This design comes from an exercise in tuning for small area and a short achievable clock period on the open sky130 flow, not from production work. RTL that was checked went through simulation tests only; none was proved equivalent to the original. The series may have gaps, and a smaller design here may also do less where the tests do not look. For run 2, only the layout was checked, not whether the RTL still works. Power and IR drop assume default switching activity.

Fig. 1: run 1, met3 routing
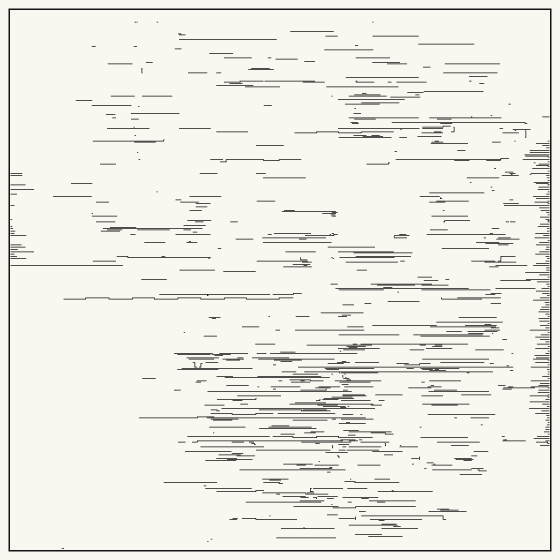
Fig. 2: run 1, placed standard cells
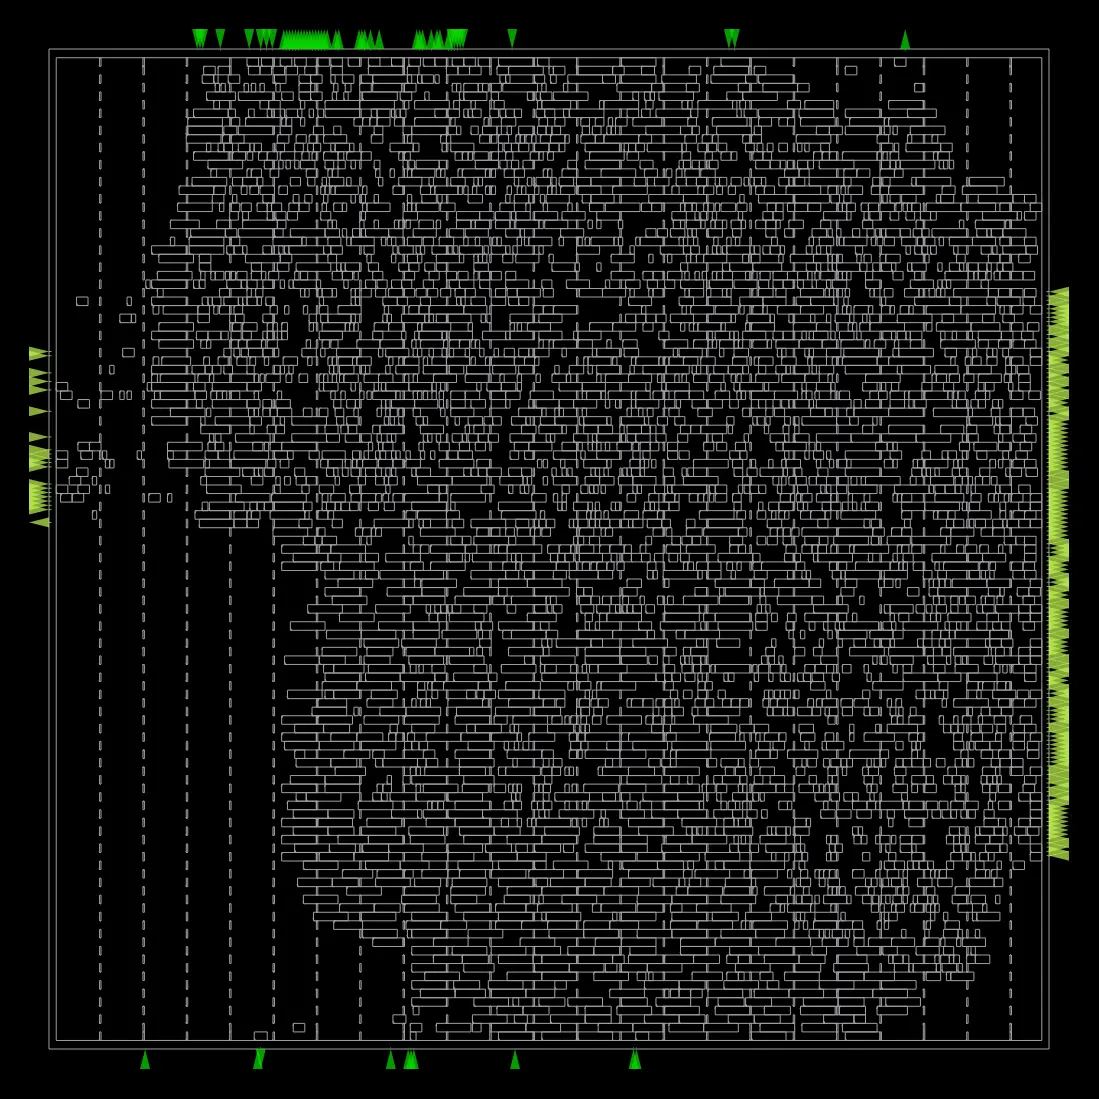
Fig. 3: run 1, register map, names as in the netlist
The bar under the picture is 100 µm long. Other sequential cells in the stronger gray, the rest of the logic in the fainter gray.
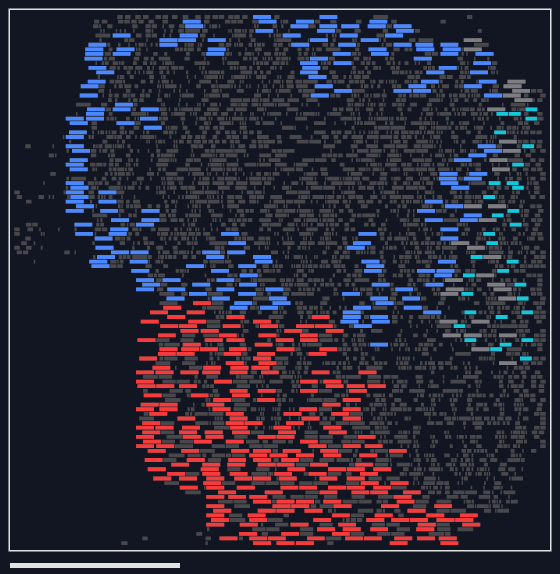
File: flow/run.sh
#!/bin/bash
# synth_recipe.tcl (not shown) runs the flow's synth.tcl, then flattens the netlist and writes it again
# the make line also repeats each setting of config.mk as NAME=value (left out here)
make -C /OpenROAD-flow-scripts/flow DESIGN_CONFIG=/design/flow/config.mk WORK_HOME=/design/flow/orfs CLKGATE_MAP_FILE= SYNTH_SCRIPT=/design/flow/synth_recipe.tcl finish
File: flow/config.mk
export PLATFORM = sky130hd
export DESIGN_NAME = CPU
export DESIGN_NICKNAME = CPU
export VERILOG_FILES = /design/flow/design.v
export SDC_FILE = /design/flow/constraint.sdc
export NUM_CORES = 4
export LEC_CHECK = 0
export CAP_MARGIN = 20
export CORE_MARGIN = 2
export CORE_UTILIZATION = 40
export SLEW_MARGIN = 20
File: flow/constraint.sdc
create_clock -name core_clock -period 12.0 [get_ports {clk}]
set_input_delay 2.4000 -clock core_clock [delete_from_list [all_inputs] [get_ports {clk}]]
set_output_delay 2.4000 -clock core_clock [all_outputs]
set_load 0.01 [all_outputs]
File: flow/design.v
`timescale 1ns / 1ps
module mux(in0, in1, select, out);
    input wire select; 
    input wire [7:0] in0;
    input wire [7:0] in1;
    output reg[7:0] out;
    always @(*)
    begin
        if(select == 0)
        begin
            out <= in0;
        end
        else begin
            out <= in1;
        end
    end
endmodule
`timescale 1ns / 1ps
module mux32bit(in0, in1, select, out);
    input wire select; 
    input wire [31:0] in0;
    input wire [25:0] in1;
    output reg[31:0] out;
    always @(*)
    begin
        if(select == 0)
        begin
            out <= in0;
        end
        else begin
            out <= {{6{1'b0}},in1};
        end
    end
endmodule 
`timescale 1ns / 1ps
module mux64bit(in0, in1, select, out);
    input wire select; 
    input wire [63:0] in0;
    input wire [63:0] in1;
    output reg[63:0] out;
    always @(*)
    begin
        if(select == 0)
        begin
            out <= in0;
        end
        else begin
            out <= in1;
        end
    end
endmodule 
`timescale 1ns / 1ps
module control_unit(
    input [31:0] instruction,
    output reg 	     TypeDetect,  
    output reg       ALUSrc,     
    output reg       MemToReg,   
    output reg       MemToVecReg,  
    output reg       RegWriteEnable,   
    output reg       VecRegWriteEnable,  
    output reg       VecWrite,    
    output reg       MemWrite,   
    output reg       Branch,     
    output reg [5:0] ALUOp,      
    output reg       Jump        
);
wire [5:0] opcode;
assign opcode = instruction [31:26];
reg [15:0]  controlSignal;
always @(*)
begin
    case (opcode)
    6'b000000: controlSignal = 16'b0010010000000000;  
    6'b000001: controlSignal = 16'b0010010000000010;  
    6'b000010: controlSignal = 16'b0010010000000100;  
    6'b000100: controlSignal = 16'b0010010000001000;  
    6'b000101: controlSignal = 16'b0010010000001010;  
    6'b000110: controlSignal = 16'b0010010000001100;  
    6'b001000: controlSignal = 16'b0010010000010000;  
    6'b001001: controlSignal = 16'b0010010000010010;  
    6'b001010: controlSignal = 16'b0010010000010100;  
    6'b001011: controlSignal = 16'b0010010000010110;  
    6'b010000: controlSignal = 16'b0100000000100000;  
    6'b010001: controlSignal = 16'b0100000000100010;  
    6'b010010: controlSignal = 16'b0100000000100100;  
    6'b001101: controlSignal = 16'b0011010000000000;  
    6'b001110: controlSignal = 16'b0011010000001000;  
    6'b001111: controlSignal = 16'b0011010000001100;  
    6'b100011: controlSignal = 16'b0011000010010110;  
    6'b011111: controlSignal = 16'b0011000010010100;  
    6'b101101: controlSignal = 16'b1001000000000000;  
    6'b101110: controlSignal = 16'b0001000100000000;  
    6'b100101: controlSignal = 16'b0001100000000000;  
    6'b100110: controlSignal = 16'b0001001000000000;  
    6'b101000: controlSignal = 16'b0011010000010100;  
    6'b110000: controlSignal = 16'b0000000011100001;  
    6'b101100: controlSignal = 16'b0000001100000000;  
    6'b101111: controlSignal = 16'b1000100000000000;  
    default:   controlSignal = 16'b0000000000000000;  
    endcase
end
always @(*)
    begin
	MemToVecReg = controlSignal[15];
	VecRegWriteEnable = controlSignal[14];
	TypeDetect = controlSignal[13];
        ALUSrc   = controlSignal[12];
        MemToReg = controlSignal[11];
        RegWriteEnable = controlSignal[10];
        MemWrite = controlSignal[9];
        VecWrite  = controlSignal[8];
        Branch   = controlSignal[7];
        ALUOp    = controlSignal[6:1];
        Jump     = controlSignal[0];
    end
endmodule
`timescale 1ns / 1ps
module ProgramCounter(
    input clk,
    input reset,
    input zero,
    input branch,
    input jump,
    input [31:0] regAddress,
    output reg [31:0] pc 
);
    wire [31:0] pcPlus4;
    wire [1:0] pcControl;
    assign pcPlus4 = pc + 4;
    assign pcControl = (jump | (branch==1 & zero == 1)) ? 2'b01 : 2'b00;
    always @(posedge clk)
    begin
        if(reset == 1)
            pc <= 32'h00000000;
        else
        begin
            case(pcControl)
                2'b01: pc <= regAddress;                                                     
                default: pc <= pcPlus4;                                                      
            endcase
        end
    end
endmodule
`timescale 1ns / 1ps
module Register_File(
        clk,
        read_addr1,
        read_addr2,
        read_data1,
        read_data2,
        write_addr,
        write_data,
        write_enable
    );
input wire clk;
input wire [4:0]  read_addr1;
input wire [4:0]  read_addr2;
input wire [4:0]  write_addr;
input wire [7:0] write_data;
input wire        write_enable;
output reg [7:0] read_data1;
output reg [7:0] read_data2;
    reg [7:0] Register_File [30:0];  
always @(*)
    begin
    read_data1 = 8'b00000000;
    read_data2 = 8'b00000000;
    if (read_addr1 != 5'b11111) begin
        read_data1 = Register_File[read_addr1];
    end 
    if (read_addr2 != 5'b11111) begin
        read_data2 = Register_File[read_addr2]; 
    end
    end
always @(posedge(clk))
    begin
    if (write_enable) begin
        if (write_addr != 5'b11111) begin
            Register_File[write_addr] <= write_data;   
        end
    end
   end
endmodule
`timescale 1ns / 1ps
module VectorRegisterFile(
        clk,
        read_data1,
        read_data2,
	read_addr1,
	read_addr2,
        write_data,
	write_addr,
        write_enable
    );
input wire clk;
input wire [63:0] write_data;
input wire        write_enable;
input wire [4:0] write_addr;
input wire [4:0] read_addr1;
input wire [4:0] read_addr2;
output reg [63:0] read_data1;
output reg [63:0] read_data2;
reg [63:0] Register_File [2:0];  
always @(*)
    begin
     read_data1 = {64{1'b0}};
     read_data2 = {64{1'b0}};
     if (read_addr1 < 5'd3) begin
	    read_data1 = Register_File[read_addr1[1:0]];
    	end	
     if (read_addr2 < 5'd3) begin
    	read_data2 = Register_File[read_addr2[1:0]];	
    	end
end
always @(posedge(clk))
    begin
        if (write_enable) begin
    	    if (write_addr < 5'd3) begin
    	        Register_File[write_addr[1:0]] <= write_data;  
    	    end 
        end
    end
endmodule
`timescale 1ns / 1ps
module ALU(clk,a, b, alufn, enable, otp, zero, overflow);
    input wire clk;
    input wire [7:0] a;
    input wire [7:0] b;
    input wire [5:0] alufn;  
    input wire 	     enable;
    output reg [7:0] otp;
    output reg zero;  
    output reg overflow;
    always @(*)
    begin
	otp = {8{1'b0}};
	zero = 1'b0;
	overflow = 1'b0;
	if(enable) begin
        casex(alufn)
            6'b0000xx: begin
        if(alufn[1:0] == 2'b00)
            begin  
                otp = a + b;
                zero = (otp==0)?1:0;
                if ((a >= 0 && b >= 0 && otp < 0) || (a < 0 && b < 0 && otp >= 0))
                    overflow = 1;
                else
                    overflow = 0;
            end
        else if(alufn[1:0] == 2'b01)  
            begin
                otp = a-b;
                zero = (otp==0)?1:0;
                if ((a >= 0 && b < 0 && otp < 0) || (a < 0 && b >= 0 && otp > 0))
                    overflow = 1;
                else
                    overflow = 0;
            end
        else if (alufn[1:0] == 2'b10)  
            begin
                otp = a*b;
                zero = (otp==0)?1:0;
                overflow = 0;
            end
    end
            6'b0001xx: begin
        case (alufn[1:0])
        2'b00:  
            begin
                otp = a & b;
                overflow = 0;
                zero = (otp==0)?1:0;
            end
        2'b01:  
            begin
                otp = a | b;
                overflow = 0;
                zero = (otp==0)?1:0;
            end
        2'b10:   
                begin
                    otp = a ^ b;
                    overflow = 0;
                    zero = (otp==0)?1:0;
                end
        endcase
    end
            6'b0010xx: begin
        case(alufn[1:0])
        2'b00:  
            begin
                otp = a<<b;
                zero = (otp == 0)?1:0;
                overflow = 0;
            end
        2'b01:  
            begin
                otp = a>>b;
                zero = (otp == 0)?1:0;
                overflow = 0;
            end
        2'b10:  
            begin
                otp = (a<b)? 1:0;
                zero = (otp == 0 && a!=b)?1:0;
                overflow = 0;
            end
	2'b11:  
	    begin
		otp = (a==b)?1:0;
		zero = (otp==0)?1:0;
		overflow = 0;
	    end
        endcase
    end
            default:
            begin 
                otp = {8{1'b0}};
            end
        endcase
    end
    else begin
	otp = {8{1'b0}};
	end
end
endmodule
module VPU(
    input wire clk,
    input wire [63:0] a,
    input wire [63:0] b,
    input wire 	      enable,
    input wire [5:0] opCode,  
    output reg [63:0] out);
    reg [31:0] temp;
    always @(*) begin
	out = {64{1'b0}};
	temp = {32{1'b0}};
	if (enable) begin
	case(opCode)
	6'b010000: begin
	out[7:0] = a[7:0] + b[7:0];
	out[15:8] = a[15:8] + b[15:8];
	out[23:16] = a[23:16] + b[23:16];
	out[31:24] = a[31:24] + b[31:24];
	out[39:32] = a[39:32] + b[39:32];
	out[47:40] = a[47:40] + b[47:40];
	out[55:48] = a[55:48] + b[55:48];
	out[63:56] = a[63:56] + b[63:56];
	end
	6'b010001: begin
	out[7:0] = a[7:0] - b[7:0];
	out[15:8] = a[15:8] - b[15:8];
	out[23:16] = a[23:16] - b[23:16];
	out[31:24] = a[31:24] - b[31:24];
	out[39:32] = a[39:32] - b[39:32];
	out[47:40] = a[47:40] - b[47:40];
	out[55:48] = a[55:48] - b[55:48];
	out[63:56] = a[63:56] - b[63:56];
	end
	6'b010010: begin
	temp[15:0] = a[7:0]*b[7:0];
	temp[31:16] = temp[15:0];
	temp[15:0] = a[15:8]*b[15:8];
	temp[31:16] = temp[31:16] + temp[15:0];
	temp[15:0] = a[23:16]*b[23:16];
	temp[31:16] = temp[31:16] + temp[15:0];
	temp[15:0] = a[31:24]*b[31:24];
	temp[31:16] = temp[31:16] + temp[15:0];
	temp[15:0] = a[39:32]*b[39:32];
	temp[31:16] = temp[31:16] + temp[15:0];
	temp[15:0] = a[47:40]*b[47:40];
	temp[31:16] = temp[31:16] + temp[15:0];
	temp[15:0] = a[55:48]*b[55:48];
	temp[31:16] = temp[31:16] + temp[15:0];
	temp[15:0] = a[63:56]*b[63:56];
	temp[31:16] = temp[31:16] + temp[15:0];
	out[7:0] = temp[23:16];
	end
endcase
end
else begin
out = {64{1'b0}};
end
end
endmodule
`timescale 1ns / 1ps
module CPU( input clk,
	input rst,
	input wire [31:0] inst,
	input wire [63:0]	main_memory_input_data_path,
	output reg[63:0] main_memory_output_data_path,
	output wire[31:0] pc_inst_addr,
	output wire		Vector_Write_Access, 
	output wire		Memory_Write_Access,
	output wire		Load_Vector_Flag,
	output wire 		Load_Word_Flag,
	output wire[11:0]	Main_Memory_Address
	);
	wire[31:0]	instruction;
    	wire[31:0]	reg_data1;
	reg[31:0]	temp_reg_data1;
	wire[5:0]		Opcode;
	wire		Branch_Control;
	wire		Jump_Control;
	wire		Word_Reg_Write_Enable;
	wire		Vect_Reg_Write_Enable;
	wire		Vector_vs_Word;
	wire		Reg_Imm_Flag;
	wire[4:0]	destination_reg;
	wire[4:0] 	source_reg1;
	wire[4:0] 	source_reg2;
	wire[7:0] 	operand1;
	wire[7:0]	temp_operand2;
	wire[7:0] 	operand2;
	wire[7:0] 	alu_output_word;
	wire[7:0]	data_to_wordreg;
	wire[63:0] 	vect_operand1;
	wire[63:0]	vect_operand2;
	wire[63:0]	vpu_vec_output;
	wire[63:0]	data_to_vec_reg;
	wire 		zero;
	wire		overflow;
	wire[63:0] 	vector_output_memory;
	wire[7:0]	word_output_memory;
	wire[63:0]	vector_input_memory;
	wire[7:0]	word_input_memory;
	wire		Reg_Address_Read;
ProgramCounter prc(.clk(clk),
	.reset(rst),
	.zero(zero),
	.branch(Branch_Control),
	.jump(Jump_Control),
	.regAddress(reg_data1),
	.pc(pc_inst_addr)
);
assign instruction = inst;
control_unit control_signal(.instruction(instruction),
	.ALUOp(Opcode),
	.VecWrite(Vector_Write_Access),
	.MemWrite(Memory_Write_Access),
	.Branch(Branch_Control),
	.Jump(Jump_Control),
	.RegWriteEnable(Word_Reg_Write_Enable),
	.VecRegWriteEnable(Vect_Reg_Write_Enable),
	.MemToVecReg(Load_Vector_Flag),
	.MemToReg(Load_Word_Flag),
	.TypeDetect(Vector_vs_Word),
	.ALUSrc(Reg_Imm_Flag)
);
mux32bit RegAddselect(.select(Jump_Control),
	.in0(temp_reg_data1),
	.in1(instruction[25:0]),
	.out(reg_data1)
);
assign destination_reg = instruction[25:21];
assign source_reg1 = instruction[20:16];
assign source_reg2 = instruction[15:11];
assign word_output_memory = main_memory_input_data_path[7:0];
assign vector_output_memory = main_memory_input_data_path;
assign Reg_Address_Read = Load_Word_Flag & Load_Vector_Flag;
mux DataToReg(.select(Load_Word_Flag),
	.in0(alu_output_word),
	.in1(word_output_memory),
	.out(data_to_wordreg)
);
mux64bit VectToReg(.select(Load_Vector_Flag),
	.in0(vpu_vec_output),
	.in1(vector_output_memory),
	.out(data_to_vec_reg)
);
Register_File reg_value_retrival_And_Update(.clk(clk),
		.read_addr1(source_reg1),
		.read_addr2(source_reg2),
		.read_data1(operand1),
		.read_data2(temp_operand2),
		.write_addr(destination_reg),
		.write_data(data_to_wordreg),
		.write_enable(((Word_Reg_Write_Enable & !Vect_Reg_Write_Enable) | Load_Word_Flag) & !Reg_Address_Read)
);
mux decision_between_immediate_reg(.select(Reg_Imm_Flag),
	.in0(temp_operand2),
	.in1(instruction[15:8]),
	.out(operand2)
);
VectorRegisterFile vect_value_retrival_And_Update(.clk(clk),
		.read_addr1(source_reg1),
		.read_addr2(source_reg2),
		.read_data1(vect_operand1),
		.read_data2(vect_operand2),
		.write_addr(destination_reg),
		.write_data(data_to_vec_reg),
		.write_enable(((Vect_Reg_Write_Enable & !Word_Reg_Write_Enable) | Load_Vector_Flag) & !Reg_Address_Read)
);
ALU alu(.clk(clk),
	.a(operand1), 
	.b(operand2), 	
	.alufn(Opcode), 
	.enable(Vector_vs_Word), 
	.otp(alu_output_word), 
	.zero(zero), 
	.overflow(overflow)
);
VPU vpu(.clk(clk),
	.a(vect_operand1),
	.b(vect_operand2),
	.enable((!Vector_vs_Word) & (Vect_Reg_Write_Enable)),
	.opCode(Opcode),
	.out(vpu_vec_output)
);
assign vector_input_memory = vect_operand1;
assign word_input_memory = operand1;
always @(posedge clk) begin
	if (Load_Word_Flag & !Memory_Write_Access & Load_Vector_Flag & !Vector_Write_Access) begin
		temp_reg_data1 <= main_memory_input_data_path[31:0];
	end
end
always @(*) 
    begin
    main_memory_output_data_path = {64{1'b0}};
    if(!Load_Word_Flag & Memory_Write_Access & !Load_Vector_Flag & !Vector_Write_Access) begin
	main_memory_output_data_path[63:8] = 56'h00000000000000;
        main_memory_output_data_path[7:0] = word_input_memory;
    end 
    else if (!Load_Word_Flag & !Memory_Write_Access & !Load_Vector_Flag & Vector_Write_Access) begin
	main_memory_output_data_path = vector_input_memory;
    end
    else if ((!Load_Word_Flag & Memory_Write_Access & !Load_Vector_Flag & Vector_Write_Access)) begin
	main_memory_output_data_path[63:32] = 32'h00000000;
	main_memory_output_data_path[31:0] = pc_inst_addr;
	end
end
assign Main_Memory_Address = instruction[11:0];
endmodule
==> out/qor.csv, run 1 <==
metric,value,unit
Top Registers,"reg_value_retrival_And_Update.Register_File x248, vect_value_retrival_And_Update.Register_File x192",
met3 WL,9.41,mm
largest stage delay on the critical path,0.61,ns
Synth Warn #,10,
Yosys reg bits,504,
final setup vio count,0,
Place WS,0.475,ns
Starting Density,0.403,
Post-Synth XOR/XNOR Area,0.0635,
H-tree Lvls,2,
max cap viols,0,
placed cells,5074,
r2r endpoint,vect_value_retrival_And_Update.Register_File[2][7],
IO Pins,210,
highest-power group,sequential cells,
crit path time final,10.89,ns
simple-gate portion of the synthesized area,0.114,
met1 Usage GRT,0.376,
clock root cell,clkbuf_16,
final period utilization,0.907,
met2 GRT Util,0.411,
setup_tns,0,ns
Worst setup SP type,primary input,
run status,"complete, no violations",
post-synthesis compound-gate area fraction,0.102,
"count leader, synth",edfxtp_1,
Net Sw Power,1.38,mW
CTS Buffer Depth,3,
Peak Freq,0.0919,GHz
Detail Route Antenna Nets,0,
Worst path depth,30,
"commonest non-fill, non-tap cell in the layout",edfxtp_1,
Switching Fraction,0.293,
post-layout power,4.72,mW
Setup WS post-layout,1.11,ns
top area cells in the synthesized netlist,"edfxtp_1 36%, fa_1 8.7%, ha_1 7.8%",
post-CTS sizing,0,
net count after synthesis,4171,
adder-cell share of the synthesized area,0.165,
About Fig. 1:
nets with wire on the layer: 509
main direction: horizontal
share of all routed wire: 7.0%
wire length on this layer: 9410 µm
longest straight run: 127 µm
via count: 29800
final wirelength: 135 mm
met3 global-route usage: 0.0372

About Fig. 2:
sequential cell area share: 0.328
Fillers: 9149
# Taps: 1287
final core utilization: 0.460

About Fig. 3:
[cyan] prc.pc | sequential cells: 32
[red] reg_value_retrival_And_Update.Register_File | sequential cells: 248 | where: bottom center
[blue] vect_value_retrival_And_Update.Register_File | sequential cells: 192
P_seq: 1.96 mW
register area: 0.0148 mm²

Fig. 4: run 1, clock tree after CTS
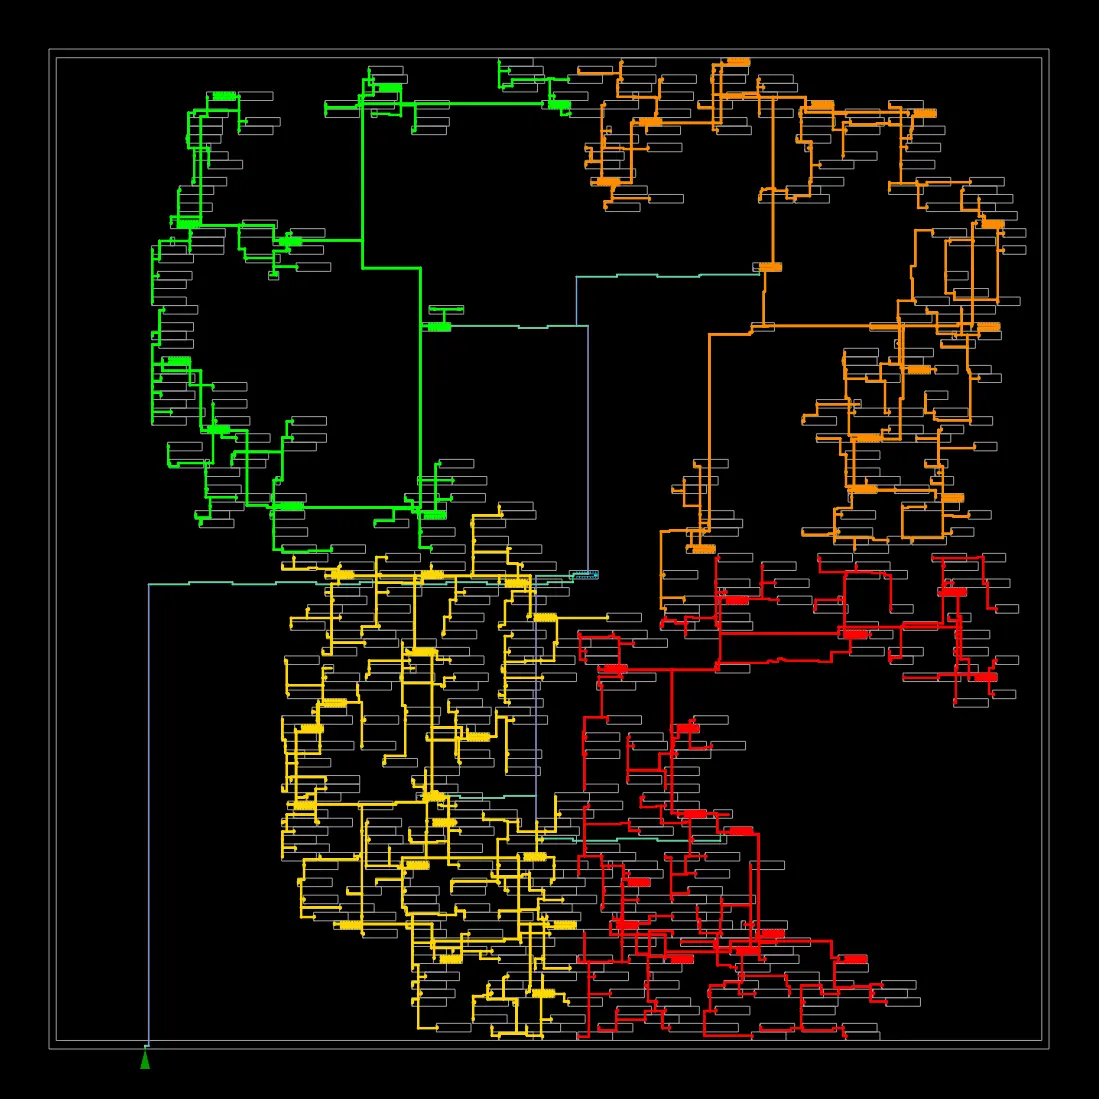

## Run 2: files that changed since run 1, shown whole
removed: flow/run.sh
==> flow/design.v <==
`timescale 1ns / 1ps
module smul(input wire [7:0] a, input wire [7:0] b, output wire [7:0] y);
  wire pp1 = a[0] & b[0];
  wire pp2 = a[0] & b[1];
  wire pp3 = a[0] & b[2];
  wire pp4 = a[0] & b[3];
  wire pp5 = a[0] & b[4];
  wire pp6 = a[0] & b[5];
  wire pp7 = a[0] & b[6];
  wire pp8 = a[0] & b[7];
  wire pp9 = a[1] & b[0];
  wire pp10 = a[1] & b[1];
  wire pp11 = a[1] & b[2];
  wire pp12 = a[1] & b[3];
  wire pp13 = a[1] & b[4];
  wire pp14 = a[1] & b[5];
  wire pp15 = a[1] & b[6];
  wire pp16 = a[2] & b[0];
  wire pp17 = a[2] & b[1];
  wire pp18 = a[2] & b[2];
  wire pp19 = a[2] & b[3];
  wire pp20 = a[2] & b[4];
  wire pp21 = a[2] & b[5];
  wire pp22 = a[3] & b[0];
  wire pp23 = a[3] & b[1];
  wire pp24 = a[3] & b[2];
  wire pp25 = a[3] & b[3];
  wire pp26 = a[3] & b[4];
  wire pp27 = a[4] & b[0];
  wire pp28 = a[4] & b[1];
  wire pp29 = a[4] & b[2];
  wire pp30 = a[4] & b[3];
  wire pp31 = a[5] & b[0];
  wire pp32 = a[5] & b[1];
  wire pp33 = a[5] & b[2];
  wire pp34 = a[6] & b[0];
  wire pp35 = a[6] & b[1];
  wire pp36 = a[7] & b[0];
  wire a37 = pp3 ^ pp10;
  wire s38 = a37 ^ pp16;
  wire o39 = a37 ? pp16 : pp3;
  wire a40 = pp4 ^ pp11;
  wire b41 = pp17 ^ pp22;
  wire q42 = a40 ^ b41;
  wire o44 = a40 ? pp17 : pp4;
  wire s43 = q42 ^ o39;
  wire y45 = q42 ? o39 : pp22;
  wire a46 = pp5 ^ pp12;
  wire b47 = pp18 ^ pp23;
  wire q48 = a46 ^ b47;
  wire o50 = a46 ? pp18 : pp5;
  wire s49 = q48 ^ pp27;
  wire y51 = q48 ? pp27 : pp23;
  wire a52 = o44 ^ y45;
  wire s53 = a52 ^ s49;
  wire o54 = a52 ? s49 : o44;
  wire a55 = pp6 ^ pp13;
  wire b56 = pp19 ^ pp24;
  wire q57 = a55 ^ b56;
  wire o59 = a55 ? pp19 : pp6;
  wire s58 = q57 ^ pp28;
  wire y60 = q57 ? pp28 : pp24;
  wire a61 = pp31 ^ o50;
  wire b62 = y51 ^ s58;
  wire q63 = a61 ^ b62;
  wire o65 = a61 ? y51 : pp31;
  wire s64 = q63 ^ o54;
  wire y66 = q63 ? o54 : s58;
  wire a67 = pp7 ^ pp14;
  wire b68 = pp20 ^ pp25;
  wire q69 = a67 ^ b68;
  wire o71 = a67 ? pp20 : pp7;
  wire s70 = q69 ^ pp29;
  wire y72 = q69 ? pp29 : pp25;
  wire a73 = pp32 ^ pp34;
  wire b74 = o59 ^ y60;
  wire q75 = a73 ^ b74;
  wire o77 = a73 ? o59 : pp32;
  wire s76 = q75 ^ s70;
  wire y78 = q75 ? s70 : y60;
  wire a79 = o65 ^ s76;
  wire s80 = a79 ^ y66;
  wire o81 = a79 ? y66 : o65;
  wire x82 = pp8 ^ pp15;
  wire x83 = pp21 ^ pp26;
  wire x84 = pp30 ^ pp33;
  wire x85 = pp35 ^ pp36;
  wire x86 = x82 ^ x83;
  wire x87 = x84 ^ x85;
  wire x88 = o71 ^ x86;
  wire x89 = x87 ^ o77;
  wire x90 = y72 ^ x88;
  wire x91 = x89 ^ x90;
  wire x92 = x91 ^ y78;
  wire x93 = x92 ^ o81;
  wire [7:0] rx = {x93, s80, s64, s53, s43, s38, pp2, pp1};
  wire [7:0] ry = {1'b0, 1'b0, 1'b0, 1'b0, 1'b0, 1'b0, pp9, 1'b0};
  assign y = rx + ry;
endmodule
module vdot_tree(input wire [63:0] a, input wire [63:0] b, output wire [7:0] y);
  wire pp1 = a[0] & b[0];
  wire pp2 = a[0] & b[1];
  wire pp3 = a[0] & b[2];
  wire pp4 = a[0] & b[3];
  wire pp5 = a[0] & b[4];
  wire pp6 = a[0] & b[5];
  wire pp7 = a[0] & b[6];
  wire pp8 = a[0] & b[7];
  wire pp9 = a[1] & b[0];
  wire pp10 = a[1] & b[1];
  wire pp11 = a[1] & b[2];
  wire pp12 = a[1] & b[3];
  wire pp13 = a[1] & b[4];
  wire pp14 = a[1] & b[5];
  wire pp15 = a[1] & b[6];
  wire pp16 = a[2] & b[0];
  wire pp17 = a[2] & b[1];
  wire pp18 = a[2] & b[2];
  wire pp19 = a[2] & b[3];
  wire pp20 = a[2] & b[4];
  wire pp21 = a[2] & b[5];
  wire pp22 = a[3] & b[0];
  wire pp23 = a[3] & b[1];
  wire pp24 = a[3] & b[2];
  wire pp25 = a[3] & b[3];
  wire pp26 = a[3] & b[4];
  wire pp27 = a[4] & b[0];
  wire pp28 = a[4] & b[1];
  wire pp29 = a[4] & b[2];
  wire pp30 = a[4] & b[3];
  wire pp31 = a[5] & b[0];
  wire pp32 = a[5] & b[1];
  wire pp33 = a[5] & b[2];
  wire pp34 = a[6] & b[0];
  wire pp35 = a[6] & b[1];
  wire pp36 = a[7] & b[0];
  wire pp37 = a[8] & b[8];
  wire pp38 = a[8] & b[9];
  wire pp39 = a[8] & b[10];
  wire pp40 = a[8] & b[11];
  wire pp41 = a[8] & b[12];
  wire pp42 = a[8] & b[13];
  wire pp43 = a[8] & b[14];
  wire pp44 = a[8] & b[15];
  wire pp45 = a[9] & b[8];
  wire pp46 = a[9] & b[9];
  wire pp47 = a[9] & b[10];
  wire pp48 = a[9] & b[11];
  wire pp49 = a[9] & b[12];
  wire pp50 = a[9] & b[13];
  wire pp51 = a[9] & b[14];
  wire pp52 = a[10] & b[8];
  wire pp53 = a[10] & b[9];
  wire pp54 = a[10] & b[10];
  wire pp55 = a[10] & b[11];
  wire pp56 = a[10] & b[12];
  wire pp57 = a[10] & b[13];
  wire pp58 = a[11] & b[8];
  wire pp59 = a[11] & b[9];
  wire pp60 = a[11] & b[10];
  wire pp61 = a[11] & b[11];
  wire pp62 = a[11] & b[12];
  wire pp63 = a[12] & b[8];
  wire pp64 = a[12] & b[9];
  wire pp65 = a[12] & b[10];
  wire pp66 = a[12] & b[11];
  wire pp67 = a[13] & b[8];
  wire pp68 = a[13] & b[9];
  wire pp69 = a[13] & b[10];
  wire pp70 = a[14] & b[8];
  wire pp71 = a[14] & b[9];
  wire pp72 = a[15] & b[8];
  wire pp73 = a[16] & b[16];
  wire pp74 = a[16] & b[17];
  wire pp75 = a[16] & b[18];
  wire pp76 = a[16] & b[19];
  wire pp77 = a[16] & b[20];
  wire pp78 = a[16] & b[21];
  wire pp79 = a[16] & b[22];
  wire pp80 = a[16] & b[23];
  wire pp81 = a[17] & b[16];
  wire pp82 = a[17] & b[17];
  wire pp83 = a[17] & b[18];
  wire pp84 = a[17] & b[19];
  wire pp85 = a[17] & b[20];
  wire pp86 = a[17] & b[21];
  wire pp87 = a[17] & b[22];
  wire pp88 = a[18] & b[16];
  wire pp89 = a[18] & b[17];
  wire pp90 = a[18] & b[18];
  wire pp91 = a[18] & b[19];
  wire pp92 = a[18] & b[20];
  wire pp93 = a[18] & b[21];
  wire pp94 = a[19] & b[16];
  wire pp95 = a[19] & b[17];
  wire pp96 = a[19] & b[18];
  wire pp97 = a[19] & b[19];
  wire pp98 = a[19] & b[20];
  wire pp99 = a[20] & b[16];
  wire pp100 = a[20] & b[17];
  wire pp101 = a[20] & b[18];
  wire pp102 = a[20] & b[19];
  wire pp103 = a[21] & b[16];
  wire pp104 = a[21] & b[17];
  wire pp105 = a[21] & b[18];
  wire pp106 = a[22] & b[16];
  wire pp107 = a[22] & b[17];
  wire pp108 = a[23] & b[16];
  wire pp109 = a[24] & b[24];
  wire pp110 = a[24] & b[25];
  wire pp111 = a[24] & b[26];
  wire pp112 = a[24] & b[27];
  wire pp113 = a[24] & b[28];
  wire pp114 = a[24] & b[29];
  wire pp115 = a[24] & b[30];
  wire pp116 = a[24] & b[31];
  wire pp117 = a[25] & b[24];
  wire pp118 = a[25] & b[25];
  wire pp119 = a[25] & b[26];
  wire pp120 = a[25] & b[27];
  wire pp121 = a[25] & b[28];
  wire pp122 = a[25] & b[29];
  wire pp123 = a[25] & b[30];
  wire pp124 = a[26] & b[24];
  wire pp125 = a[26] & b[25];
  wire pp126 = a[26] & b[26];
  wire pp127 = a[26] & b[27];
  wire pp128 = a[26] & b[28];
  wire pp129 = a[26] & b[29];
  wire pp130 = a[27] & b[24];
  wire pp131 = a[27] & b[25];
  wire pp132 = a[27] & b[26];
  wire pp133 = a[27] & b[27];
  wire pp134 = a[27] & b[28];
  wire pp135 = a[28] & b[24];
  wire pp136 = a[28] & b[25];
  wire pp137 = a[28] & b[26];
  wire pp138 = a[28] & b[27];
  wire pp139 = a[29] & b[24];
  wire pp140 = a[29] & b[25];
  wire pp141 = a[29] & b[26];
  wire pp142 = a[30] & b[24];
  wire pp143 = a[30] & b[25];
  wire pp144 = a[31] & b[24];
  wire pp145 = a[32] & b[32];
  wire pp146 = a[32] & b[33];
  wire pp147 = a[32] & b[34];
  wire pp148 = a[32] & b[35];
  wire pp149 = a[32] & b[36];
  wire pp150 = a[32] & b[37];
  wire pp151 = a[32] & b[38];
  wire pp152 = a[32] & b[39];
  wire pp153 = a[33] & b[32];
  wire pp154 = a[33] & b[33];
  wire pp155 = a[33] & b[34];
  wire pp156 = a[33] & b[35];
  wire pp157 = a[33] & b[36];
  wire pp158 = a[33] & b[37];
  wire pp159 = a[33] & b[38];
  wire pp160 = a[34] & b[32];
  wire pp161 = a[34] & b[33];
  wire pp162 = a[34] & b[34];
  wire pp163 = a[34] & b[35];
  wire pp164 = a[34] & b[36];
  wire pp165 = a[34] & b[37];
  wire pp166 = a[35] & b[32];
  wire pp167 = a[35] & b[33];
  wire pp168 = a[35] & b[34];
  wire pp169 = a[35] & b[35];
  wire pp170 = a[35] & b[36];
  wire pp171 = a[36] & b[32];
  wire pp172 = a[36] & b[33];
  wire pp173 = a[36] & b[34];
  wire pp174 = a[36] & b[35];
  wire pp175 = a[37] & b[32];
  wire pp176 = a[37] & b[33];
  wire pp177 = a[37] & b[34];
  wire pp178 = a[38] & b[32];
  wire pp179 = a[38] & b[33];
  wire pp180 = a[39] & b[32];
  wire pp181 = a[40] & b[40];
  wire pp182 = a[40] & b[41];
  wire pp183 = a[40] & b[42];
  wire pp184 = a[40] & b[43];
  wire pp185 = a[40] & b[44];
  wire pp186 = a[40] & b[45];
  wire pp187 = a[40] & b[46];
  wire pp188 = a[40] & b[47];
  wire pp189 = a[41] & b[40];
  wire pp190 = a[41] & b[41];
  wire pp191 = a[41] & b[42];
  wire pp192 = a[41] & b[43];
  wire pp193 = a[41] & b[44];
  wire pp194 = a[41] & b[45];
  wire pp195 = a[41] & b[46];
  wire pp196 = a[42] & b[40];
  wire pp197 = a[42] & b[41];
  wire pp198 = a[42] & b[42];
  wire pp199 = a[42] & b[43];
  wire pp200 = a[42] & b[44];
  wire pp201 = a[42] & b[45];
  wire pp202 = a[43] & b[40];
  wire pp203 = a[43] & b[41];
  wire pp204 = a[43] & b[42];
  wire pp205 = a[43] & b[43];
  wire pp206 = a[43] & b[44];
  wire pp207 = a[44] & b[40];
  wire pp208 = a[44] & b[41];
  wire pp209 = a[44] & b[42];
  wire pp210 = a[44] & b[43];
  wire pp211 = a[45] & b[40];
  wire pp212 = a[45] & b[41];
  wire pp213 = a[45] & b[42];
  wire pp214 = a[46] & b[40];
  wire pp215 = a[46] & b[41];
  wire pp216 = a[47] & b[40];
  wire pp217 = a[48] & b[48];
  wire pp218 = a[48] & b[49];
  wire pp219 = a[48] & b[50];
  wire pp220 = a[48] & b[51];
  wire pp221 = a[48] & b[52];
  wire pp222 = a[48] & b[53];
  wire pp223 = a[48] & b[54];
  wire pp224 = a[48] & b[55];
  wire pp225 = a[49] & b[48];
  wire pp226 = a[49] & b[49];
  wire pp227 = a[49] & b[50];
  wire pp228 = a[49] & b[51];
  wire pp229 = a[49] & b[52];
  wire pp230 = a[49] & b[53];
  wire pp231 = a[49] & b[54];
  wire pp232 = a[50] & b[48];
  wire pp233 = a[50] & b[49];
  wire pp234 = a[50] & b[50];
  wire pp235 = a[50] & b[51];
  wire pp236 = a[50] & b[52];
  wire pp237 = a[50] & b[53];
  wire pp238 = a[51] & b[48];
  wire pp239 = a[51] & b[49];
  wire pp240 = a[51] & b[50];
  wire pp241 = a[51] & b[51];
  wire pp242 = a[51] & b[52];
  wire pp243 = a[52] & b[48];
  wire pp244 = a[52] & b[49];
  wire pp245 = a[52] & b[50];
  wire pp246 = a[52] & b[51];
  wire pp247 = a[53] & b[48];
  wire pp248 = a[53] & b[49];
  wire pp249 = a[53] & b[50];
  wire pp250 = a[54] & b[48];
  wire pp251 = a[54] & b[49];
  wire pp252 = a[55] & b[48];
  wire pp253 = a[56] & b[56];
  wire pp254 = a[56] & b[57];
  wire pp255 = a[56] & b[58];
  wire pp256 = a[56] & b[59];
  wire pp257 = a[56] & b[60];
  wire pp258 = a[56] & b[61];
  wire pp259 = a[56] & b[62];
  wire pp260 = a[56] & b[63];
  wire pp261 = a[57] & b[56];
  wire pp262 = a[57] & b[57];
  wire pp263 = a[57] & b[58];
  wire pp264 = a[57] & b[59];
  wire pp265 = a[57] & b[60];
  wire pp266 = a[57] & b[61];
  wire pp267 = a[57] & b[62];
  wire pp268 = a[58] & b[56];
  wire pp269 = a[58] & b[57];
  wire pp270 = a[58] & b[58];
  wire pp271 = a[58] & b[59];
  wire pp272 = a[58] & b[60];
  wire pp273 = a[58] & b[61];
  wire pp274 = a[59] & b[56];
  wire pp275 = a[59] & b[57];
  wire pp276 = a[59] & b[58];
  wire pp277 = a[59] & b[59];
  wire pp278 = a[59] & b[60];
  wire pp279 = a[60] & b[56];
  wire pp280 = a[60] & b[57];
  wire pp281 = a[60] & b[58];
  wire pp282 = a[60] & b[59];
  wire pp283 = a[61] & b[56];
  wire pp284 = a[61] & b[57];
  wire pp285 = a[61] & b[58];
  wire pp286 = a[62] & b[56];
  wire pp287 = a[62] & b[57];
  wire pp288 = a[63] & b[56];
  wire a289 = pp1 ^ pp37;
  wire b290 = pp73 ^ pp109;
  wire q291 = a289 ^ b290;
  wire o293 = a289 ? pp73 : pp1;
  wire s292 = q291 ^ pp145;
  wire y294 = q291 ? pp145 : pp109;
  wire a295 = pp181 ^ pp217;
  wire s296 = a295 ^ pp253;
  wire o297 = a295 ? pp253 : pp181;
  wire a298 = pp2 ^ pp9;
  wire b299 = pp38 ^ pp45;
  wire q300 = a298 ^ b299;
  wire o302 = a298 ? pp38 : pp2;
  wire s301 = q300 ^ pp74;
  wire y303 = q300 ? pp74 : pp45;
  wire a304 = pp81 ^ pp110;
  wire b305 = pp117 ^ pp146;
  wire q306 = a304 ^ b305;
  wire o308 = a304 ? pp117 : pp81;
  wire s307 = q306 ^ pp153;
  wire y309 = q306 ? pp153 : pp146;
  wire a310 = pp182 ^ pp189;
  wire b311 = pp218 ^ pp225;
  wire q312 = a310 ^ b311;
  wire o314 = a310 ? pp218 : pp182;
  wire s313 = q312 ^ pp254;
  wire y315 = q312 ? pp254 : pp225;
  wire a316 = pp261 ^ o293;
  wire b317 = o297 ^ y294;
  wire q318 = a316 ^ b317;
  wire o320 = a316 ? o297 : pp261;
  wire s319 = q318 ^ s301;
  wire y321 = q318 ? s301 : y294;
  wire a322 = s307 ^ s313;
  wire s323 = a322 ^ s319;
  wire o324 = a322 ? s319 : s307;
  wire a325 = pp3 ^ pp10;
  wire b326 = pp16 ^ pp39;
  wire q327 = a325 ^ b326;
  wire o329 = a325 ? pp16 : pp3;
  wire s328 = q327 ^ pp46;
  wire y330 = q327 ? pp46 : pp39;
  wire a331 = pp52 ^ pp75;
  wire b332 = pp82 ^ pp88;
  wire q333 = a331 ^ b332;
  wire o335 = a331 ? pp82 : pp52;
  wire s334 = q333 ^ pp111;
  wire y336 = q333 ? pp111 : pp88;
  wire a337 = pp118 ^ pp124;
  wire b338 = pp147 ^ pp154;
  wire q339 = a337 ^ b338;
  wire o341 = a337 ? pp147 : pp118;
  wire s340 = q339 ^ pp160;
  wire y342 = q339 ? pp160 : pp154;
  wire a343 = pp183 ^ pp190;
  wire b344 = pp196 ^ pp219;
  wire q345 = a343 ^ b344;
  wire o347 = a343 ? pp196 : pp183;
  wire s346 = q345 ^ pp226;
  wire y348 = q345 ? pp226 : pp219;
  wire a349 = pp232 ^ pp255;
  wire b350 = pp262 ^ pp268;
  wire q351 = a349 ^ b350;
  wire o353 = a349 ? pp262 : pp232;
  wire s352 = q351 ^ o302;
  wire y354 = q351 ? o302 : pp268;
  wire a355 = o308 ^ o314;
  wire b356 = y303 ^ y309;
  wire q357 = a355 ^ b356;
  wire o359 = a355 ? y303 : o308;
  wire s358 = q357 ^ y315;
  wire y360 = q357 ? y315 : y309;
  wire a361 = s328 ^ s334;
  wire b362 = s340 ^ s346;
  wire q363 = a361 ^ b362;
  wire o365 = a361 ? s340 : s328;
  wire s364 = q363 ^ s352;
  wire y366 = q363 ? s352 : s346;
  wire a367 = o320 ^ y321;
  wire b368 = s358 ^ s364;
  wire q369 = a367 ^ b368;
  wire o371 = a367 ? s358 : o320;
  wire s370 = q369 ^ o324;
  wire y372 = q369 ? o324 : s364;
  wire a373 = pp4 ^ pp11;
  wire b374 = pp17 ^ pp22;
  wire q375 = a373 ^ b374;
  wire o377 = a373 ? pp17 : pp4;
  wire s376 = q375 ^ pp40;
  wire y378 = q375 ? pp40 : pp22;
  wire a379 = pp47 ^ pp53;
  wire b380 = pp58 ^ pp76;
  wire q381 = a379 ^ b380;
  wire o383 = a379 ? pp58 : pp47;
  wire s382 = q381 ^ pp83;
  wire y384 = q381 ? pp83 : pp76;
  wire a385 = pp89 ^ pp94;
  wire b386 = pp112 ^ pp119;
  wire q387 = a385 ^ b386;
  wire o389 = a385 ? pp112 : pp89;
  wire s388 = q387 ^ pp125;
  wire y390 = q387 ? pp125 : pp119;
  wire a391 = pp130 ^ pp148;
  wire b392 = pp155 ^ pp161;
  wire q393 = a391 ^ b392;
  wire o395 = a391 ? pp155 : pp130;
  wire s394 = q393 ^ pp166;
  wire y396 = q393 ? pp166 : pp161;
  wire a397 = pp184 ^ pp191;
  wire b398 = pp197 ^ pp202;
  wire q399 = a397 ^ b398;
  wire o401 = a397 ? pp197 : pp184;
  wire s400 = q399 ^ pp220;
  wire y402 = q399 ? pp220 : pp202;
  wire a403 = pp227 ^ pp233;
  wire b404 = pp238 ^ pp256;
  wire q405 = a403 ^ b404;
  wire o407 = a403 ? pp238 : pp227;
  wire s406 = q405 ^ pp263;
  wire y408 = q405 ? pp263 : pp256;
  wire a409 = pp269 ^ pp274;
  wire b410 = o329 ^ o335;
  wire q411 = a409 ^ b410;
  wire o413 = a409 ? o329 : pp269;
  wire s412 = q411 ^ o341;
  wire y414 = q411 ? o341 : o335;
  wire a415 = o347 ^ o353;
  wire b416 = y330 ^ y336;
  wire q417 = a415 ^ b416;
  wire o419 = a415 ? y330 : o347;
  wire s418 = q417 ^ y342;
  wire y420 = q417 ? y342 : y336;
  wire a421 = y348 ^ y354;
  wire b422 = s376 ^ s382;
  wire q423 = a421 ^ b422;
  wire o425 = a421 ? s376 : y348;
  wire s424 = q423 ^ s388;
  wire y426 = q423 ? s388 : s382;
  wire a427 = s394 ^ s400;
  wire b428 = s406 ^ o359;
  wire q429 = a427 ^ b428;
  wire o431 = a427 ? s406 : s394;
  wire s430 = q429 ^ s412;
  wire y432 = q429 ? s412 : o359;
  wire a433 = o365 ^ y360;
  wire b434 = s418 ^ y366;
  wire q435 = a433 ^ b434;
  wire o437 = a433 ? s418 : o365;
  wire s436 = q435 ^ s424;
  wire y438 = q435 ? s424 : y366;
  wire a439 = s430 ^ o371;
  wire s440 = a439 ^ y372;
  wire o441 = a439 ? y372 : s430;
  wire a442 = pp5 ^ pp12;
  wire b443 = pp18 ^ pp23;
  wire q444 = a442 ^ b443;
  wire o446 = a442 ? pp18 : pp5;
  wire s445 = q444 ^ pp27;
  wire y447 = q444 ? pp27 : pp23;
  wire a448 = pp41 ^ pp48;
  wire b449 = pp54 ^ pp59;
  wire q450 = a448 ^ b449;
  wire o452 = a448 ? pp54 : pp41;
  wire s451 = q450 ^ pp63;
  wire y453 = q450 ? pp63 : pp59;
  wire a454 = pp77 ^ pp84;
  wire b455 = pp90 ^ pp95;
  wire q456 = a454 ^ b455;
  wire o458 = a454 ? pp90 : pp77;
  wire s457 = q456 ^ pp99;
  wire y459 = q456 ? pp99 : pp95;
  wire a460 = pp113 ^ pp120;
  wire b461 = pp126 ^ pp131;
  wire q462 = a460 ^ b461;
  wire o464 = a460 ? pp126 : pp113;
  wire s463 = q462 ^ pp135;
  wire y465 = q462 ? pp135 : pp131;
  wire a466 = pp149 ^ pp156;
  wire b467 = pp162 ^ pp167;
  wire q468 = a466 ^ b467;
  wire o470 = a466 ? pp162 : pp149;
  wire s469 = q468 ^ pp171;
  wire y471 = q468 ? pp171 : pp167;
  wire a472 = pp185 ^ pp192;
  wire b473 = pp198 ^ pp203;
  wire q474 = a472 ^ b473;
  wire o476 = a472 ? pp198 : pp185;
  wire s475 = q474 ^ pp207;
  wire y477 = q474 ? pp207 : pp203;
  wire a478 = pp221 ^ pp228;
  wire b479 = pp234 ^ pp239;
  wire q480 = a478 ^ b479;
  wire o482 = a478 ? pp234 : pp221;
  wire s481 = q480 ^ pp243;
  wire y483 = q480 ? pp243 : pp239;
  wire a484 = pp257 ^ pp264;
  wire b485 = pp270 ^ pp275;
  wire q486 = a484 ^ b485;
  wire o488 = a484 ? pp270 : pp257;
  wire s487 = q486 ^ pp279;
  wire y489 = q486 ? pp279 : pp275;
  wire a490 = o377 ^ o383;
  wire b491 = o389 ^ o395;
  wire q492 = a490 ^ b491;
  wire o494 = a490 ? o389 : o377;
  wire s493 = q492 ^ o401;
  wire y495 = q492 ? o401 : o395;
  wire a496 = o407 ^ o413;
  wire b497 = y378 ^ y384;
  wire q498 = a496 ^ b497;
  wire o500 = a496 ? y378 : o407;
  wire s499 = q498 ^ y390;
  wire y501 = q498 ? y390 : y384;
  wire a502 = y396 ^ y402;
  wire b503 = y408 ^ s445;
  wire q504 = a502 ^ b503;
  wire o506 = a502 ? y408 : y396;
  wire s505 = q504 ^ s451;
  wire y507 = q504 ? s451 : s445;
  wire a508 = s457 ^ s463;
  wire b509 = s469 ^ s475;
  wire q510 = a508 ^ b509;
  wire o512 = a508 ? s469 : s457;
  wire s511 = q510 ^ s481;
  wire y513 = q510 ? s481 : s475;
  wire a514 = s487 ^ o419;
  wire b515 = y414 ^ o425;
  wire q516 = a514 ^ b515;
  wire o518 = a514 ? y414 : s487;
  wire s517 = q516 ^ s493;
  wire y519 = q516 ? s493 : o425;
  wire a520 = o431 ^ y420;
  wire b521 = s499 ^ y426;
  wire q522 = a520 ^ b521;
  wire o524 = a520 ? s499 : o431;
  wire s523 = q522 ^ s505;
  wire y525 = q522 ? s505 : y426;
  wire a526 = s511 ^ y432;
  wire b527 = o437 ^ s517;
  wire q528 = a526 ^ b527;
  wire o530 = a526 ? o437 : s511;
  wire s529 = q528 ^ y438;
  wire y531 = q528 ? y438 : s517;
  wire a532 = s523 ^ o441;
  wire s533 = a532 ^ s529;
  wire o534 = a532 ? s529 : s523;
  wire a535 = pp6 ^ pp13;
  wire b536 = pp19 ^ pp24;
  wire q537 = a535 ^ b536;
  wire o539 = a535 ? pp19 : pp6;
  wire s538 = q537 ^ pp28;
  wire y540 = q537 ? pp28 : pp24;
  wire a541 = pp31 ^ pp42;
  wire b542 = pp49 ^ pp55;
  wire q543 = a541 ^ b542;
  wire o545 = a541 ? pp49 : pp31;
  wire s544 = q543 ^ pp60;
  wire y546 = q543 ? pp60 : pp55;
  wire a547 = pp64 ^ pp67;
  wire b548 = pp78 ^ pp85;
  wire q549 = a547 ^ b548;
  wire o551 = a547 ? pp78 : pp64;
  wire s550 = q549 ^ pp91;
  wire y552 = q549 ? pp91 : pp85;
  wire a553 = pp96 ^ pp100;
  wire b554 = pp103 ^ pp114;
  wire q555 = a553 ^ b554;
  wire o557 = a553 ? pp103 : pp96;
  wire s556 = q555 ^ pp121;
  wire y558 = q555 ? pp121 : pp114;
  wire a559 = pp127 ^ pp132;
  wire b560 = pp136 ^ pp139;
  wire q561 = a559 ^ b560;
  wire o563 = a559 ? pp136 : pp127;
  wire s562 = q561 ^ pp150;
  wire y564 = q561 ? pp150 : pp139;
  wire a565 = pp157 ^ pp163;
  wire b566 = pp168 ^ pp172;
  wire q567 = a565 ^ b566;
  wire o569 = a565 ? pp168 : pp157;
  wire s568 = q567 ^ pp175;
  wire y570 = q567 ? pp175 : pp172;
  wire a571 = pp186 ^ pp193;
  wire b572 = pp199 ^ pp204;
  wire q573 = a571 ^ b572;
  wire o575 = a571 ? pp199 : pp186;
  wire s574 = q573 ^ pp208;
  wire y576 = q573 ? pp208 : pp204;
  wire a577 = pp211 ^ pp222;
  wire b578 = pp229 ^ pp235;
  wire q579 = a577 ^ b578;
  wire o581 = a577 ? pp229 : pp211;
  wire s580 = q579 ^ pp240;
  wire y582 = q579 ? pp240 : pp235;
  wire a583 = pp244 ^ pp247;
  wire b584 = pp258 ^ pp265;
  wire q585 = a583 ^ b584;
  wire o587 = a583 ? pp258 : pp244;
  wire s586 = q585 ^ pp271;
  wire y588 = q585 ? pp271 : pp265;
  wire a589 = pp276 ^ pp280;
  wire b590 = pp283 ^ o446;
  wire q591 = a589 ^ b590;
  wire o593 = a589 ? pp283 : pp276;
  wire s592 = q591 ^ o452;
  wire y594 = q591 ? o452 : o446;
  wire a595 = o458 ^ o464;
  wire b596 = o470 ^ o476;
  wire q597 = a595 ^ b596;
  wire o599 = a595 ? o470 : o458;
  wire s598 = q597 ^ o482;
  wire y600 = q597 ? o482 : o476;
  wire a601 = o488 ^ y447;
  wire b602 = y453 ^ y459;
  wire q603 = a601 ^ b602;
  wire o605 = a601 ? y453 : o488;
  wire s604 = q603 ^ y465;
  wire y606 = q603 ? y465 : y459;
  wire a607 = y471 ^ y477;
  wire b608 = y483 ^ y489;
  wire q609 = a607 ^ b608;
  wire o611 = a607 ? y483 : y471;
  wire s610 = q609 ^ s538;
  wire y612 = q609 ? s538 : y489;
  wire a613 = s544 ^ s550;
  wire b614 = s556 ^ s562;
  wire q615 = a613 ^ b614;
  wire o617 = a613 ? s556 : s544;
  wire s616 = q615 ^ s568;
  wire y618 = q615 ? s568 : s562;
  wire a619 = s574 ^ s580;
  wire b620 = s586 ^ o494;
  wire q621 = a619 ^ b620;
  wire o623 = a619 ? s586 : s574;
  wire s622 = q621 ^ o500;
  wire y624 = q621 ? o500 : o494;
  wire a625 = y495 ^ o506;
  wire b626 = s592 ^ s598;
  wire q627 = a625 ^ b626;
  wire o629 = a625 ? s592 : y495;
  wire s628 = q627 ^ o512;
  wire y630 = q627 ? o512 : s598;
  wire a631 = o518 ^ y501;
  wire b632 = s604 ^ s610;
  wire q633 = a631 ^ b632;
  wire o635 = a631 ? s604 : o518;
  wire s634 = q633 ^ y507;
  wire y636 = q633 ? y507 : s610;
  wire a637 = y513 ^ s616;
  wire b638 = s622 ^ y519;
  wire q639 = a637 ^ b638;
  wire o641 = a637 ? s622 : y513;
  wire s640 = q639 ^ o524;
  wire y642 = q639 ? o524 : y519;
  wire a643 = s628 ^ o530;
  wire b644 = y525 ^ s634;
  wire q645 = a643 ^ b644;
  wire o647 = a643 ? y525 : s628;
  wire s646 = q645 ^ y531;
  wire y648 = q645 ? y531 : s634;
  wire a649 = s640 ^ o534;
  wire s650 = a649 ^ s646;
  wire o651 = a649 ? s646 : s640;
  wire a652 = pp7 ^ pp14;
  wire b653 = pp20 ^ pp25;
  wire q654 = a652 ^ b653;
  wire o656 = a652 ? pp20 : pp7;
  wire s655 = q654 ^ pp29;
  wire y657 = q654 ? pp29 : pp25;
  wire a658 = pp32 ^ pp34;
  wire b659 = pp43 ^ pp50;
  wire q660 = a658 ^ b659;
  wire o662 = a658 ? pp43 : pp32;
  wire s661 = q660 ^ pp56;
  wire y663 = q660 ? pp56 : pp50;
  wire a664 = pp61 ^ pp65;
  wire b665 = pp68 ^ pp70;
  wire q666 = a664 ^ b665;
  wire o668 = a664 ? pp68 : pp61;
  wire s667 = q666 ^ pp79;
  wire y669 = q666 ? pp79 : pp70;
  wire a670 = pp86 ^ pp92;
  wire b671 = pp97 ^ pp101;
  wire q672 = a670 ^ b671;
  wire o674 = a670 ? pp97 : pp86;
  wire s673 = q672 ^ pp104;
  wire y675 = q672 ? pp104 : pp101;
  wire a676 = pp106 ^ pp115;
  wire b677 = pp122 ^ pp128;
  wire q678 = a676 ^ b677;
  wire o680 = a676 ? pp122 : pp106;
  wire s679 = q678 ^ pp133;
  wire y681 = q678 ? pp133 : pp128;
  wire a682 = pp137 ^ pp140;
  wire b683 = pp142 ^ pp151;
  wire q684 = a682 ^ b683;
  wire o686 = a682 ? pp142 : pp137;
  wire s685 = q684 ^ pp158;
  wire y687 = q684 ? pp158 : pp151;
  wire a688 = pp164 ^ pp169;
  wire b689 = pp173 ^ pp176;
  wire q690 = a688 ^ b689;
  wire o692 = a688 ? pp173 : pp164;
  wire s691 = q690 ^ pp178;
  wire y693 = q690 ? pp178 : pp176;
  wire a694 = pp187 ^ pp194;
  wire b695 = pp200 ^ pp205;
  wire q696 = a694 ^ b695;
  wire o698 = a694 ? pp200 : pp187;
  wire s697 = q696 ^ pp209;
  wire y699 = q696 ? pp209 : pp205;
  wire a700 = pp212 ^ pp214;
  wire b701 = pp223 ^ pp230;
  wire q702 = a700 ^ b701;
  wire o704 = a700 ? pp223 : pp212;
  wire s703 = q702 ^ pp236;
  wire y705 = q702 ? pp236 : pp230;
  wire a706 = pp241 ^ pp245;
  wire b707 = pp248 ^ pp250;
  wire q708 = a706 ^ b707;
  wire o710 = a706 ? pp248 : pp241;
  wire s709 = q708 ^ pp259;
  wire y711 = q708 ? pp259 : pp250;
  wire a712 = pp266 ^ pp272;
  wire b713 = pp277 ^ pp281;
  wire q714 = a712 ^ b713;
  wire o716 = a712 ? pp277 : pp266;
  wire s715 = q714 ^ pp284;
  wire y717 = q714 ? pp284 : pp281;
  wire a718 = pp286 ^ o539;
  wire b719 = o545 ^ o551;
  wire q720 = a718 ^ b719;
  wire o722 = a718 ? o545 : pp286;
  wire s721 = q720 ^ o557;
  wire y723 = q720 ? o557 : o551;
  wire a724 = o563 ^ o569;
  wire b725 = o575 ^ o581;
  wire q726 = a724 ^ b725;
  wire o728 = a724 ? o575 : o563;
  wire s727 = q726 ^ o587;
  wire y729 = q726 ? o587 : o581;
  wire a730 = o593 ^ y540;
  wire b731 = y546 ^ y552;
  wire q732 = a730 ^ b731;
  wire o734 = a730 ? y546 : o593;
  wire s733 = q732 ^ y558;
  wire y735 = q732 ? y558 : y552;
  wire a736 = y564 ^ y570;
  wire b737 = y576 ^ y582;
  wire q738 = a736 ^ b737;
  wire o740 = a736 ? y576 : y564;
  wire s739 = q738 ^ y588;
  wire y741 = q738 ? y588 : y582;
  wire a742 = s655 ^ s661;
  wire b743 = s667 ^ s673;
  wire q744 = a742 ^ b743;
  wire o746 = a742 ? s667 : s655;
  wire s745 = q744 ^ s679;
  wire y747 = q744 ? s679 : s673;
  wire a748 = s685 ^ s691;
  wire b749 = s697 ^ s703;
  wire q750 = a748 ^ b749;
  wire o752 = a748 ? s697 : s685;
  wire s751 = q750 ^ s709;
  wire y753 = q750 ? s709 : s703;
  wire a754 = s715 ^ o599;
  wire b755 = y594 ^ y600;
  wire q756 = a754 ^ b755;
  wire o758 = a754 ? y594 : s715;
  wire s757 = q756 ^ o605;
  wire y759 = q756 ? o605 : y600;
  wire a760 = o611 ^ s721;
  wire b761 = s727 ^ o617;
  wire q762 = a760 ^ b761;
  wire o764 = a760 ? s727 : o611;
  wire s763 = q762 ^ o623;
  wire y765 = q762 ? o623 : o617;
  wire a766 = y606 ^ y612;
  wire b767 = s733 ^ s739;
  wire q768 = a766 ^ b767;
  wire o770 = a766 ? s733 : y606;
  wire s769 = q768 ^ y618;
  wire y771 = q768 ? y618 : s739;
  wire a772 = s745 ^ s751;
  wire b773 = y624 ^ o629;
  wire q774 = a772 ^ b773;
  wire o776 = a772 ? y624 : s745;
  wire s775 = q774 ^ o635;
  wire y777 = q774 ? o635 : o629;
  wire a778 = y630 ^ s757;
  wire b779 = o641 ^ s763;
  wire q780 = a778 ^ b779;
  wire o782 = a778 ? o641 : y630;
  wire s781 = q780 ^ y636;
  wire y783 = q780 ? y636 : s763;
  wire a784 = s769 ^ s775;
  wire b785 = o647 ^ y642;
  wire q786 = a784 ^ b785;
  wire o788 = a784 ? o647 : s769;
  wire s787 = q786 ^ s781;
  wire y789 = q786 ? s781 : y642;
  wire a790 = y648 ^ s787;
  wire s791 = a790 ^ o651;
  wire o792 = a790 ? o651 : y648;
  wire x793 = pp8 ^ pp15;
  wire x794 = pp21 ^ pp26;
  wire x795 = pp30 ^ pp33;
  wire x796 = pp35 ^ pp36;
  wire x797 = pp44 ^ pp51;
  wire x798 = pp57 ^ pp62;
  wire x799 = pp66 ^ pp69;
  wire x800 = pp71 ^ pp72;
  wire x801 = pp80 ^ pp87;
  wire x802 = pp93 ^ pp98;
  wire x803 = pp102 ^ pp105;
  wire x804 = pp107 ^ pp108;
  wire x805 = pp116 ^ pp123;
  wire x806 = pp129 ^ pp134;
  wire x807 = pp138 ^ pp141;
  wire x808 = pp143 ^ pp144;
  wire x809 = pp152 ^ pp159;
  wire x810 = pp165 ^ pp170;
  wire x811 = pp174 ^ pp177;
  wire x812 = pp179 ^ pp180;
  wire x813 = pp188 ^ pp195;
  wire x814 = pp201 ^ pp206;
  wire x815 = pp210 ^ pp213;
  wire x816 = pp215 ^ pp216;
  wire x817 = pp224 ^ pp231;
  wire x818 = pp237 ^ pp242;
  wire x819 = pp246 ^ pp249;
  wire x820 = pp251 ^ pp252;
  wire x821 = pp260 ^ pp267;
  wire x822 = pp273 ^ pp278;
  wire x823 = pp282 ^ pp285;
  wire x824 = pp287 ^ pp288;
  wire x825 = x793 ^ x794;
  wire x826 = x795 ^ x796;
  wire x827 = x797 ^ x798;
  wire x828 = x799 ^ x800;
  wire x829 = x801 ^ x802;
  wire x830 = x803 ^ x804;
  wire x831 = x805 ^ x806;
  wire x832 = x807 ^ x808;
  wire x833 = x809 ^ x810;
  wire x834 = x811 ^ x812;
  wire x835 = x813 ^ x814;
  wire x836 = x815 ^ x816;
  wire x837 = x817 ^ x818;
  wire x838 = x819 ^ x820;
  wire x839 = x821 ^ x822;
  wire x840 = x823 ^ x824;
  wire x841 = o656 ^ o662;
  wire x842 = o668 ^ o674;
  wire x843 = o680 ^ o686;
  wire x844 = o692 ^ o698;
  wire x845 = o704 ^ o710;
  wire x846 = o716 ^ x825;
  wire x847 = x826 ^ x827;
  wire x848 = x828 ^ x829;
  wire x849 = x830 ^ x831;
  wire x850 = x832 ^ x833;
  wire x851 = x834 ^ x835;
  wire x852 = x836 ^ x837;
  wire x853 = x838 ^ x839;
  wire x854 = x840 ^ y657;
  wire x855 = y663 ^ y669;
  wire x856 = y675 ^ y681;
  wire x857 = y687 ^ y693;
  wire x858 = y699 ^ y705;
  wire x859 = y711 ^ y717;
  wire x860 = x841 ^ x842;
  wire x861 = x843 ^ x844;
  wire x862 = x845 ^ x846;
  wire x863 = x847 ^ x848;
  wire x864 = x849 ^ x850;
  wire x865 = x851 ^ x852;
  wire x866 = x853 ^ o722;
  wire x867 = o728 ^ x854;
  wire x868 = x855 ^ x856;
  wire x869 = x857 ^ x858;
  wire x870 = x859 ^ x860;
  wire x871 = x861 ^ x862;
  wire x872 = x863 ^ x864;
  wire x873 = x865 ^ y723;
  wire x874 = y729 ^ o734;
  wire x875 = o740 ^ x866;
  wire x876 = x867 ^ x868;
  wire x877 = x869 ^ x870;
  wire x878 = o746 ^ o752;
  wire x879 = x871 ^ x872;
  wire x880 = o758 ^ y735;
  wire x881 = y741 ^ x873;
  wire x882 = x874 ^ x875;
  wire x883 = x876 ^ x877;
  wire x884 = y747 ^ y753;
  wire x885 = x878 ^ x879;
  wire x886 = o764 ^ x880;
  wire x887 = x881 ^ x882;
  wire x888 = x883 ^ x884;
  wire x889 = x885 ^ y759;
  wire x890 = o770 ^ x886;
  wire x891 = x887 ^ y765;
  wire x892 = o776 ^ x888;
  wire x893 = x889 ^ x890;
  wire x894 = y771 ^ x891;
  wire x895 = x892 ^ y777;
  wire x896 = o782 ^ x893;
  wire x897 = x894 ^ x895;
  wire x898 = x896 ^ y783;
  wire x899 = o788 ^ x897;
  wire x900 = x898 ^ x899;
  wire x901 = y789 ^ x900;
  wire x902 = x901 ^ o792;
  wire [7:0] rx = {x902, s791, s650, s533, s436, s370, s323, s296};
  wire [7:0] ry = {1'b0, 1'b0, 1'b0, 1'b0, s440, 1'b0, 1'b0, s292};
  assign y = rx + ry;
endmodule
`timescale 1ns / 1ps
module CPU( input clk,
	input rst,
	input wire [31:0] inst,
	input wire [63:0]	main_memory_input_data_path,
	output reg[63:0] main_memory_output_data_path,
	output wire[31:0] pc_inst_addr,
	output wire		Vector_Write_Access,
	output wire		Memory_Write_Access,
	output wire		Load_Vector_Flag,
	output wire 		Load_Word_Flag,
	output wire[11:0]	Main_Memory_Address
	);
	wire [5:0] op  = inst[31:26];
	wire [4:0] rd  = inst[25:21];
	wire [4:0] rs1 = inst[20:16];
	wire [4:0] rs2 = inst[15:11];
	wire [7:0] imm = inst[15:8];
	wire [63:0] mem = main_memory_input_data_path;
	wire op_add  = op == 6'b000000;
	wire op_sub  = op == 6'b000001;
	wire op_mul  = op == 6'b000010;
	wire op_and  = op == 6'b000100;
	wire op_or   = op == 6'b000101;
	wire op_xor  = op == 6'b000110;
	wire op_sll  = op == 6'b001000;
	wire op_srl  = op == 6'b001001;
	wire op_slt  = op == 6'b001010;
	wire op_seq  = op == 6'b001011;
	wire op_addi = op == 6'b001101;
	wire op_andi = op == 6'b001110;
	wire op_xori = op == 6'b001111;
	wire op_slti = op == 6'b101000;
	wire op_vadd = op == 6'b010000;
	wire op_vsub = op == 6'b010001;
	wire op_vdot = op == 6'b010010;
	wire op_lw   = op == 6'b100101;
	wire op_lv   = op == 6'b101101;
	wire op_sw   = op == 6'b100110;
	wire op_sv   = op == 6'b101110;
	wire op_rar  = op == 6'b101111;
	wire op_raw  = op == 6'b101100;
	wire op_beq  = op == 6'b100011;
	wire op_bgt  = op == 6'b011111;
	wire op_jmp  = op == 6'b110000;
	assign Load_Word_Flag      = op_lw | op_rar;
	assign Load_Vector_Flag    = op_lv | op_rar;
	assign Memory_Write_Access = op_sw | op_raw;
	assign Vector_Write_Access = op_sv | op_raw;
	assign Main_Memory_Address = inst[11:0];
	wire imm_sel = op_addi | op_andi | op_xori | op_slti | op_beq | op_bgt;
	wire s_we = op_add | op_sub | op_mul | op_and | op_or | op_xor | op_sll | op_srl |
	            op_slt | op_seq | op_addi | op_andi | op_xori | op_slti | op_lw;
	wire v_we = op_vadd | op_vsub | op_vdot | op_lv;
	reg [7:0]  R [0:30];
	reg [63:0] V [0:2];
	reg [31:0] T;
	reg [31:0] PC;
	assign pc_inst_addr = PC;
	reg [7:0] A, B;
	integer i;
	always @(*) begin
		A = 8'd0;
		B = 8'd0;
		for (i = 0; i < 31; i = i + 1) begin
			A = A | (R[i] & {8{rs1 == i}});
			B = B | (R[i] & {8{rs2 == i}});
		end
	end
	wire nva = op_sw | op_raw;
	wire [63:0] VA = (V[0] & {64{rs1 == 5'd0 && !nva}}) |
	                 (V[1] & {64{rs1 == 5'd1 && !nva}}) |
	                 (V[2] & {64{rs1 == 5'd2 && !nva}});
	wire [63:0] VB = (V[0] & {64{rs2 == 5'd0}}) |
	                 (V[1] & {64{rs2 == 5'd1}}) |
	                 (V[2] & {64{rs2 == 5'd2}});
	always @(*) begin
		main_memory_output_data_path = VA;
		main_memory_output_data_path[7:0] = VA[7:0] | (A & {8{op_sw}}) | (PC[7:0] & {8{op_raw}});
		main_memory_output_data_path[31:8] = VA[31:8] | (PC[31:8] & {24{op_raw}});
	end
	wire [7:0] B2 = imm_sel ? imm : B;
	wire do_sub = !(op_add | op_addi);
	wire [9:0] dsum = {1'b0, A, 1'b1} + {1'b0, B2 ^ {8{do_sub}}, do_sub};
	wire [8:0] diff = dsum[9:1];
	wire lt = !diff[8];               
	wire eq = (A == B2);
	wire [7:0] prod;
	smul u_mul(.a(A), .b(B), .y(prod));
	wire [7:0] shl = (B[7:3] != 5'd0) ? 8'd0 : (A << B[2:0]);
	wire [7:0] shr = (B[7:3] != 5'd0) ? 8'd0 : (A >> B[2:0]);
	reg [7:0] alu;
	always @(*) begin
		alu = 8'd0;
		if (op_add | op_addi | op_sub) alu = diff[7:0];
		if (op_mul)                    alu = prod;
		if (op_and | op_andi)          alu = A & B2;
		if (op_or)                     alu = A | B2;
		if (op_xor | op_xori)          alu = A ^ B2;
		if (op_sll)                    alu = shl;
		if (op_srl)                    alu = shr;
		if (op_slt | op_slti)          alu = {7'd0, lt};
		if (op_seq)                    alu = {7'd0, eq};
	end
	wire [7:0] s_wdata = op_lw ? mem[7:0] : alu;
	reg [63:0] vaddsub;
	wire [7:0] dot;
	vdot_tree u_dot(.a(VA), .b(VB), .y(dot));
	reg [8:0] lsum;
	integer k;
	always @(*) begin
		for (k = 0; k < 8; k = k + 1) begin
			lsum = {VA[8*k +: 8], 1'b1} + {VB[8*k +: 8] ^ {8{op_vsub}}, op_vsub};
			vaddsub[8*k +: 8] = lsum[8:1];
		end
	end
	wire [63:0] v_wdata = op_lv ? mem : (op_vdot ? {56'd0, dot} : vaddsub);
	wire taken = (op_beq & !eq) | (op_bgt & !lt & !eq);
	always @(posedge clk) begin
		if (rst) PC <= 32'd0;
		else if (op_jmp) PC <= {6'd0, inst[25:0]};
		else if (taken) PC <= T;
		else PC <= PC + 32'd4;
	end
	always @(posedge clk)
		if (op_rar) T <= mem[31:0];
	integer j;
	always @(posedge clk) begin
		for (j = 0; j < 31; j = j + 1)
			if (s_we && rd == j) R[j] <= s_wdata;
		for (j = 0; j < 3; j = j + 1)
			if (v_we && rd == j) V[j] <= v_wdata;
	end
endmodule
==> flow/flow/run.sh <==
#!/bin/bash
set -euo pipefail
bash standard.sh "BUFFER_PORTS_ARGS=-buffer_cell sky130_fd_sc_hd__buf_2" finish > standard_flow.log 2>&1
==> flow/standard.sh <==
#!/bin/bash
# synth_recipe.tcl (not shown) runs the flow's synth.tcl, then flattens the netlist and writes it again
# the make line also repeats each setting of config.mk as NAME=value (left out here)
make -C /OpenROAD-flow-scripts/flow DESIGN_CONFIG=/design/flow/config.mk WORK_HOME=/design/flow/orfs CLKGATE_MAP_FILE= SYNTH_SCRIPT=/design/flow/synth_recipe.tcl "${@:-finish}"
==> flow/config.mk <==
export PLATFORM = sky130hd
export DESIGN_NAME = CPU
export DESIGN_NICKNAME = CPU
export VERILOG_FILES = /design/flow/design.v
export SDC_FILE = /design/flow/constraint.sdc
export NUM_CORES = 4
export LEC_CHECK = 0
export CAP_MARGIN = 20
export CORE_MARGIN = 2
export CORE_UTILIZATION = 40
export CTS_BUF_LIST = sky130_fd_sc_hd__clkbuf_2 sky130_fd_sc_hd__clkbuf_4 sky130_fd_sc_hd__clkbuf_8
export SETUP_SLACK_MARGIN = 5
export SLEW_MARGIN = 20
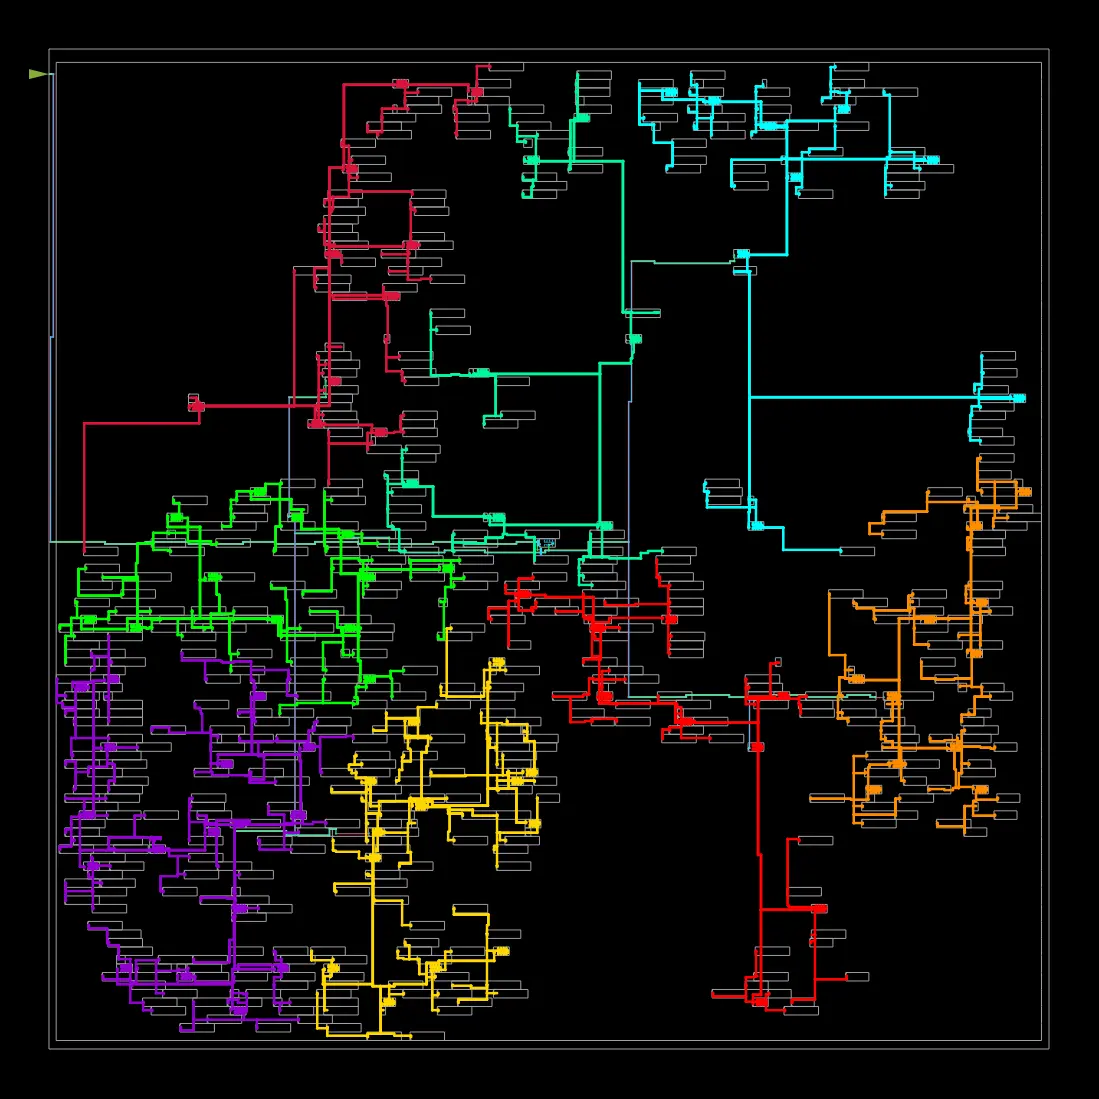
Fig. 5. Clock tree after CTS (run 2).
clock root cell: clkbuf_8
FFs & Latches: 504

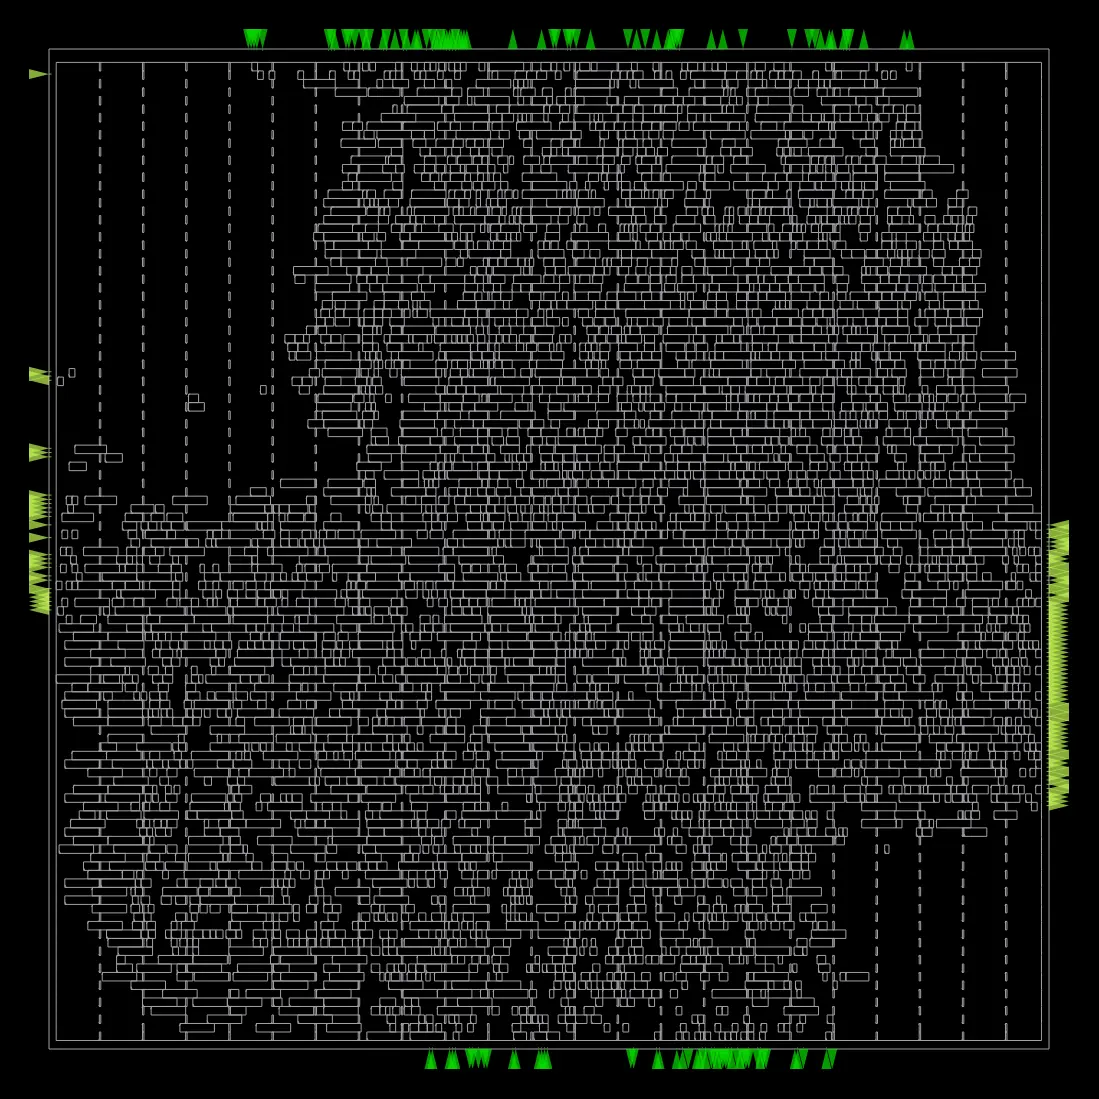
Fig. 6. Placed standard cells (run 2).
Fillers: 8865
non-filler cells, final: 5643
final core utilization: 0.500
sequential cell area share: 0.301
row count: 115

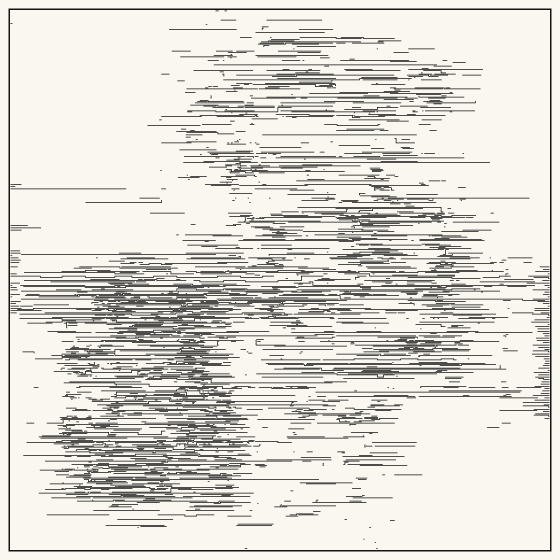
Fig. 7. Met3 routing (run 2).
wire length on this layer: 28.1 mm
nets with wire on the layer: 850
final wirelength: 189 mm
via count: 37800
met3 global-route usage: 0.121

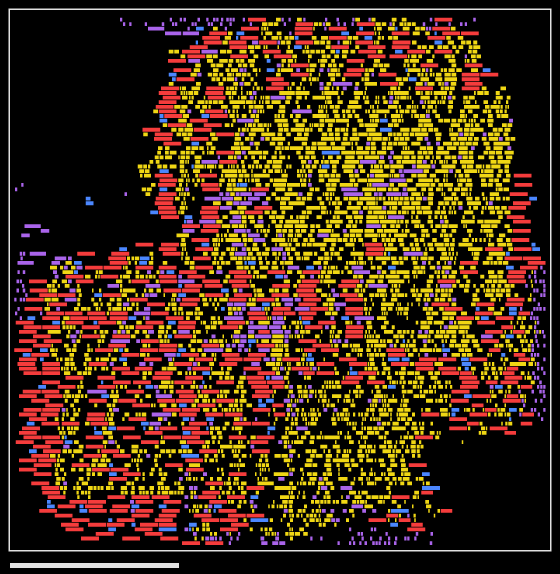
Fig. 8. Cell classes on the final placement (run 2).
The bar under the picture is 100 µm long.
[blue] clock drivers and dummy loads | cells: 157
[red] sequential cells | cells: 504
[yellow] combinational and other logic | cells: 3174
[purple] remaining buffers and delay cells | cells: 513
CORE AREA: 0.0986 mm²
Finished Cell Area: 0.0493 mm²

==> out/qor.csv, run 2 <==
metric,value,unit,change
# Taps,1287,,unchanged
H-tree Lvls,3,,+1
GRT overflow,0,,
Yosys reg bits,504,,unchanged
post-synthesis compound-gate area fraction,0.149,,+0.0467
crit path time final,7.61,ns,-3.28 ns
adder-cell share of the synthesized area,0.0657,,-0.0993
Switching Fraction,0.316,,+0.0237
Net Sw Power,1.51,mW,+9.0%
Starting Density,0.405,,+0.00207
post-CTS sizing,366,,+366
final setup vio count,0,,unchanged
Synth Warn #,3,,-7
Worst path depth,22,,-27%
CP endpoint,V[0][7],,
Worst R2R Setup Slack,6.15,ns,
post-layout power,4.76,mW,+0.88%
met2 GRT Util,0.503,,+0.0921
P_seq,1.96,mW,about the same
Top Registers,"R x248, V x192",,
highest-power group,sequential cells,,
# port buffers,209,,
net count after synthesis,4123,,-1.2%
simple-gate portion of the synthesized area,0.160,,+0.0462
Buf/Inv on CP,4,,
clk sink count,504,,
CTS Buffer Depth,3,,unchanged
largest stage delay on the critical path,0.49,ns,-0.12 ns
Peak Freq,0.131,GHz,+43%
r2r endpoint,V[0][7],,
met1 Usage GRT,0.461,,+0.0856
CTS Hold Bufs,0,,
met3 WL,28.1,mm,+200%
slowest CP cell,xnor3_2,,
max cap viols,0,,unchanged
register area,0.0148,mm²,unchanged
"delay-heaviest family, CP",XOR/XNOR gates,,
"commonest non-fill, non-tap cell in the layout",edfxtp_1,,
Worst setup SP type,primary input,,
"count leader, synth",edfxtp_1,,
run status,"complete, no violations",,
Setup WS post-layout,4.39,ns,+3.28 ns
Clock power frac,0.365,,
Layout area overhead,23.5,%,
top area cells in the synthesized netlist,"edfxtp_1 36%, xnor2_1 8.3%, xor2_1 4.0%",,
Detail Route Antenna Nets,0,,unchanged
#MultiIn Comb,3117,,
Hold Crit Start,T[4],,
ys async rst share,0,,
IO Pins,210,,unchanged
final period utilization,0.634,,-0.273
placed cells,5268,,+3.8%
multiplexer area fraction after synthesis,0.0370,,
clock buffers,117,,
buffer share of cell area,0.0985,,
setup_tns,0,ns,unchanged
Place WS,2.42,ns,+1.95 ns
CTS tree,done,,
layout cell share with drive strength beyond 1,0.274,,
Post-Synth XOR/XNOR Area,0.177,,+0.113
Fig. 9: run 2, gate-type map
The bar under the picture is 100 µm long.
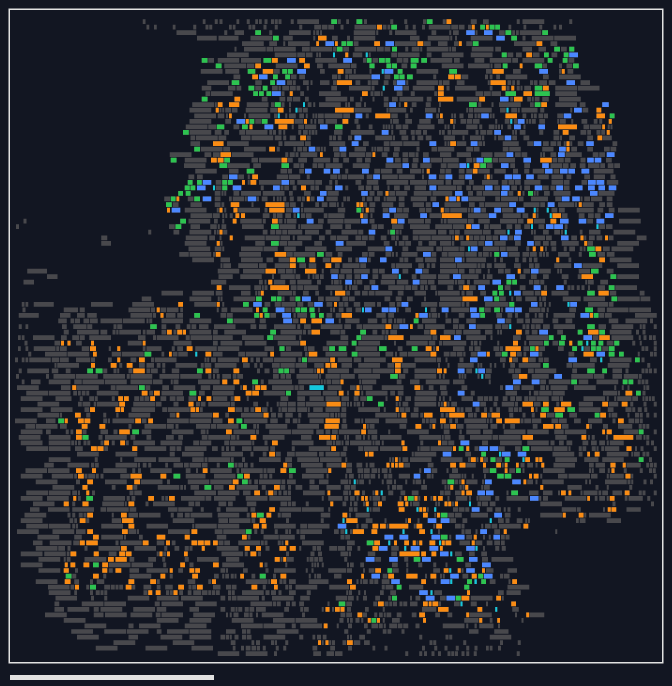

==> run 3: too many edits to list; what changed since run 2 <==
flow/design.v: 1140 -> 1154 lines; modules unchanged: 0
  smul: edited, 98 -> 98 lines
  vdot_tree: edited, 907 -> 907 lines
  CPU: edited, 133 -> 147 lines
==> module smul as of run 3 <==
module smul(input wire [7:0] a, input wire [7:0] b, output wire [7:0] y);
  wire pp1 = a[0] & b[0];
  wire pp2 = a[0] & b[1];
  wire pp3 = a[0] & b[2];
  wire pp4 = a[0] & b[3];
  wire pp5 = a[0] & b[4];
  wire pp6 = a[0] & b[5];
  wire pp7 = a[0] & b[6];
  wire pp8 = a[0] & b[7];
  wire pp9 = a[1] & b[0];
  wire pp10 = a[1] & b[1];
  wire pp11 = a[1] & b[2];
  wire pp12 = a[1] & b[3];
  wire pp13 = a[1] & b[4];
  wire pp14 = a[1] & b[5];
  wire pp15 = a[1] & b[6];
  wire pp16 = a[2] & b[0];
  wire pp17 = a[2] & b[1];
  wire pp18 = a[2] & b[2];
  wire pp19 = a[2] & b[3];
  wire pp20 = a[2] & b[4];
  wire pp21 = a[2] & b[5];
  wire pp22 = a[3] & b[0];
  wire pp23 = a[3] & b[1];
  wire pp24 = a[3] & b[2];
  wire pp25 = a[3] & b[3];
  wire pp26 = a[3] & b[4];
  wire pp27 = a[4] & b[0];
  wire pp28 = a[4] & b[1];
  wire pp29 = a[4] & b[2];
  wire pp30 = a[4] & b[3];
  wire pp31 = a[5] & b[0];
  wire pp32 = a[5] & b[1];
  wire pp33 = a[5] & b[2];
  wire pp34 = a[6] & b[0];
  wire pp35 = a[6] & b[1];
  wire pp36 = a[7] & b[0];
  wire h39 = pp3 ^ pp10;
  wire s37 = h39 ^ pp16;
  wire c38 = h39 ? pp16 : pp3;
  wire h42 = pp4 ^ pp11;
  wire s40 = h42 ^ pp17;
  wire c41 = h42 ? pp17 : pp4;
  wire h45 = pp22 ^ c38;
  wire s43 = h45 ^ s40;
  wire c44 = h45 ? s40 : pp22;
  wire h48 = pp5 ^ pp12;
  wire s46 = h48 ^ pp18;
  wire c47 = h48 ? pp18 : pp5;
  wire h51 = pp23 ^ pp27;
  wire s49 = h51 ^ c41;
  wire c50 = h51 ? c41 : pp23;
  wire h54 = s46 ^ c44;
  wire s52 = h54 ^ s49;
  wire c53 = h54 ? s49 : s46;
  wire h57 = pp6 ^ pp13;
  wire s55 = h57 ^ pp19;
  wire c56 = h57 ? pp19 : pp6;
  wire h60 = pp24 ^ pp28;
  wire s58 = h60 ^ pp31;
  wire c59 = h60 ? pp31 : pp24;
  wire h63 = c47 ^ s55;
  wire s61 = h63 ^ s58;
  wire c62 = h63 ? s58 : c47;
  wire h66 = c50 ^ s61;
  wire s64 = h66 ^ c53;
  wire c65 = h66 ? c53 : c50;
  wire h69 = pp7 ^ pp14;
  wire s67 = h69 ^ pp20;
  wire c68 = h69 ? pp20 : pp7;
  wire h72 = pp25 ^ pp29;
  wire s70 = h72 ^ pp32;
  wire c71 = h72 ? pp32 : pp25;
  wire h75 = pp34 ^ c56;
  wire s73 = h75 ^ c59;
  wire c74 = h75 ? c59 : pp34;
  wire h78 = s67 ^ s70;
  wire s76 = h78 ^ c62;
  wire c77 = h78 ? c62 : s67;
  wire h81 = s73 ^ s76;
  wire s79 = h81 ^ c65;
  wire c80 = h81 ? c65 : s73;
  wire x82 = pp8 ^ pp15;
  wire x83 = pp21 ^ pp26;
  wire x84 = pp30 ^ pp33;
  wire x85 = pp35 ^ pp36;
  wire x86 = x82 ^ x83;
  wire x87 = x84 ^ x85;
  wire x88 = c68 ^ c71;
  wire x89 = x86 ^ x87;
  wire x90 = x88 ^ x89;
  wire x91 = c74 ^ x90;
  wire x92 = x91 ^ c77;
  wire x93 = x92 ^ c80;
  wire [7:0] rx = {x93, s79, s64, s52, s43, s37, pp2, pp1};
  wire [7:0] ry = {1'b0, 1'b0, 1'b0, 1'b0, 1'b0, 1'b0, pp9, 1'b0};
  assign y = rx + ry;
endmodule
==> module CPU as of run 3 <==
module CPU( input clk,
	input rst,
	input wire [31:0] inst,
	input wire [63:0]	main_memory_input_data_path,
	output reg[63:0] main_memory_output_data_path,
	output wire[31:0] pc_inst_addr,
	output wire		Vector_Write_Access,
	output wire		Memory_Write_Access,
	output wire		Load_Vector_Flag,
	output wire 		Load_Word_Flag,
	output wire[11:0]	Main_Memory_Address
	);
	wire [5:0] op  = inst[31:26];
	wire [4:0] rd  = inst[25:21];
	wire [4:0] rs1 = inst[20:16];
	wire [4:0] rs2 = inst[15:11];
	wire [7:0] imm = inst[15:8];
	wire [63:0] mem = main_memory_input_data_path;
	wire op_add  = op == 6'b000000;
	wire op_sub  = op == 6'b000001;
	wire op_mul  = op == 6'b000010;
	wire op_and  = op == 6'b000100;
	wire op_or   = op == 6'b000101;
	wire op_xor  = op == 6'b000110;
	wire op_sll  = op == 6'b001000;
	wire op_srl  = op == 6'b001001;
	wire op_slt  = op == 6'b001010;
	wire op_seq  = op == 6'b001011;
	wire op_addi = op == 6'b001101;
	wire op_andi = op == 6'b001110;
	wire op_xori = op == 6'b001111;
	wire op_slti = op == 6'b101000;
	wire op_vadd = op == 6'b010000;
	wire op_vsub = op == 6'b010001;
	wire op_vdot = op == 6'b010010;
	wire op_lw   = op == 6'b100101;
	wire op_lv   = op == 6'b101101;
	wire op_sw   = op == 6'b100110;
	wire op_sv   = op == 6'b101110;
	wire op_rar  = op == 6'b101111;
	wire op_raw  = op == 6'b101100;
	wire op_beq  = op == 6'b100011;
	wire op_bgt  = op == 6'b011111;
	wire op_jmp  = op == 6'b110000;
	assign Load_Word_Flag      = op_lw | op_rar;
	assign Load_Vector_Flag    = op_lv | op_rar;
	assign Memory_Write_Access = op_sw | op_raw;
	assign Vector_Write_Access = op_sv | op_raw;
	assign Main_Memory_Address = inst[11:0];
	wire imm_sel = op_addi | op_andi | op_xori | op_slti | op_beq | op_bgt;
	wire s_we = op_add | op_sub | op_mul | op_and | op_or | op_xor | op_sll | op_srl |
	            op_slt | op_seq | op_addi | op_andi | op_xori | op_slti | op_lw;
	wire v_we = op_vadd | op_vsub | op_vdot | op_lv;
	reg [7:0]  R [0:30];
	reg [63:0] V [0:2];
	reg [31:0] T;
	reg [31:0] PC;
	assign pc_inst_addr = PC;
	reg [7:0] A, B;
	integer i;
	always @(*) begin
		A = 8'd0;
		B = 8'd0;
		for (i = 0; i < 31; i = i + 1) begin
			A = A | (R[i] & {8{rs1 == i}});
			B = B | (R[i] & {8{rs2 == i}});
		end
	end
	wire nva = op_sw | op_raw;
	wire [63:0] VA = (V[0] & {64{rs1 == 5'd0 && !nva}}) |
	                 (V[1] & {64{rs1 == 5'd1 && !nva}}) |
	                 (V[2] & {64{rs1 == 5'd2 && !nva}});
	wire [63:0] VB = (V[0] & {64{rs2 == 5'd0}}) |
	                 (V[1] & {64{rs2 == 5'd1}}) |
	                 (V[2] & {64{rs2 == 5'd2}});
	always @(*) begin
		main_memory_output_data_path = VA;
		main_memory_output_data_path[7:0] = VA[7:0] | (A & {8{op_sw}}) | (PC[7:0] & {8{op_raw}});
		main_memory_output_data_path[31:8] = VA[31:8] | (PC[31:8] & {24{op_raw}});
	end
	wire [7:0] B2 = imm_sel ? imm : B;
	wire do_sub = !(op_add | op_addi);
	wire [7:0] b2x = B2 ^ {8{do_sub}};
	reg [8:0] dc;
	reg [7:0] diff;
	integer d;
	always @(*) begin
		dc[0] = do_sub;
		for (d = 0; d < 8; d = d + 1) begin
			diff[d] = A[d] ^ b2x[d] ^ dc[d];
			dc[d+1] = (A[d] ^ b2x[d]) ? dc[d] : A[d];
		end
	end
	wire lt = !dc[8];                 
	wire eq = (A == B2);
	wire [7:0] prod;
	smul u_mul(.a(A), .b(B), .y(prod));
	wire [7:0] shl = (B[7:3] != 5'd0) ? 8'd0 : (A << B[2:0]);
	wire [7:0] shr = (B[7:3] != 5'd0) ? 8'd0 : (A >> B[2:0]);
	reg [7:0] alu;
	always @(*) begin
		alu = 8'd0;
		if (op_add | op_addi | op_sub) alu = diff;
		if (op_mul)                    alu = prod;
		if (op_and | op_andi)          alu = A & B2;
		if (op_or)                     alu = A | B2;
		if (op_xor | op_xori)          alu = A ^ B2;
		if (op_sll)                    alu = shl;
		if (op_srl)                    alu = shr;
		if (op_slt | op_slti)          alu = {7'd0, lt};
		if (op_seq)                    alu = {7'd0, eq};
	end
	wire [7:0] s_wdata = op_lw ? mem[7:0] : alu;
	reg [63:0] vaddsub;
	wire [7:0] dot;
	vdot_tree u_dot(.a(VA), .b(VB), .y(dot));
	integer k, m;
	reg [8:0] cy;
	reg [7:0] bb;
	always @(*) begin
		for (k = 0; k < 8; k = k + 1) begin
			bb = VB[8*k +: 8] ^ {8{op_vsub}};
			cy[0] = op_vsub;
			for (m = 0; m < 8; m = m + 1) begin
				vaddsub[8*k+m] = VA[8*k+m] ^ bb[m] ^ cy[m];
				cy[m+1] = (VA[8*k+m] ^ bb[m]) ? cy[m] : VA[8*k+m];
			end
		end
	end
	wire [63:0] v_wdata = op_lv ? mem : (op_vdot ? {56'd0, dot} : vaddsub);
	wire taken = (op_beq & !eq) | (op_bgt & !lt & !eq);
	always @(posedge clk) begin
		if (rst) PC <= 32'd0;
		else if (op_jmp) PC <= {6'd0, inst[25:0]};
		else if (taken) PC <= T;
		else PC <= PC + 32'd4;
	end
	always @(posedge clk)
		if (op_rar) T <= mem[31:0];
	integer j;
	always @(posedge clk) begin
		for (j = 0; j < 31; j = j + 1)
			if (s_we && rd == j) R[j] <= s_wdata;
		for (j = 0; j < 3; j = j + 1)
			if (v_we && rd == j) V[j] <= v_wdata;
	end
endmodule
--- a/flow/config.mk
+++ b/flow/config.mk
@@ -12,2 +12,3 @@
 export SETUP_SLACK_MARGIN = 5
 export SLEW_MARGIN = 20
+export SYNTH_HIERARCHICAL = 1
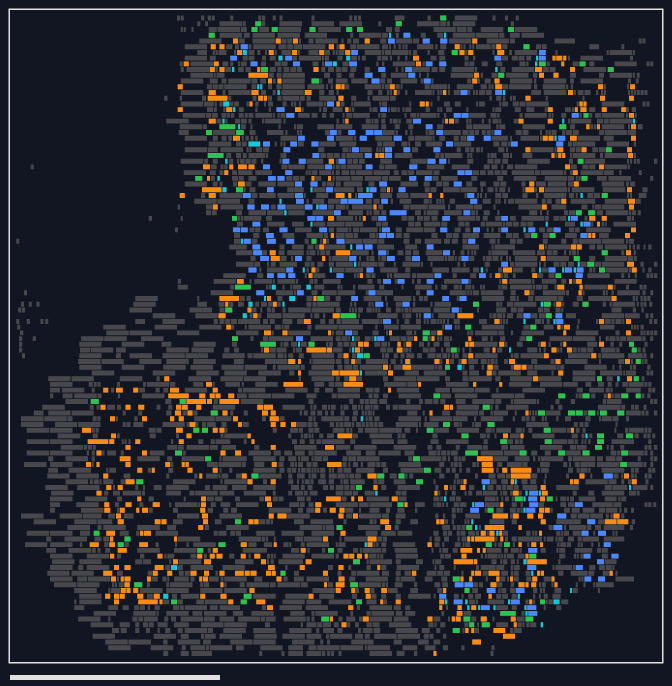
Fig. 10. Gate-type map (run 3).
The bar under the picture is 100 µm long.
[orange] aoi and oai cells | cells: 565 | where: all over the die
[cyan] inv cells | cells: 97
[blue] fa/ha/maj cells | cells: 212
[green] non-inverting ao/oa cells | cells: 143 | where: all over the die
non-filler cells, final: 5573
fraction of area in multi-input gates: 0.480
commonest non-fill, non-tap cell in the layout: nand2_1

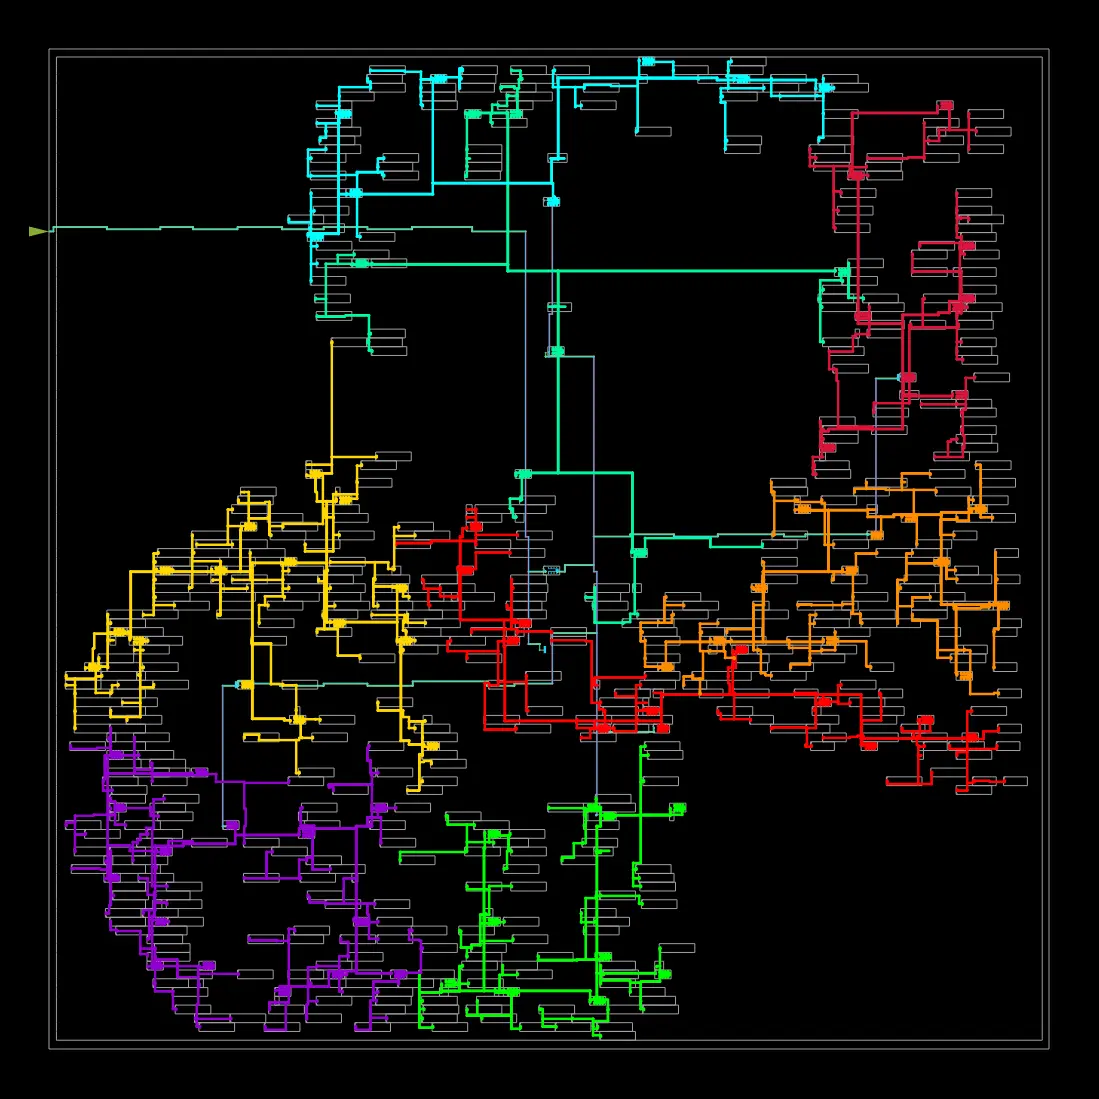
Fig. 11. Clock tree after CTS (run 3).
clk sink count: 504
H-tree Lvls: 3

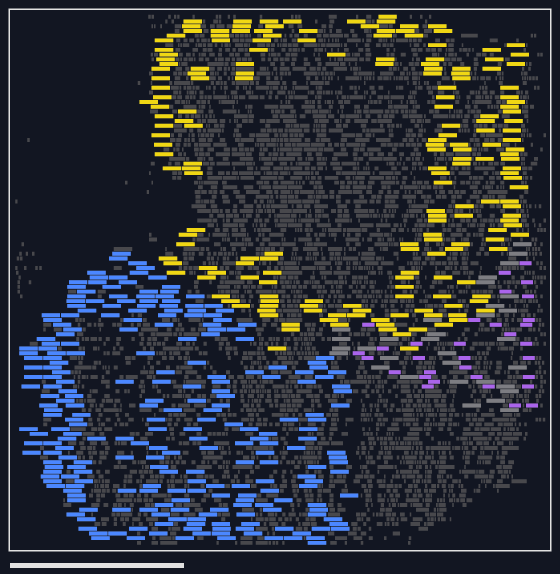
Fig. 12. Register map, names as in the netlist (run 3).
The bar under the picture is 100 µm long. Other sequential cells in the stronger gray, the rest of the logic in the fainter gray.
[purple] PC | sequential cells: 32
[blue] R | sequential cells: 248
[yellow] V | sequential cells: 192
final core utilization: 0.513
sequential cell area share: 0.311

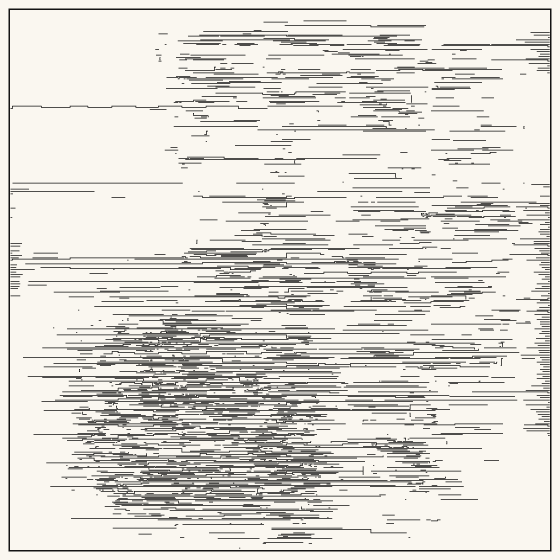
Fig. 13. Met3 routing (run 3).
final wirelength: 179 mm
met3 global-route usage: 0.122
via count: 36100

==> out/qor.csv, run 3 <==
metric,value,unit,change
run status,"complete, no violations",,
CP endpoint,V[2][7],,
clock buffers,114,,-2.6%
ys async rst share,0,,unchanged
post-synthesis compound-gate area fraction,0.145,,-0.00434
GRT overflow,0,,unchanged
met2 GRT Util,0.501,,-0.00172
Net Sw Power,1.46,mW,-3.4%
# Taps,1254,,-2.6%
post-CTS sizing,298,,-19%
CTS tree,done,,
top area cells in the synthesized netlist,"edfxtp_1 38%, xnor2_1 7.6%, nand2_1 6.5%",,
simple-gate portion of the synthesized area,0.165,,+0.00477
Setup WS post-layout,4.26,ns,-0.133 ns
"delay-heaviest family, CP",XOR/XNOR gates,,
slowest CP cell,xnor3_1,,
setup_tns,0,ns,unchanged
clock root cell,clkbuf_8,,
placed cells,5034,,-4.4%
# port buffers,209,,unchanged
met1 Usage GRT,0.479,,+0.0181
Top Registers,"R x248, V x192",,
net count after synthesis,3798,,-7.9%
Clock power frac,0.353,,-0.012
#MultiIn Comb,2862,,-8.2%
buffer share of cell area,0.129,,+0.0310
CORE AREA,0.0930,mm²,-5.6%
P_seq,1.96,mW,about the same
post-layout power,4.74,mW,-0.52%
Worst path depth,24,,+9.1%
Fillers,8389,,-5.4%
Synth Warn #,9,,+6
Switching Fraction,0.307,,-0.00924
met3 WL,27.7,mm,-1.5%
row count,112,,-2.6%
multiplexer area fraction after synthesis,0.0132,,-0.0239
Worst R2R Setup Slack,6.48,ns,+0.33 ns
Buf/Inv on CP,6,,+2
adder-cell share of the synthesized area,0.0598,,-0.00595
Fig. 14: run 3, placed standard cells
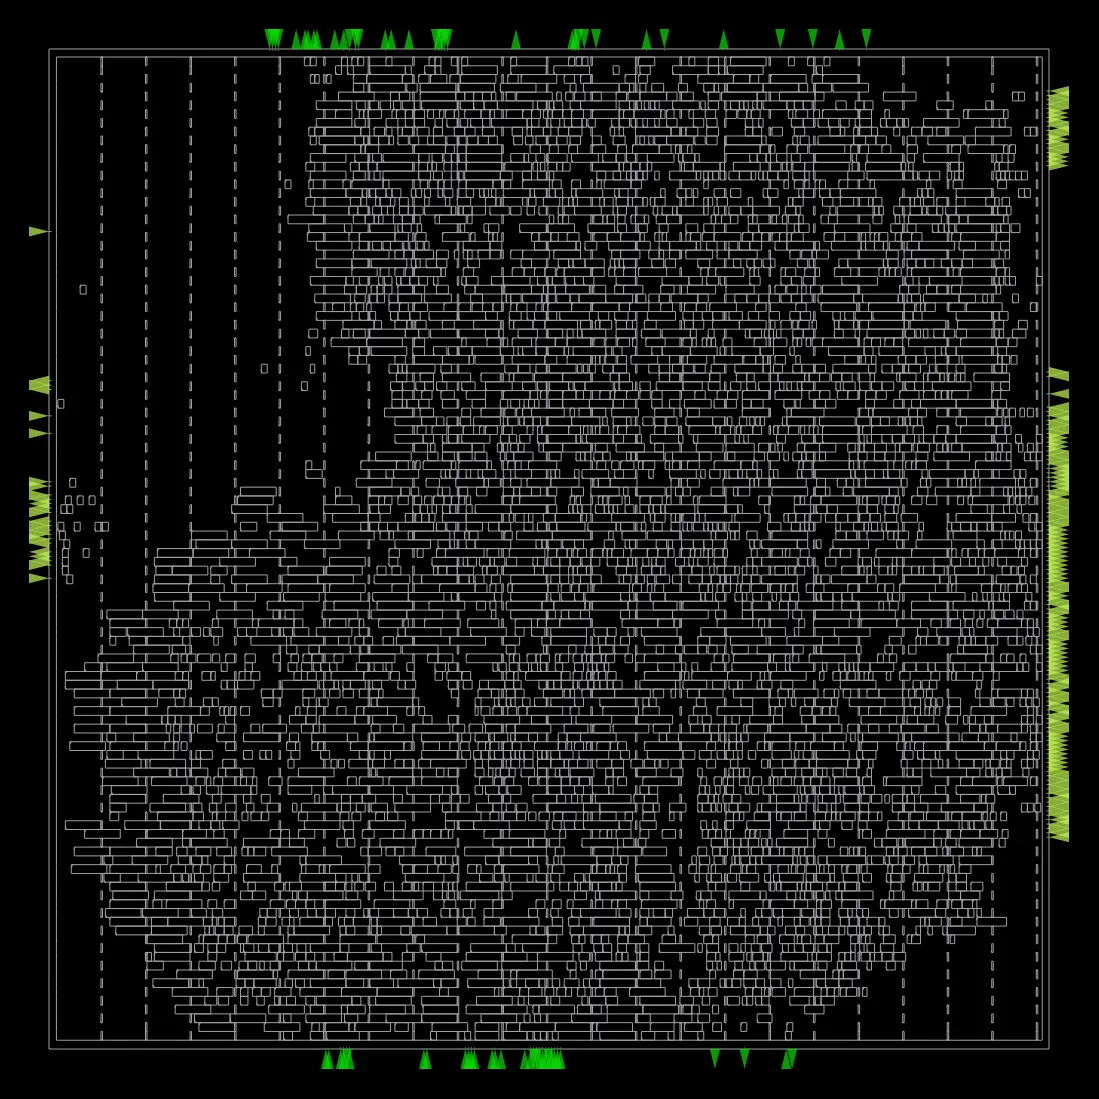

==> inputs of run 4 (changes only) <==
--- a/flow/config.mk
+++ b/flow/config.mk
@@ -11,4 +11,3 @@
 export CTS_BUF_LIST = sky130_fd_sc_hd__clkbuf_2 sky130_fd_sc_hd__clkbuf_4 sky130_fd_sc_hd__clkbuf_8
 export SETUP_SLACK_MARGIN = 5
 export SLEW_MARGIN = 20
-export SYNTH_HIERARCHICAL = 1
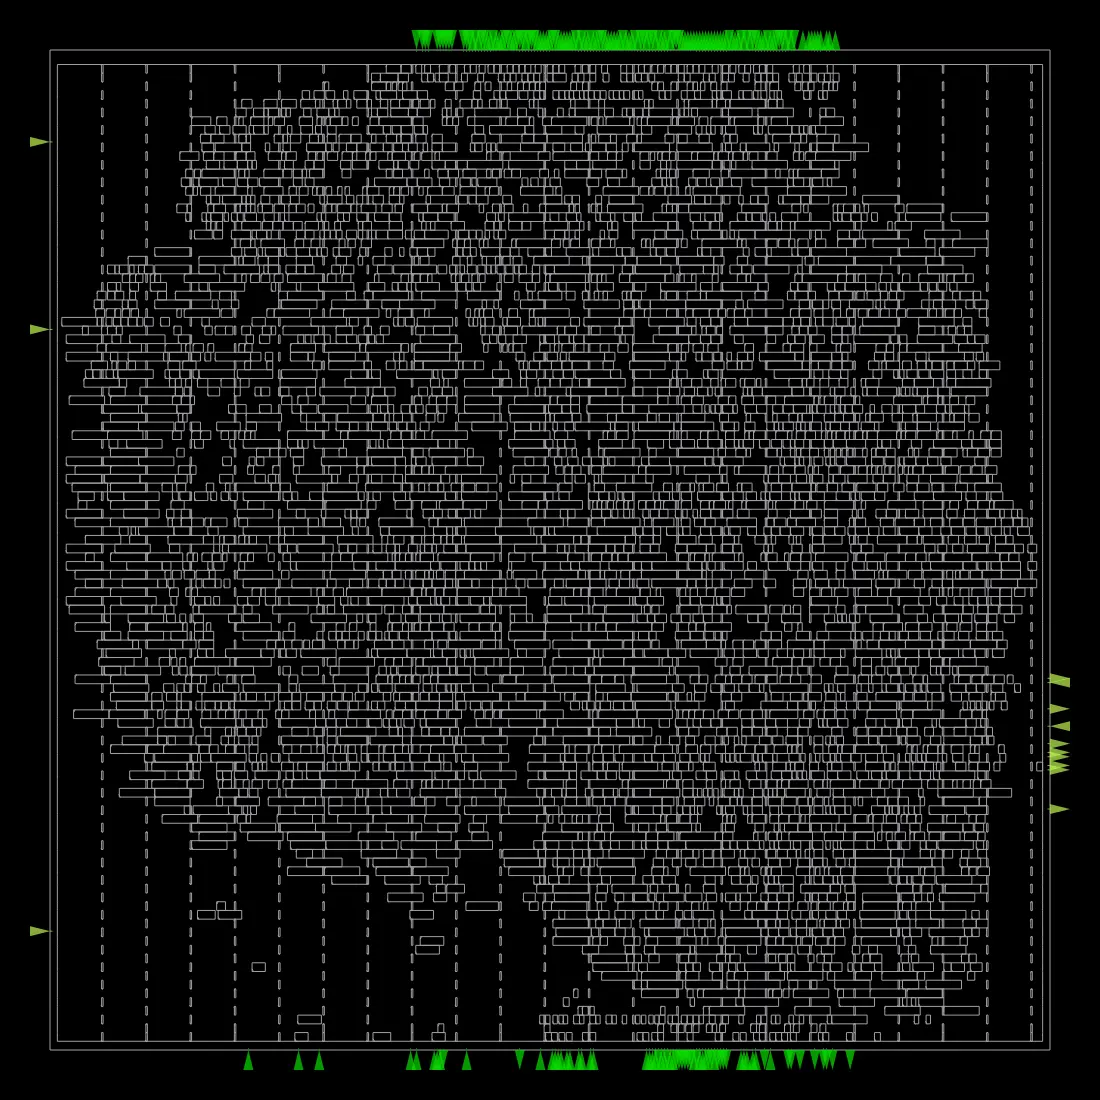
Fig. 15. Placed standard cells (run 4).
final core utilization: 0.517
# Taps: 1254

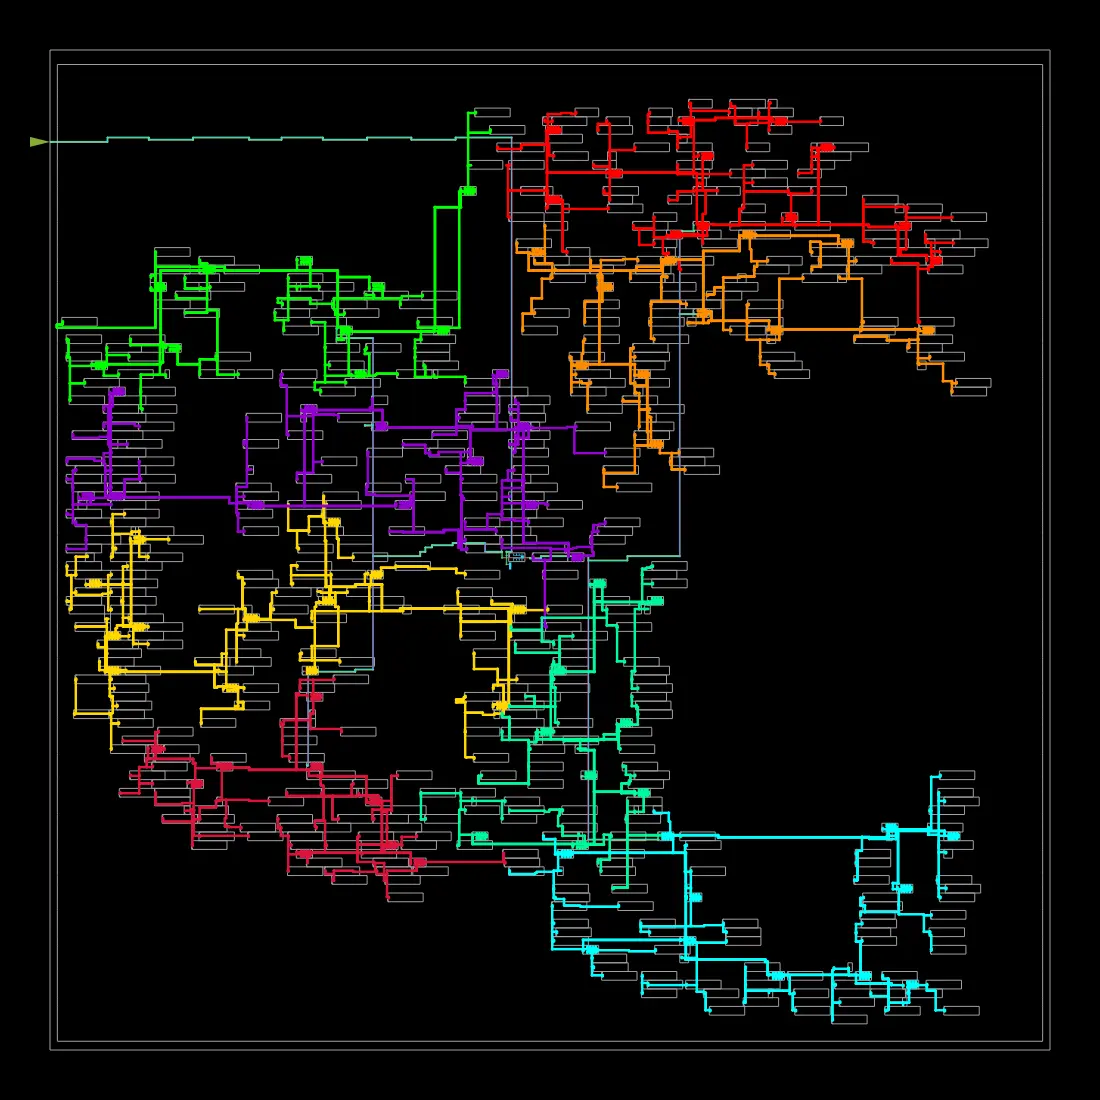
Fig. 16. Clock tree after CTS (run 4).
CTS buffer count: 88

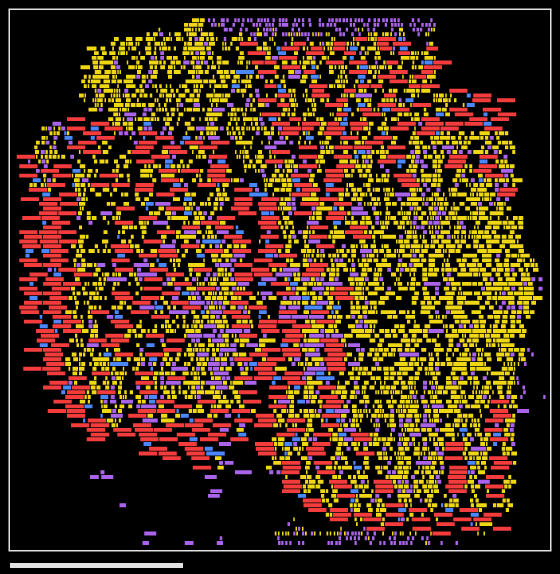
Fig. 17. Cell classes on the final placement (run 4).
The bar under the picture is 100 µm long.
[blue] clock drivers and dummy loads | cells: 165
[red] sequential cells | cells: 504
[purple] remaining buffers and delay cells | cells: 690
[yellow] combinational and other logic | cells: 3081
CORE AREA: 0.0936 mm²
sequential cell area share: 0.306
row count: 112
Finished Cell Area: 0.0484 mm²

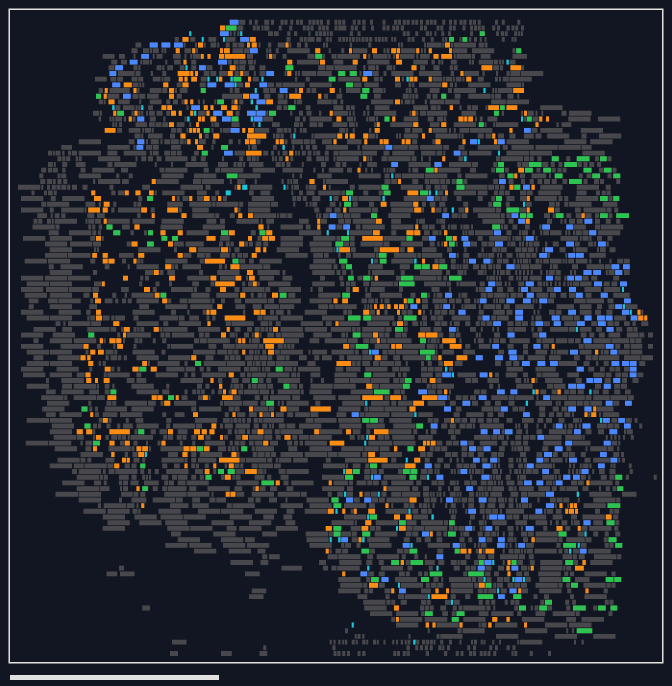
Fig. 18. Gate-type map (run 4).
The bar under the picture is 100 µm long.
[cyan] inv cells | cells: 91
[blue] fa/ha/maj cells | cells: 236
[orange] aoi and oai cells | cells: 494
[green] non-inverting ao/oa cells | cells: 190 | where: all over the die
fraction of area in multi-input gates: 0.485
non-filler cells, final: 5698

==> out/qor.csv, run 4 <==
metric,value,unit,change
run status,"complete, no violations",,
Buf/Inv on CP,3,,-3
setup_tns,0,ns,unchanged
Worst R2R Setup Slack,6.65,ns,+0.17 ns
Fillers,8440,,+0.61%
"commonest non-fill, non-tap cell in the layout",nand2_1,,
simple-gate portion of the synthesized area,0.170,,+0.00501
Worst path depth,9,,-63%
CP endpoint,main_memory_output_data_path[4],,
Setup WS post-layout,4.65,ns,+0.393 ns
"delay-heaviest family, CP",simple AND/OR/NAND/NOR gates,,
clock buffers,120,,+5.3%
Switching Fraction,0.304,,-0.00350
multiplexer area fraction after synthesis,0.0201,,+0.00692
buffer share of cell area,0.130,,+0.000624
min-delay worst type,reg -> reg,,
met3 WL,21.5,mm,-22%
Clock power frac,0.366,,+0.013
met3 global-route usage,0.0803,,-0.0422
GRT overflow,0,,unchanged
via count,36700,,+1.8%
Top Registers,"R x248, V x192",,
CTS tree,done,,
ys async rst share,0,,unchanged
post-synthesis compound-gate area fraction,0.137,,-0.00779
Synth Warn #,3,,-6
met2 GRT Util,0.541,,+0.0395
final wirelength,181,mm,+0.93%
placed cells,5137,,+2.0%
top area cells in the synthesized netlist,"edfxtp_1 37%, xnor2_1 12%, nand2_1 5.6%",,
H-tree Lvls,3,,unchanged
#MultiIn Comb,2990,,+4.5%
post-layout power,4.78,mW,+0.82%
# port buffers,209,,unchanged
met1 Usage GRT,0.425,,-0.0542
adder-cell share of the synthesized area,0.0643,,+0.00452

## port drivers added, routing unchanged
How much do the figures lean on ideal ports? The routed layouts below were timed once more, with nothing changed but the port constraints. Step 1 assumes that a clkbuf_16 drives the clock port and a buf_2 every other input. Step 2, shift: input delay + t, output delay - t, t = (earliest + latest rising clock arrival at the registers) / 2. This alone moves slack from input paths to output paths. Slacks: ideal / step 1 / step 2; pairs: ideal / step 1.
run	t (ns)	setup WS [ns]	worst setup path at the end	clock arrival spread, ns	worst data-port slew with drivers (ns)
run 1	0.722	1.114 / 1.148 / 0.427	input to register	0.038 / 0.037	0.11
run 2	0.840	4.392 / 4.306 / 3.466	input to register	0.059 / 0.058	0.23
run 3	0.834	4.259 / 4.257 / 3.423	input to register	0.054 / 0.054	0.16
run 4	0.801	4.652 / 4.422 / 4.012	input to register	0.066 / 0.066	0.25
After both steps setup and hold are still met in every run listed. For run 2, which loses most, drivers alone change the setup slack by -0.086 ns; drivers and shift together by -0.926 ns.
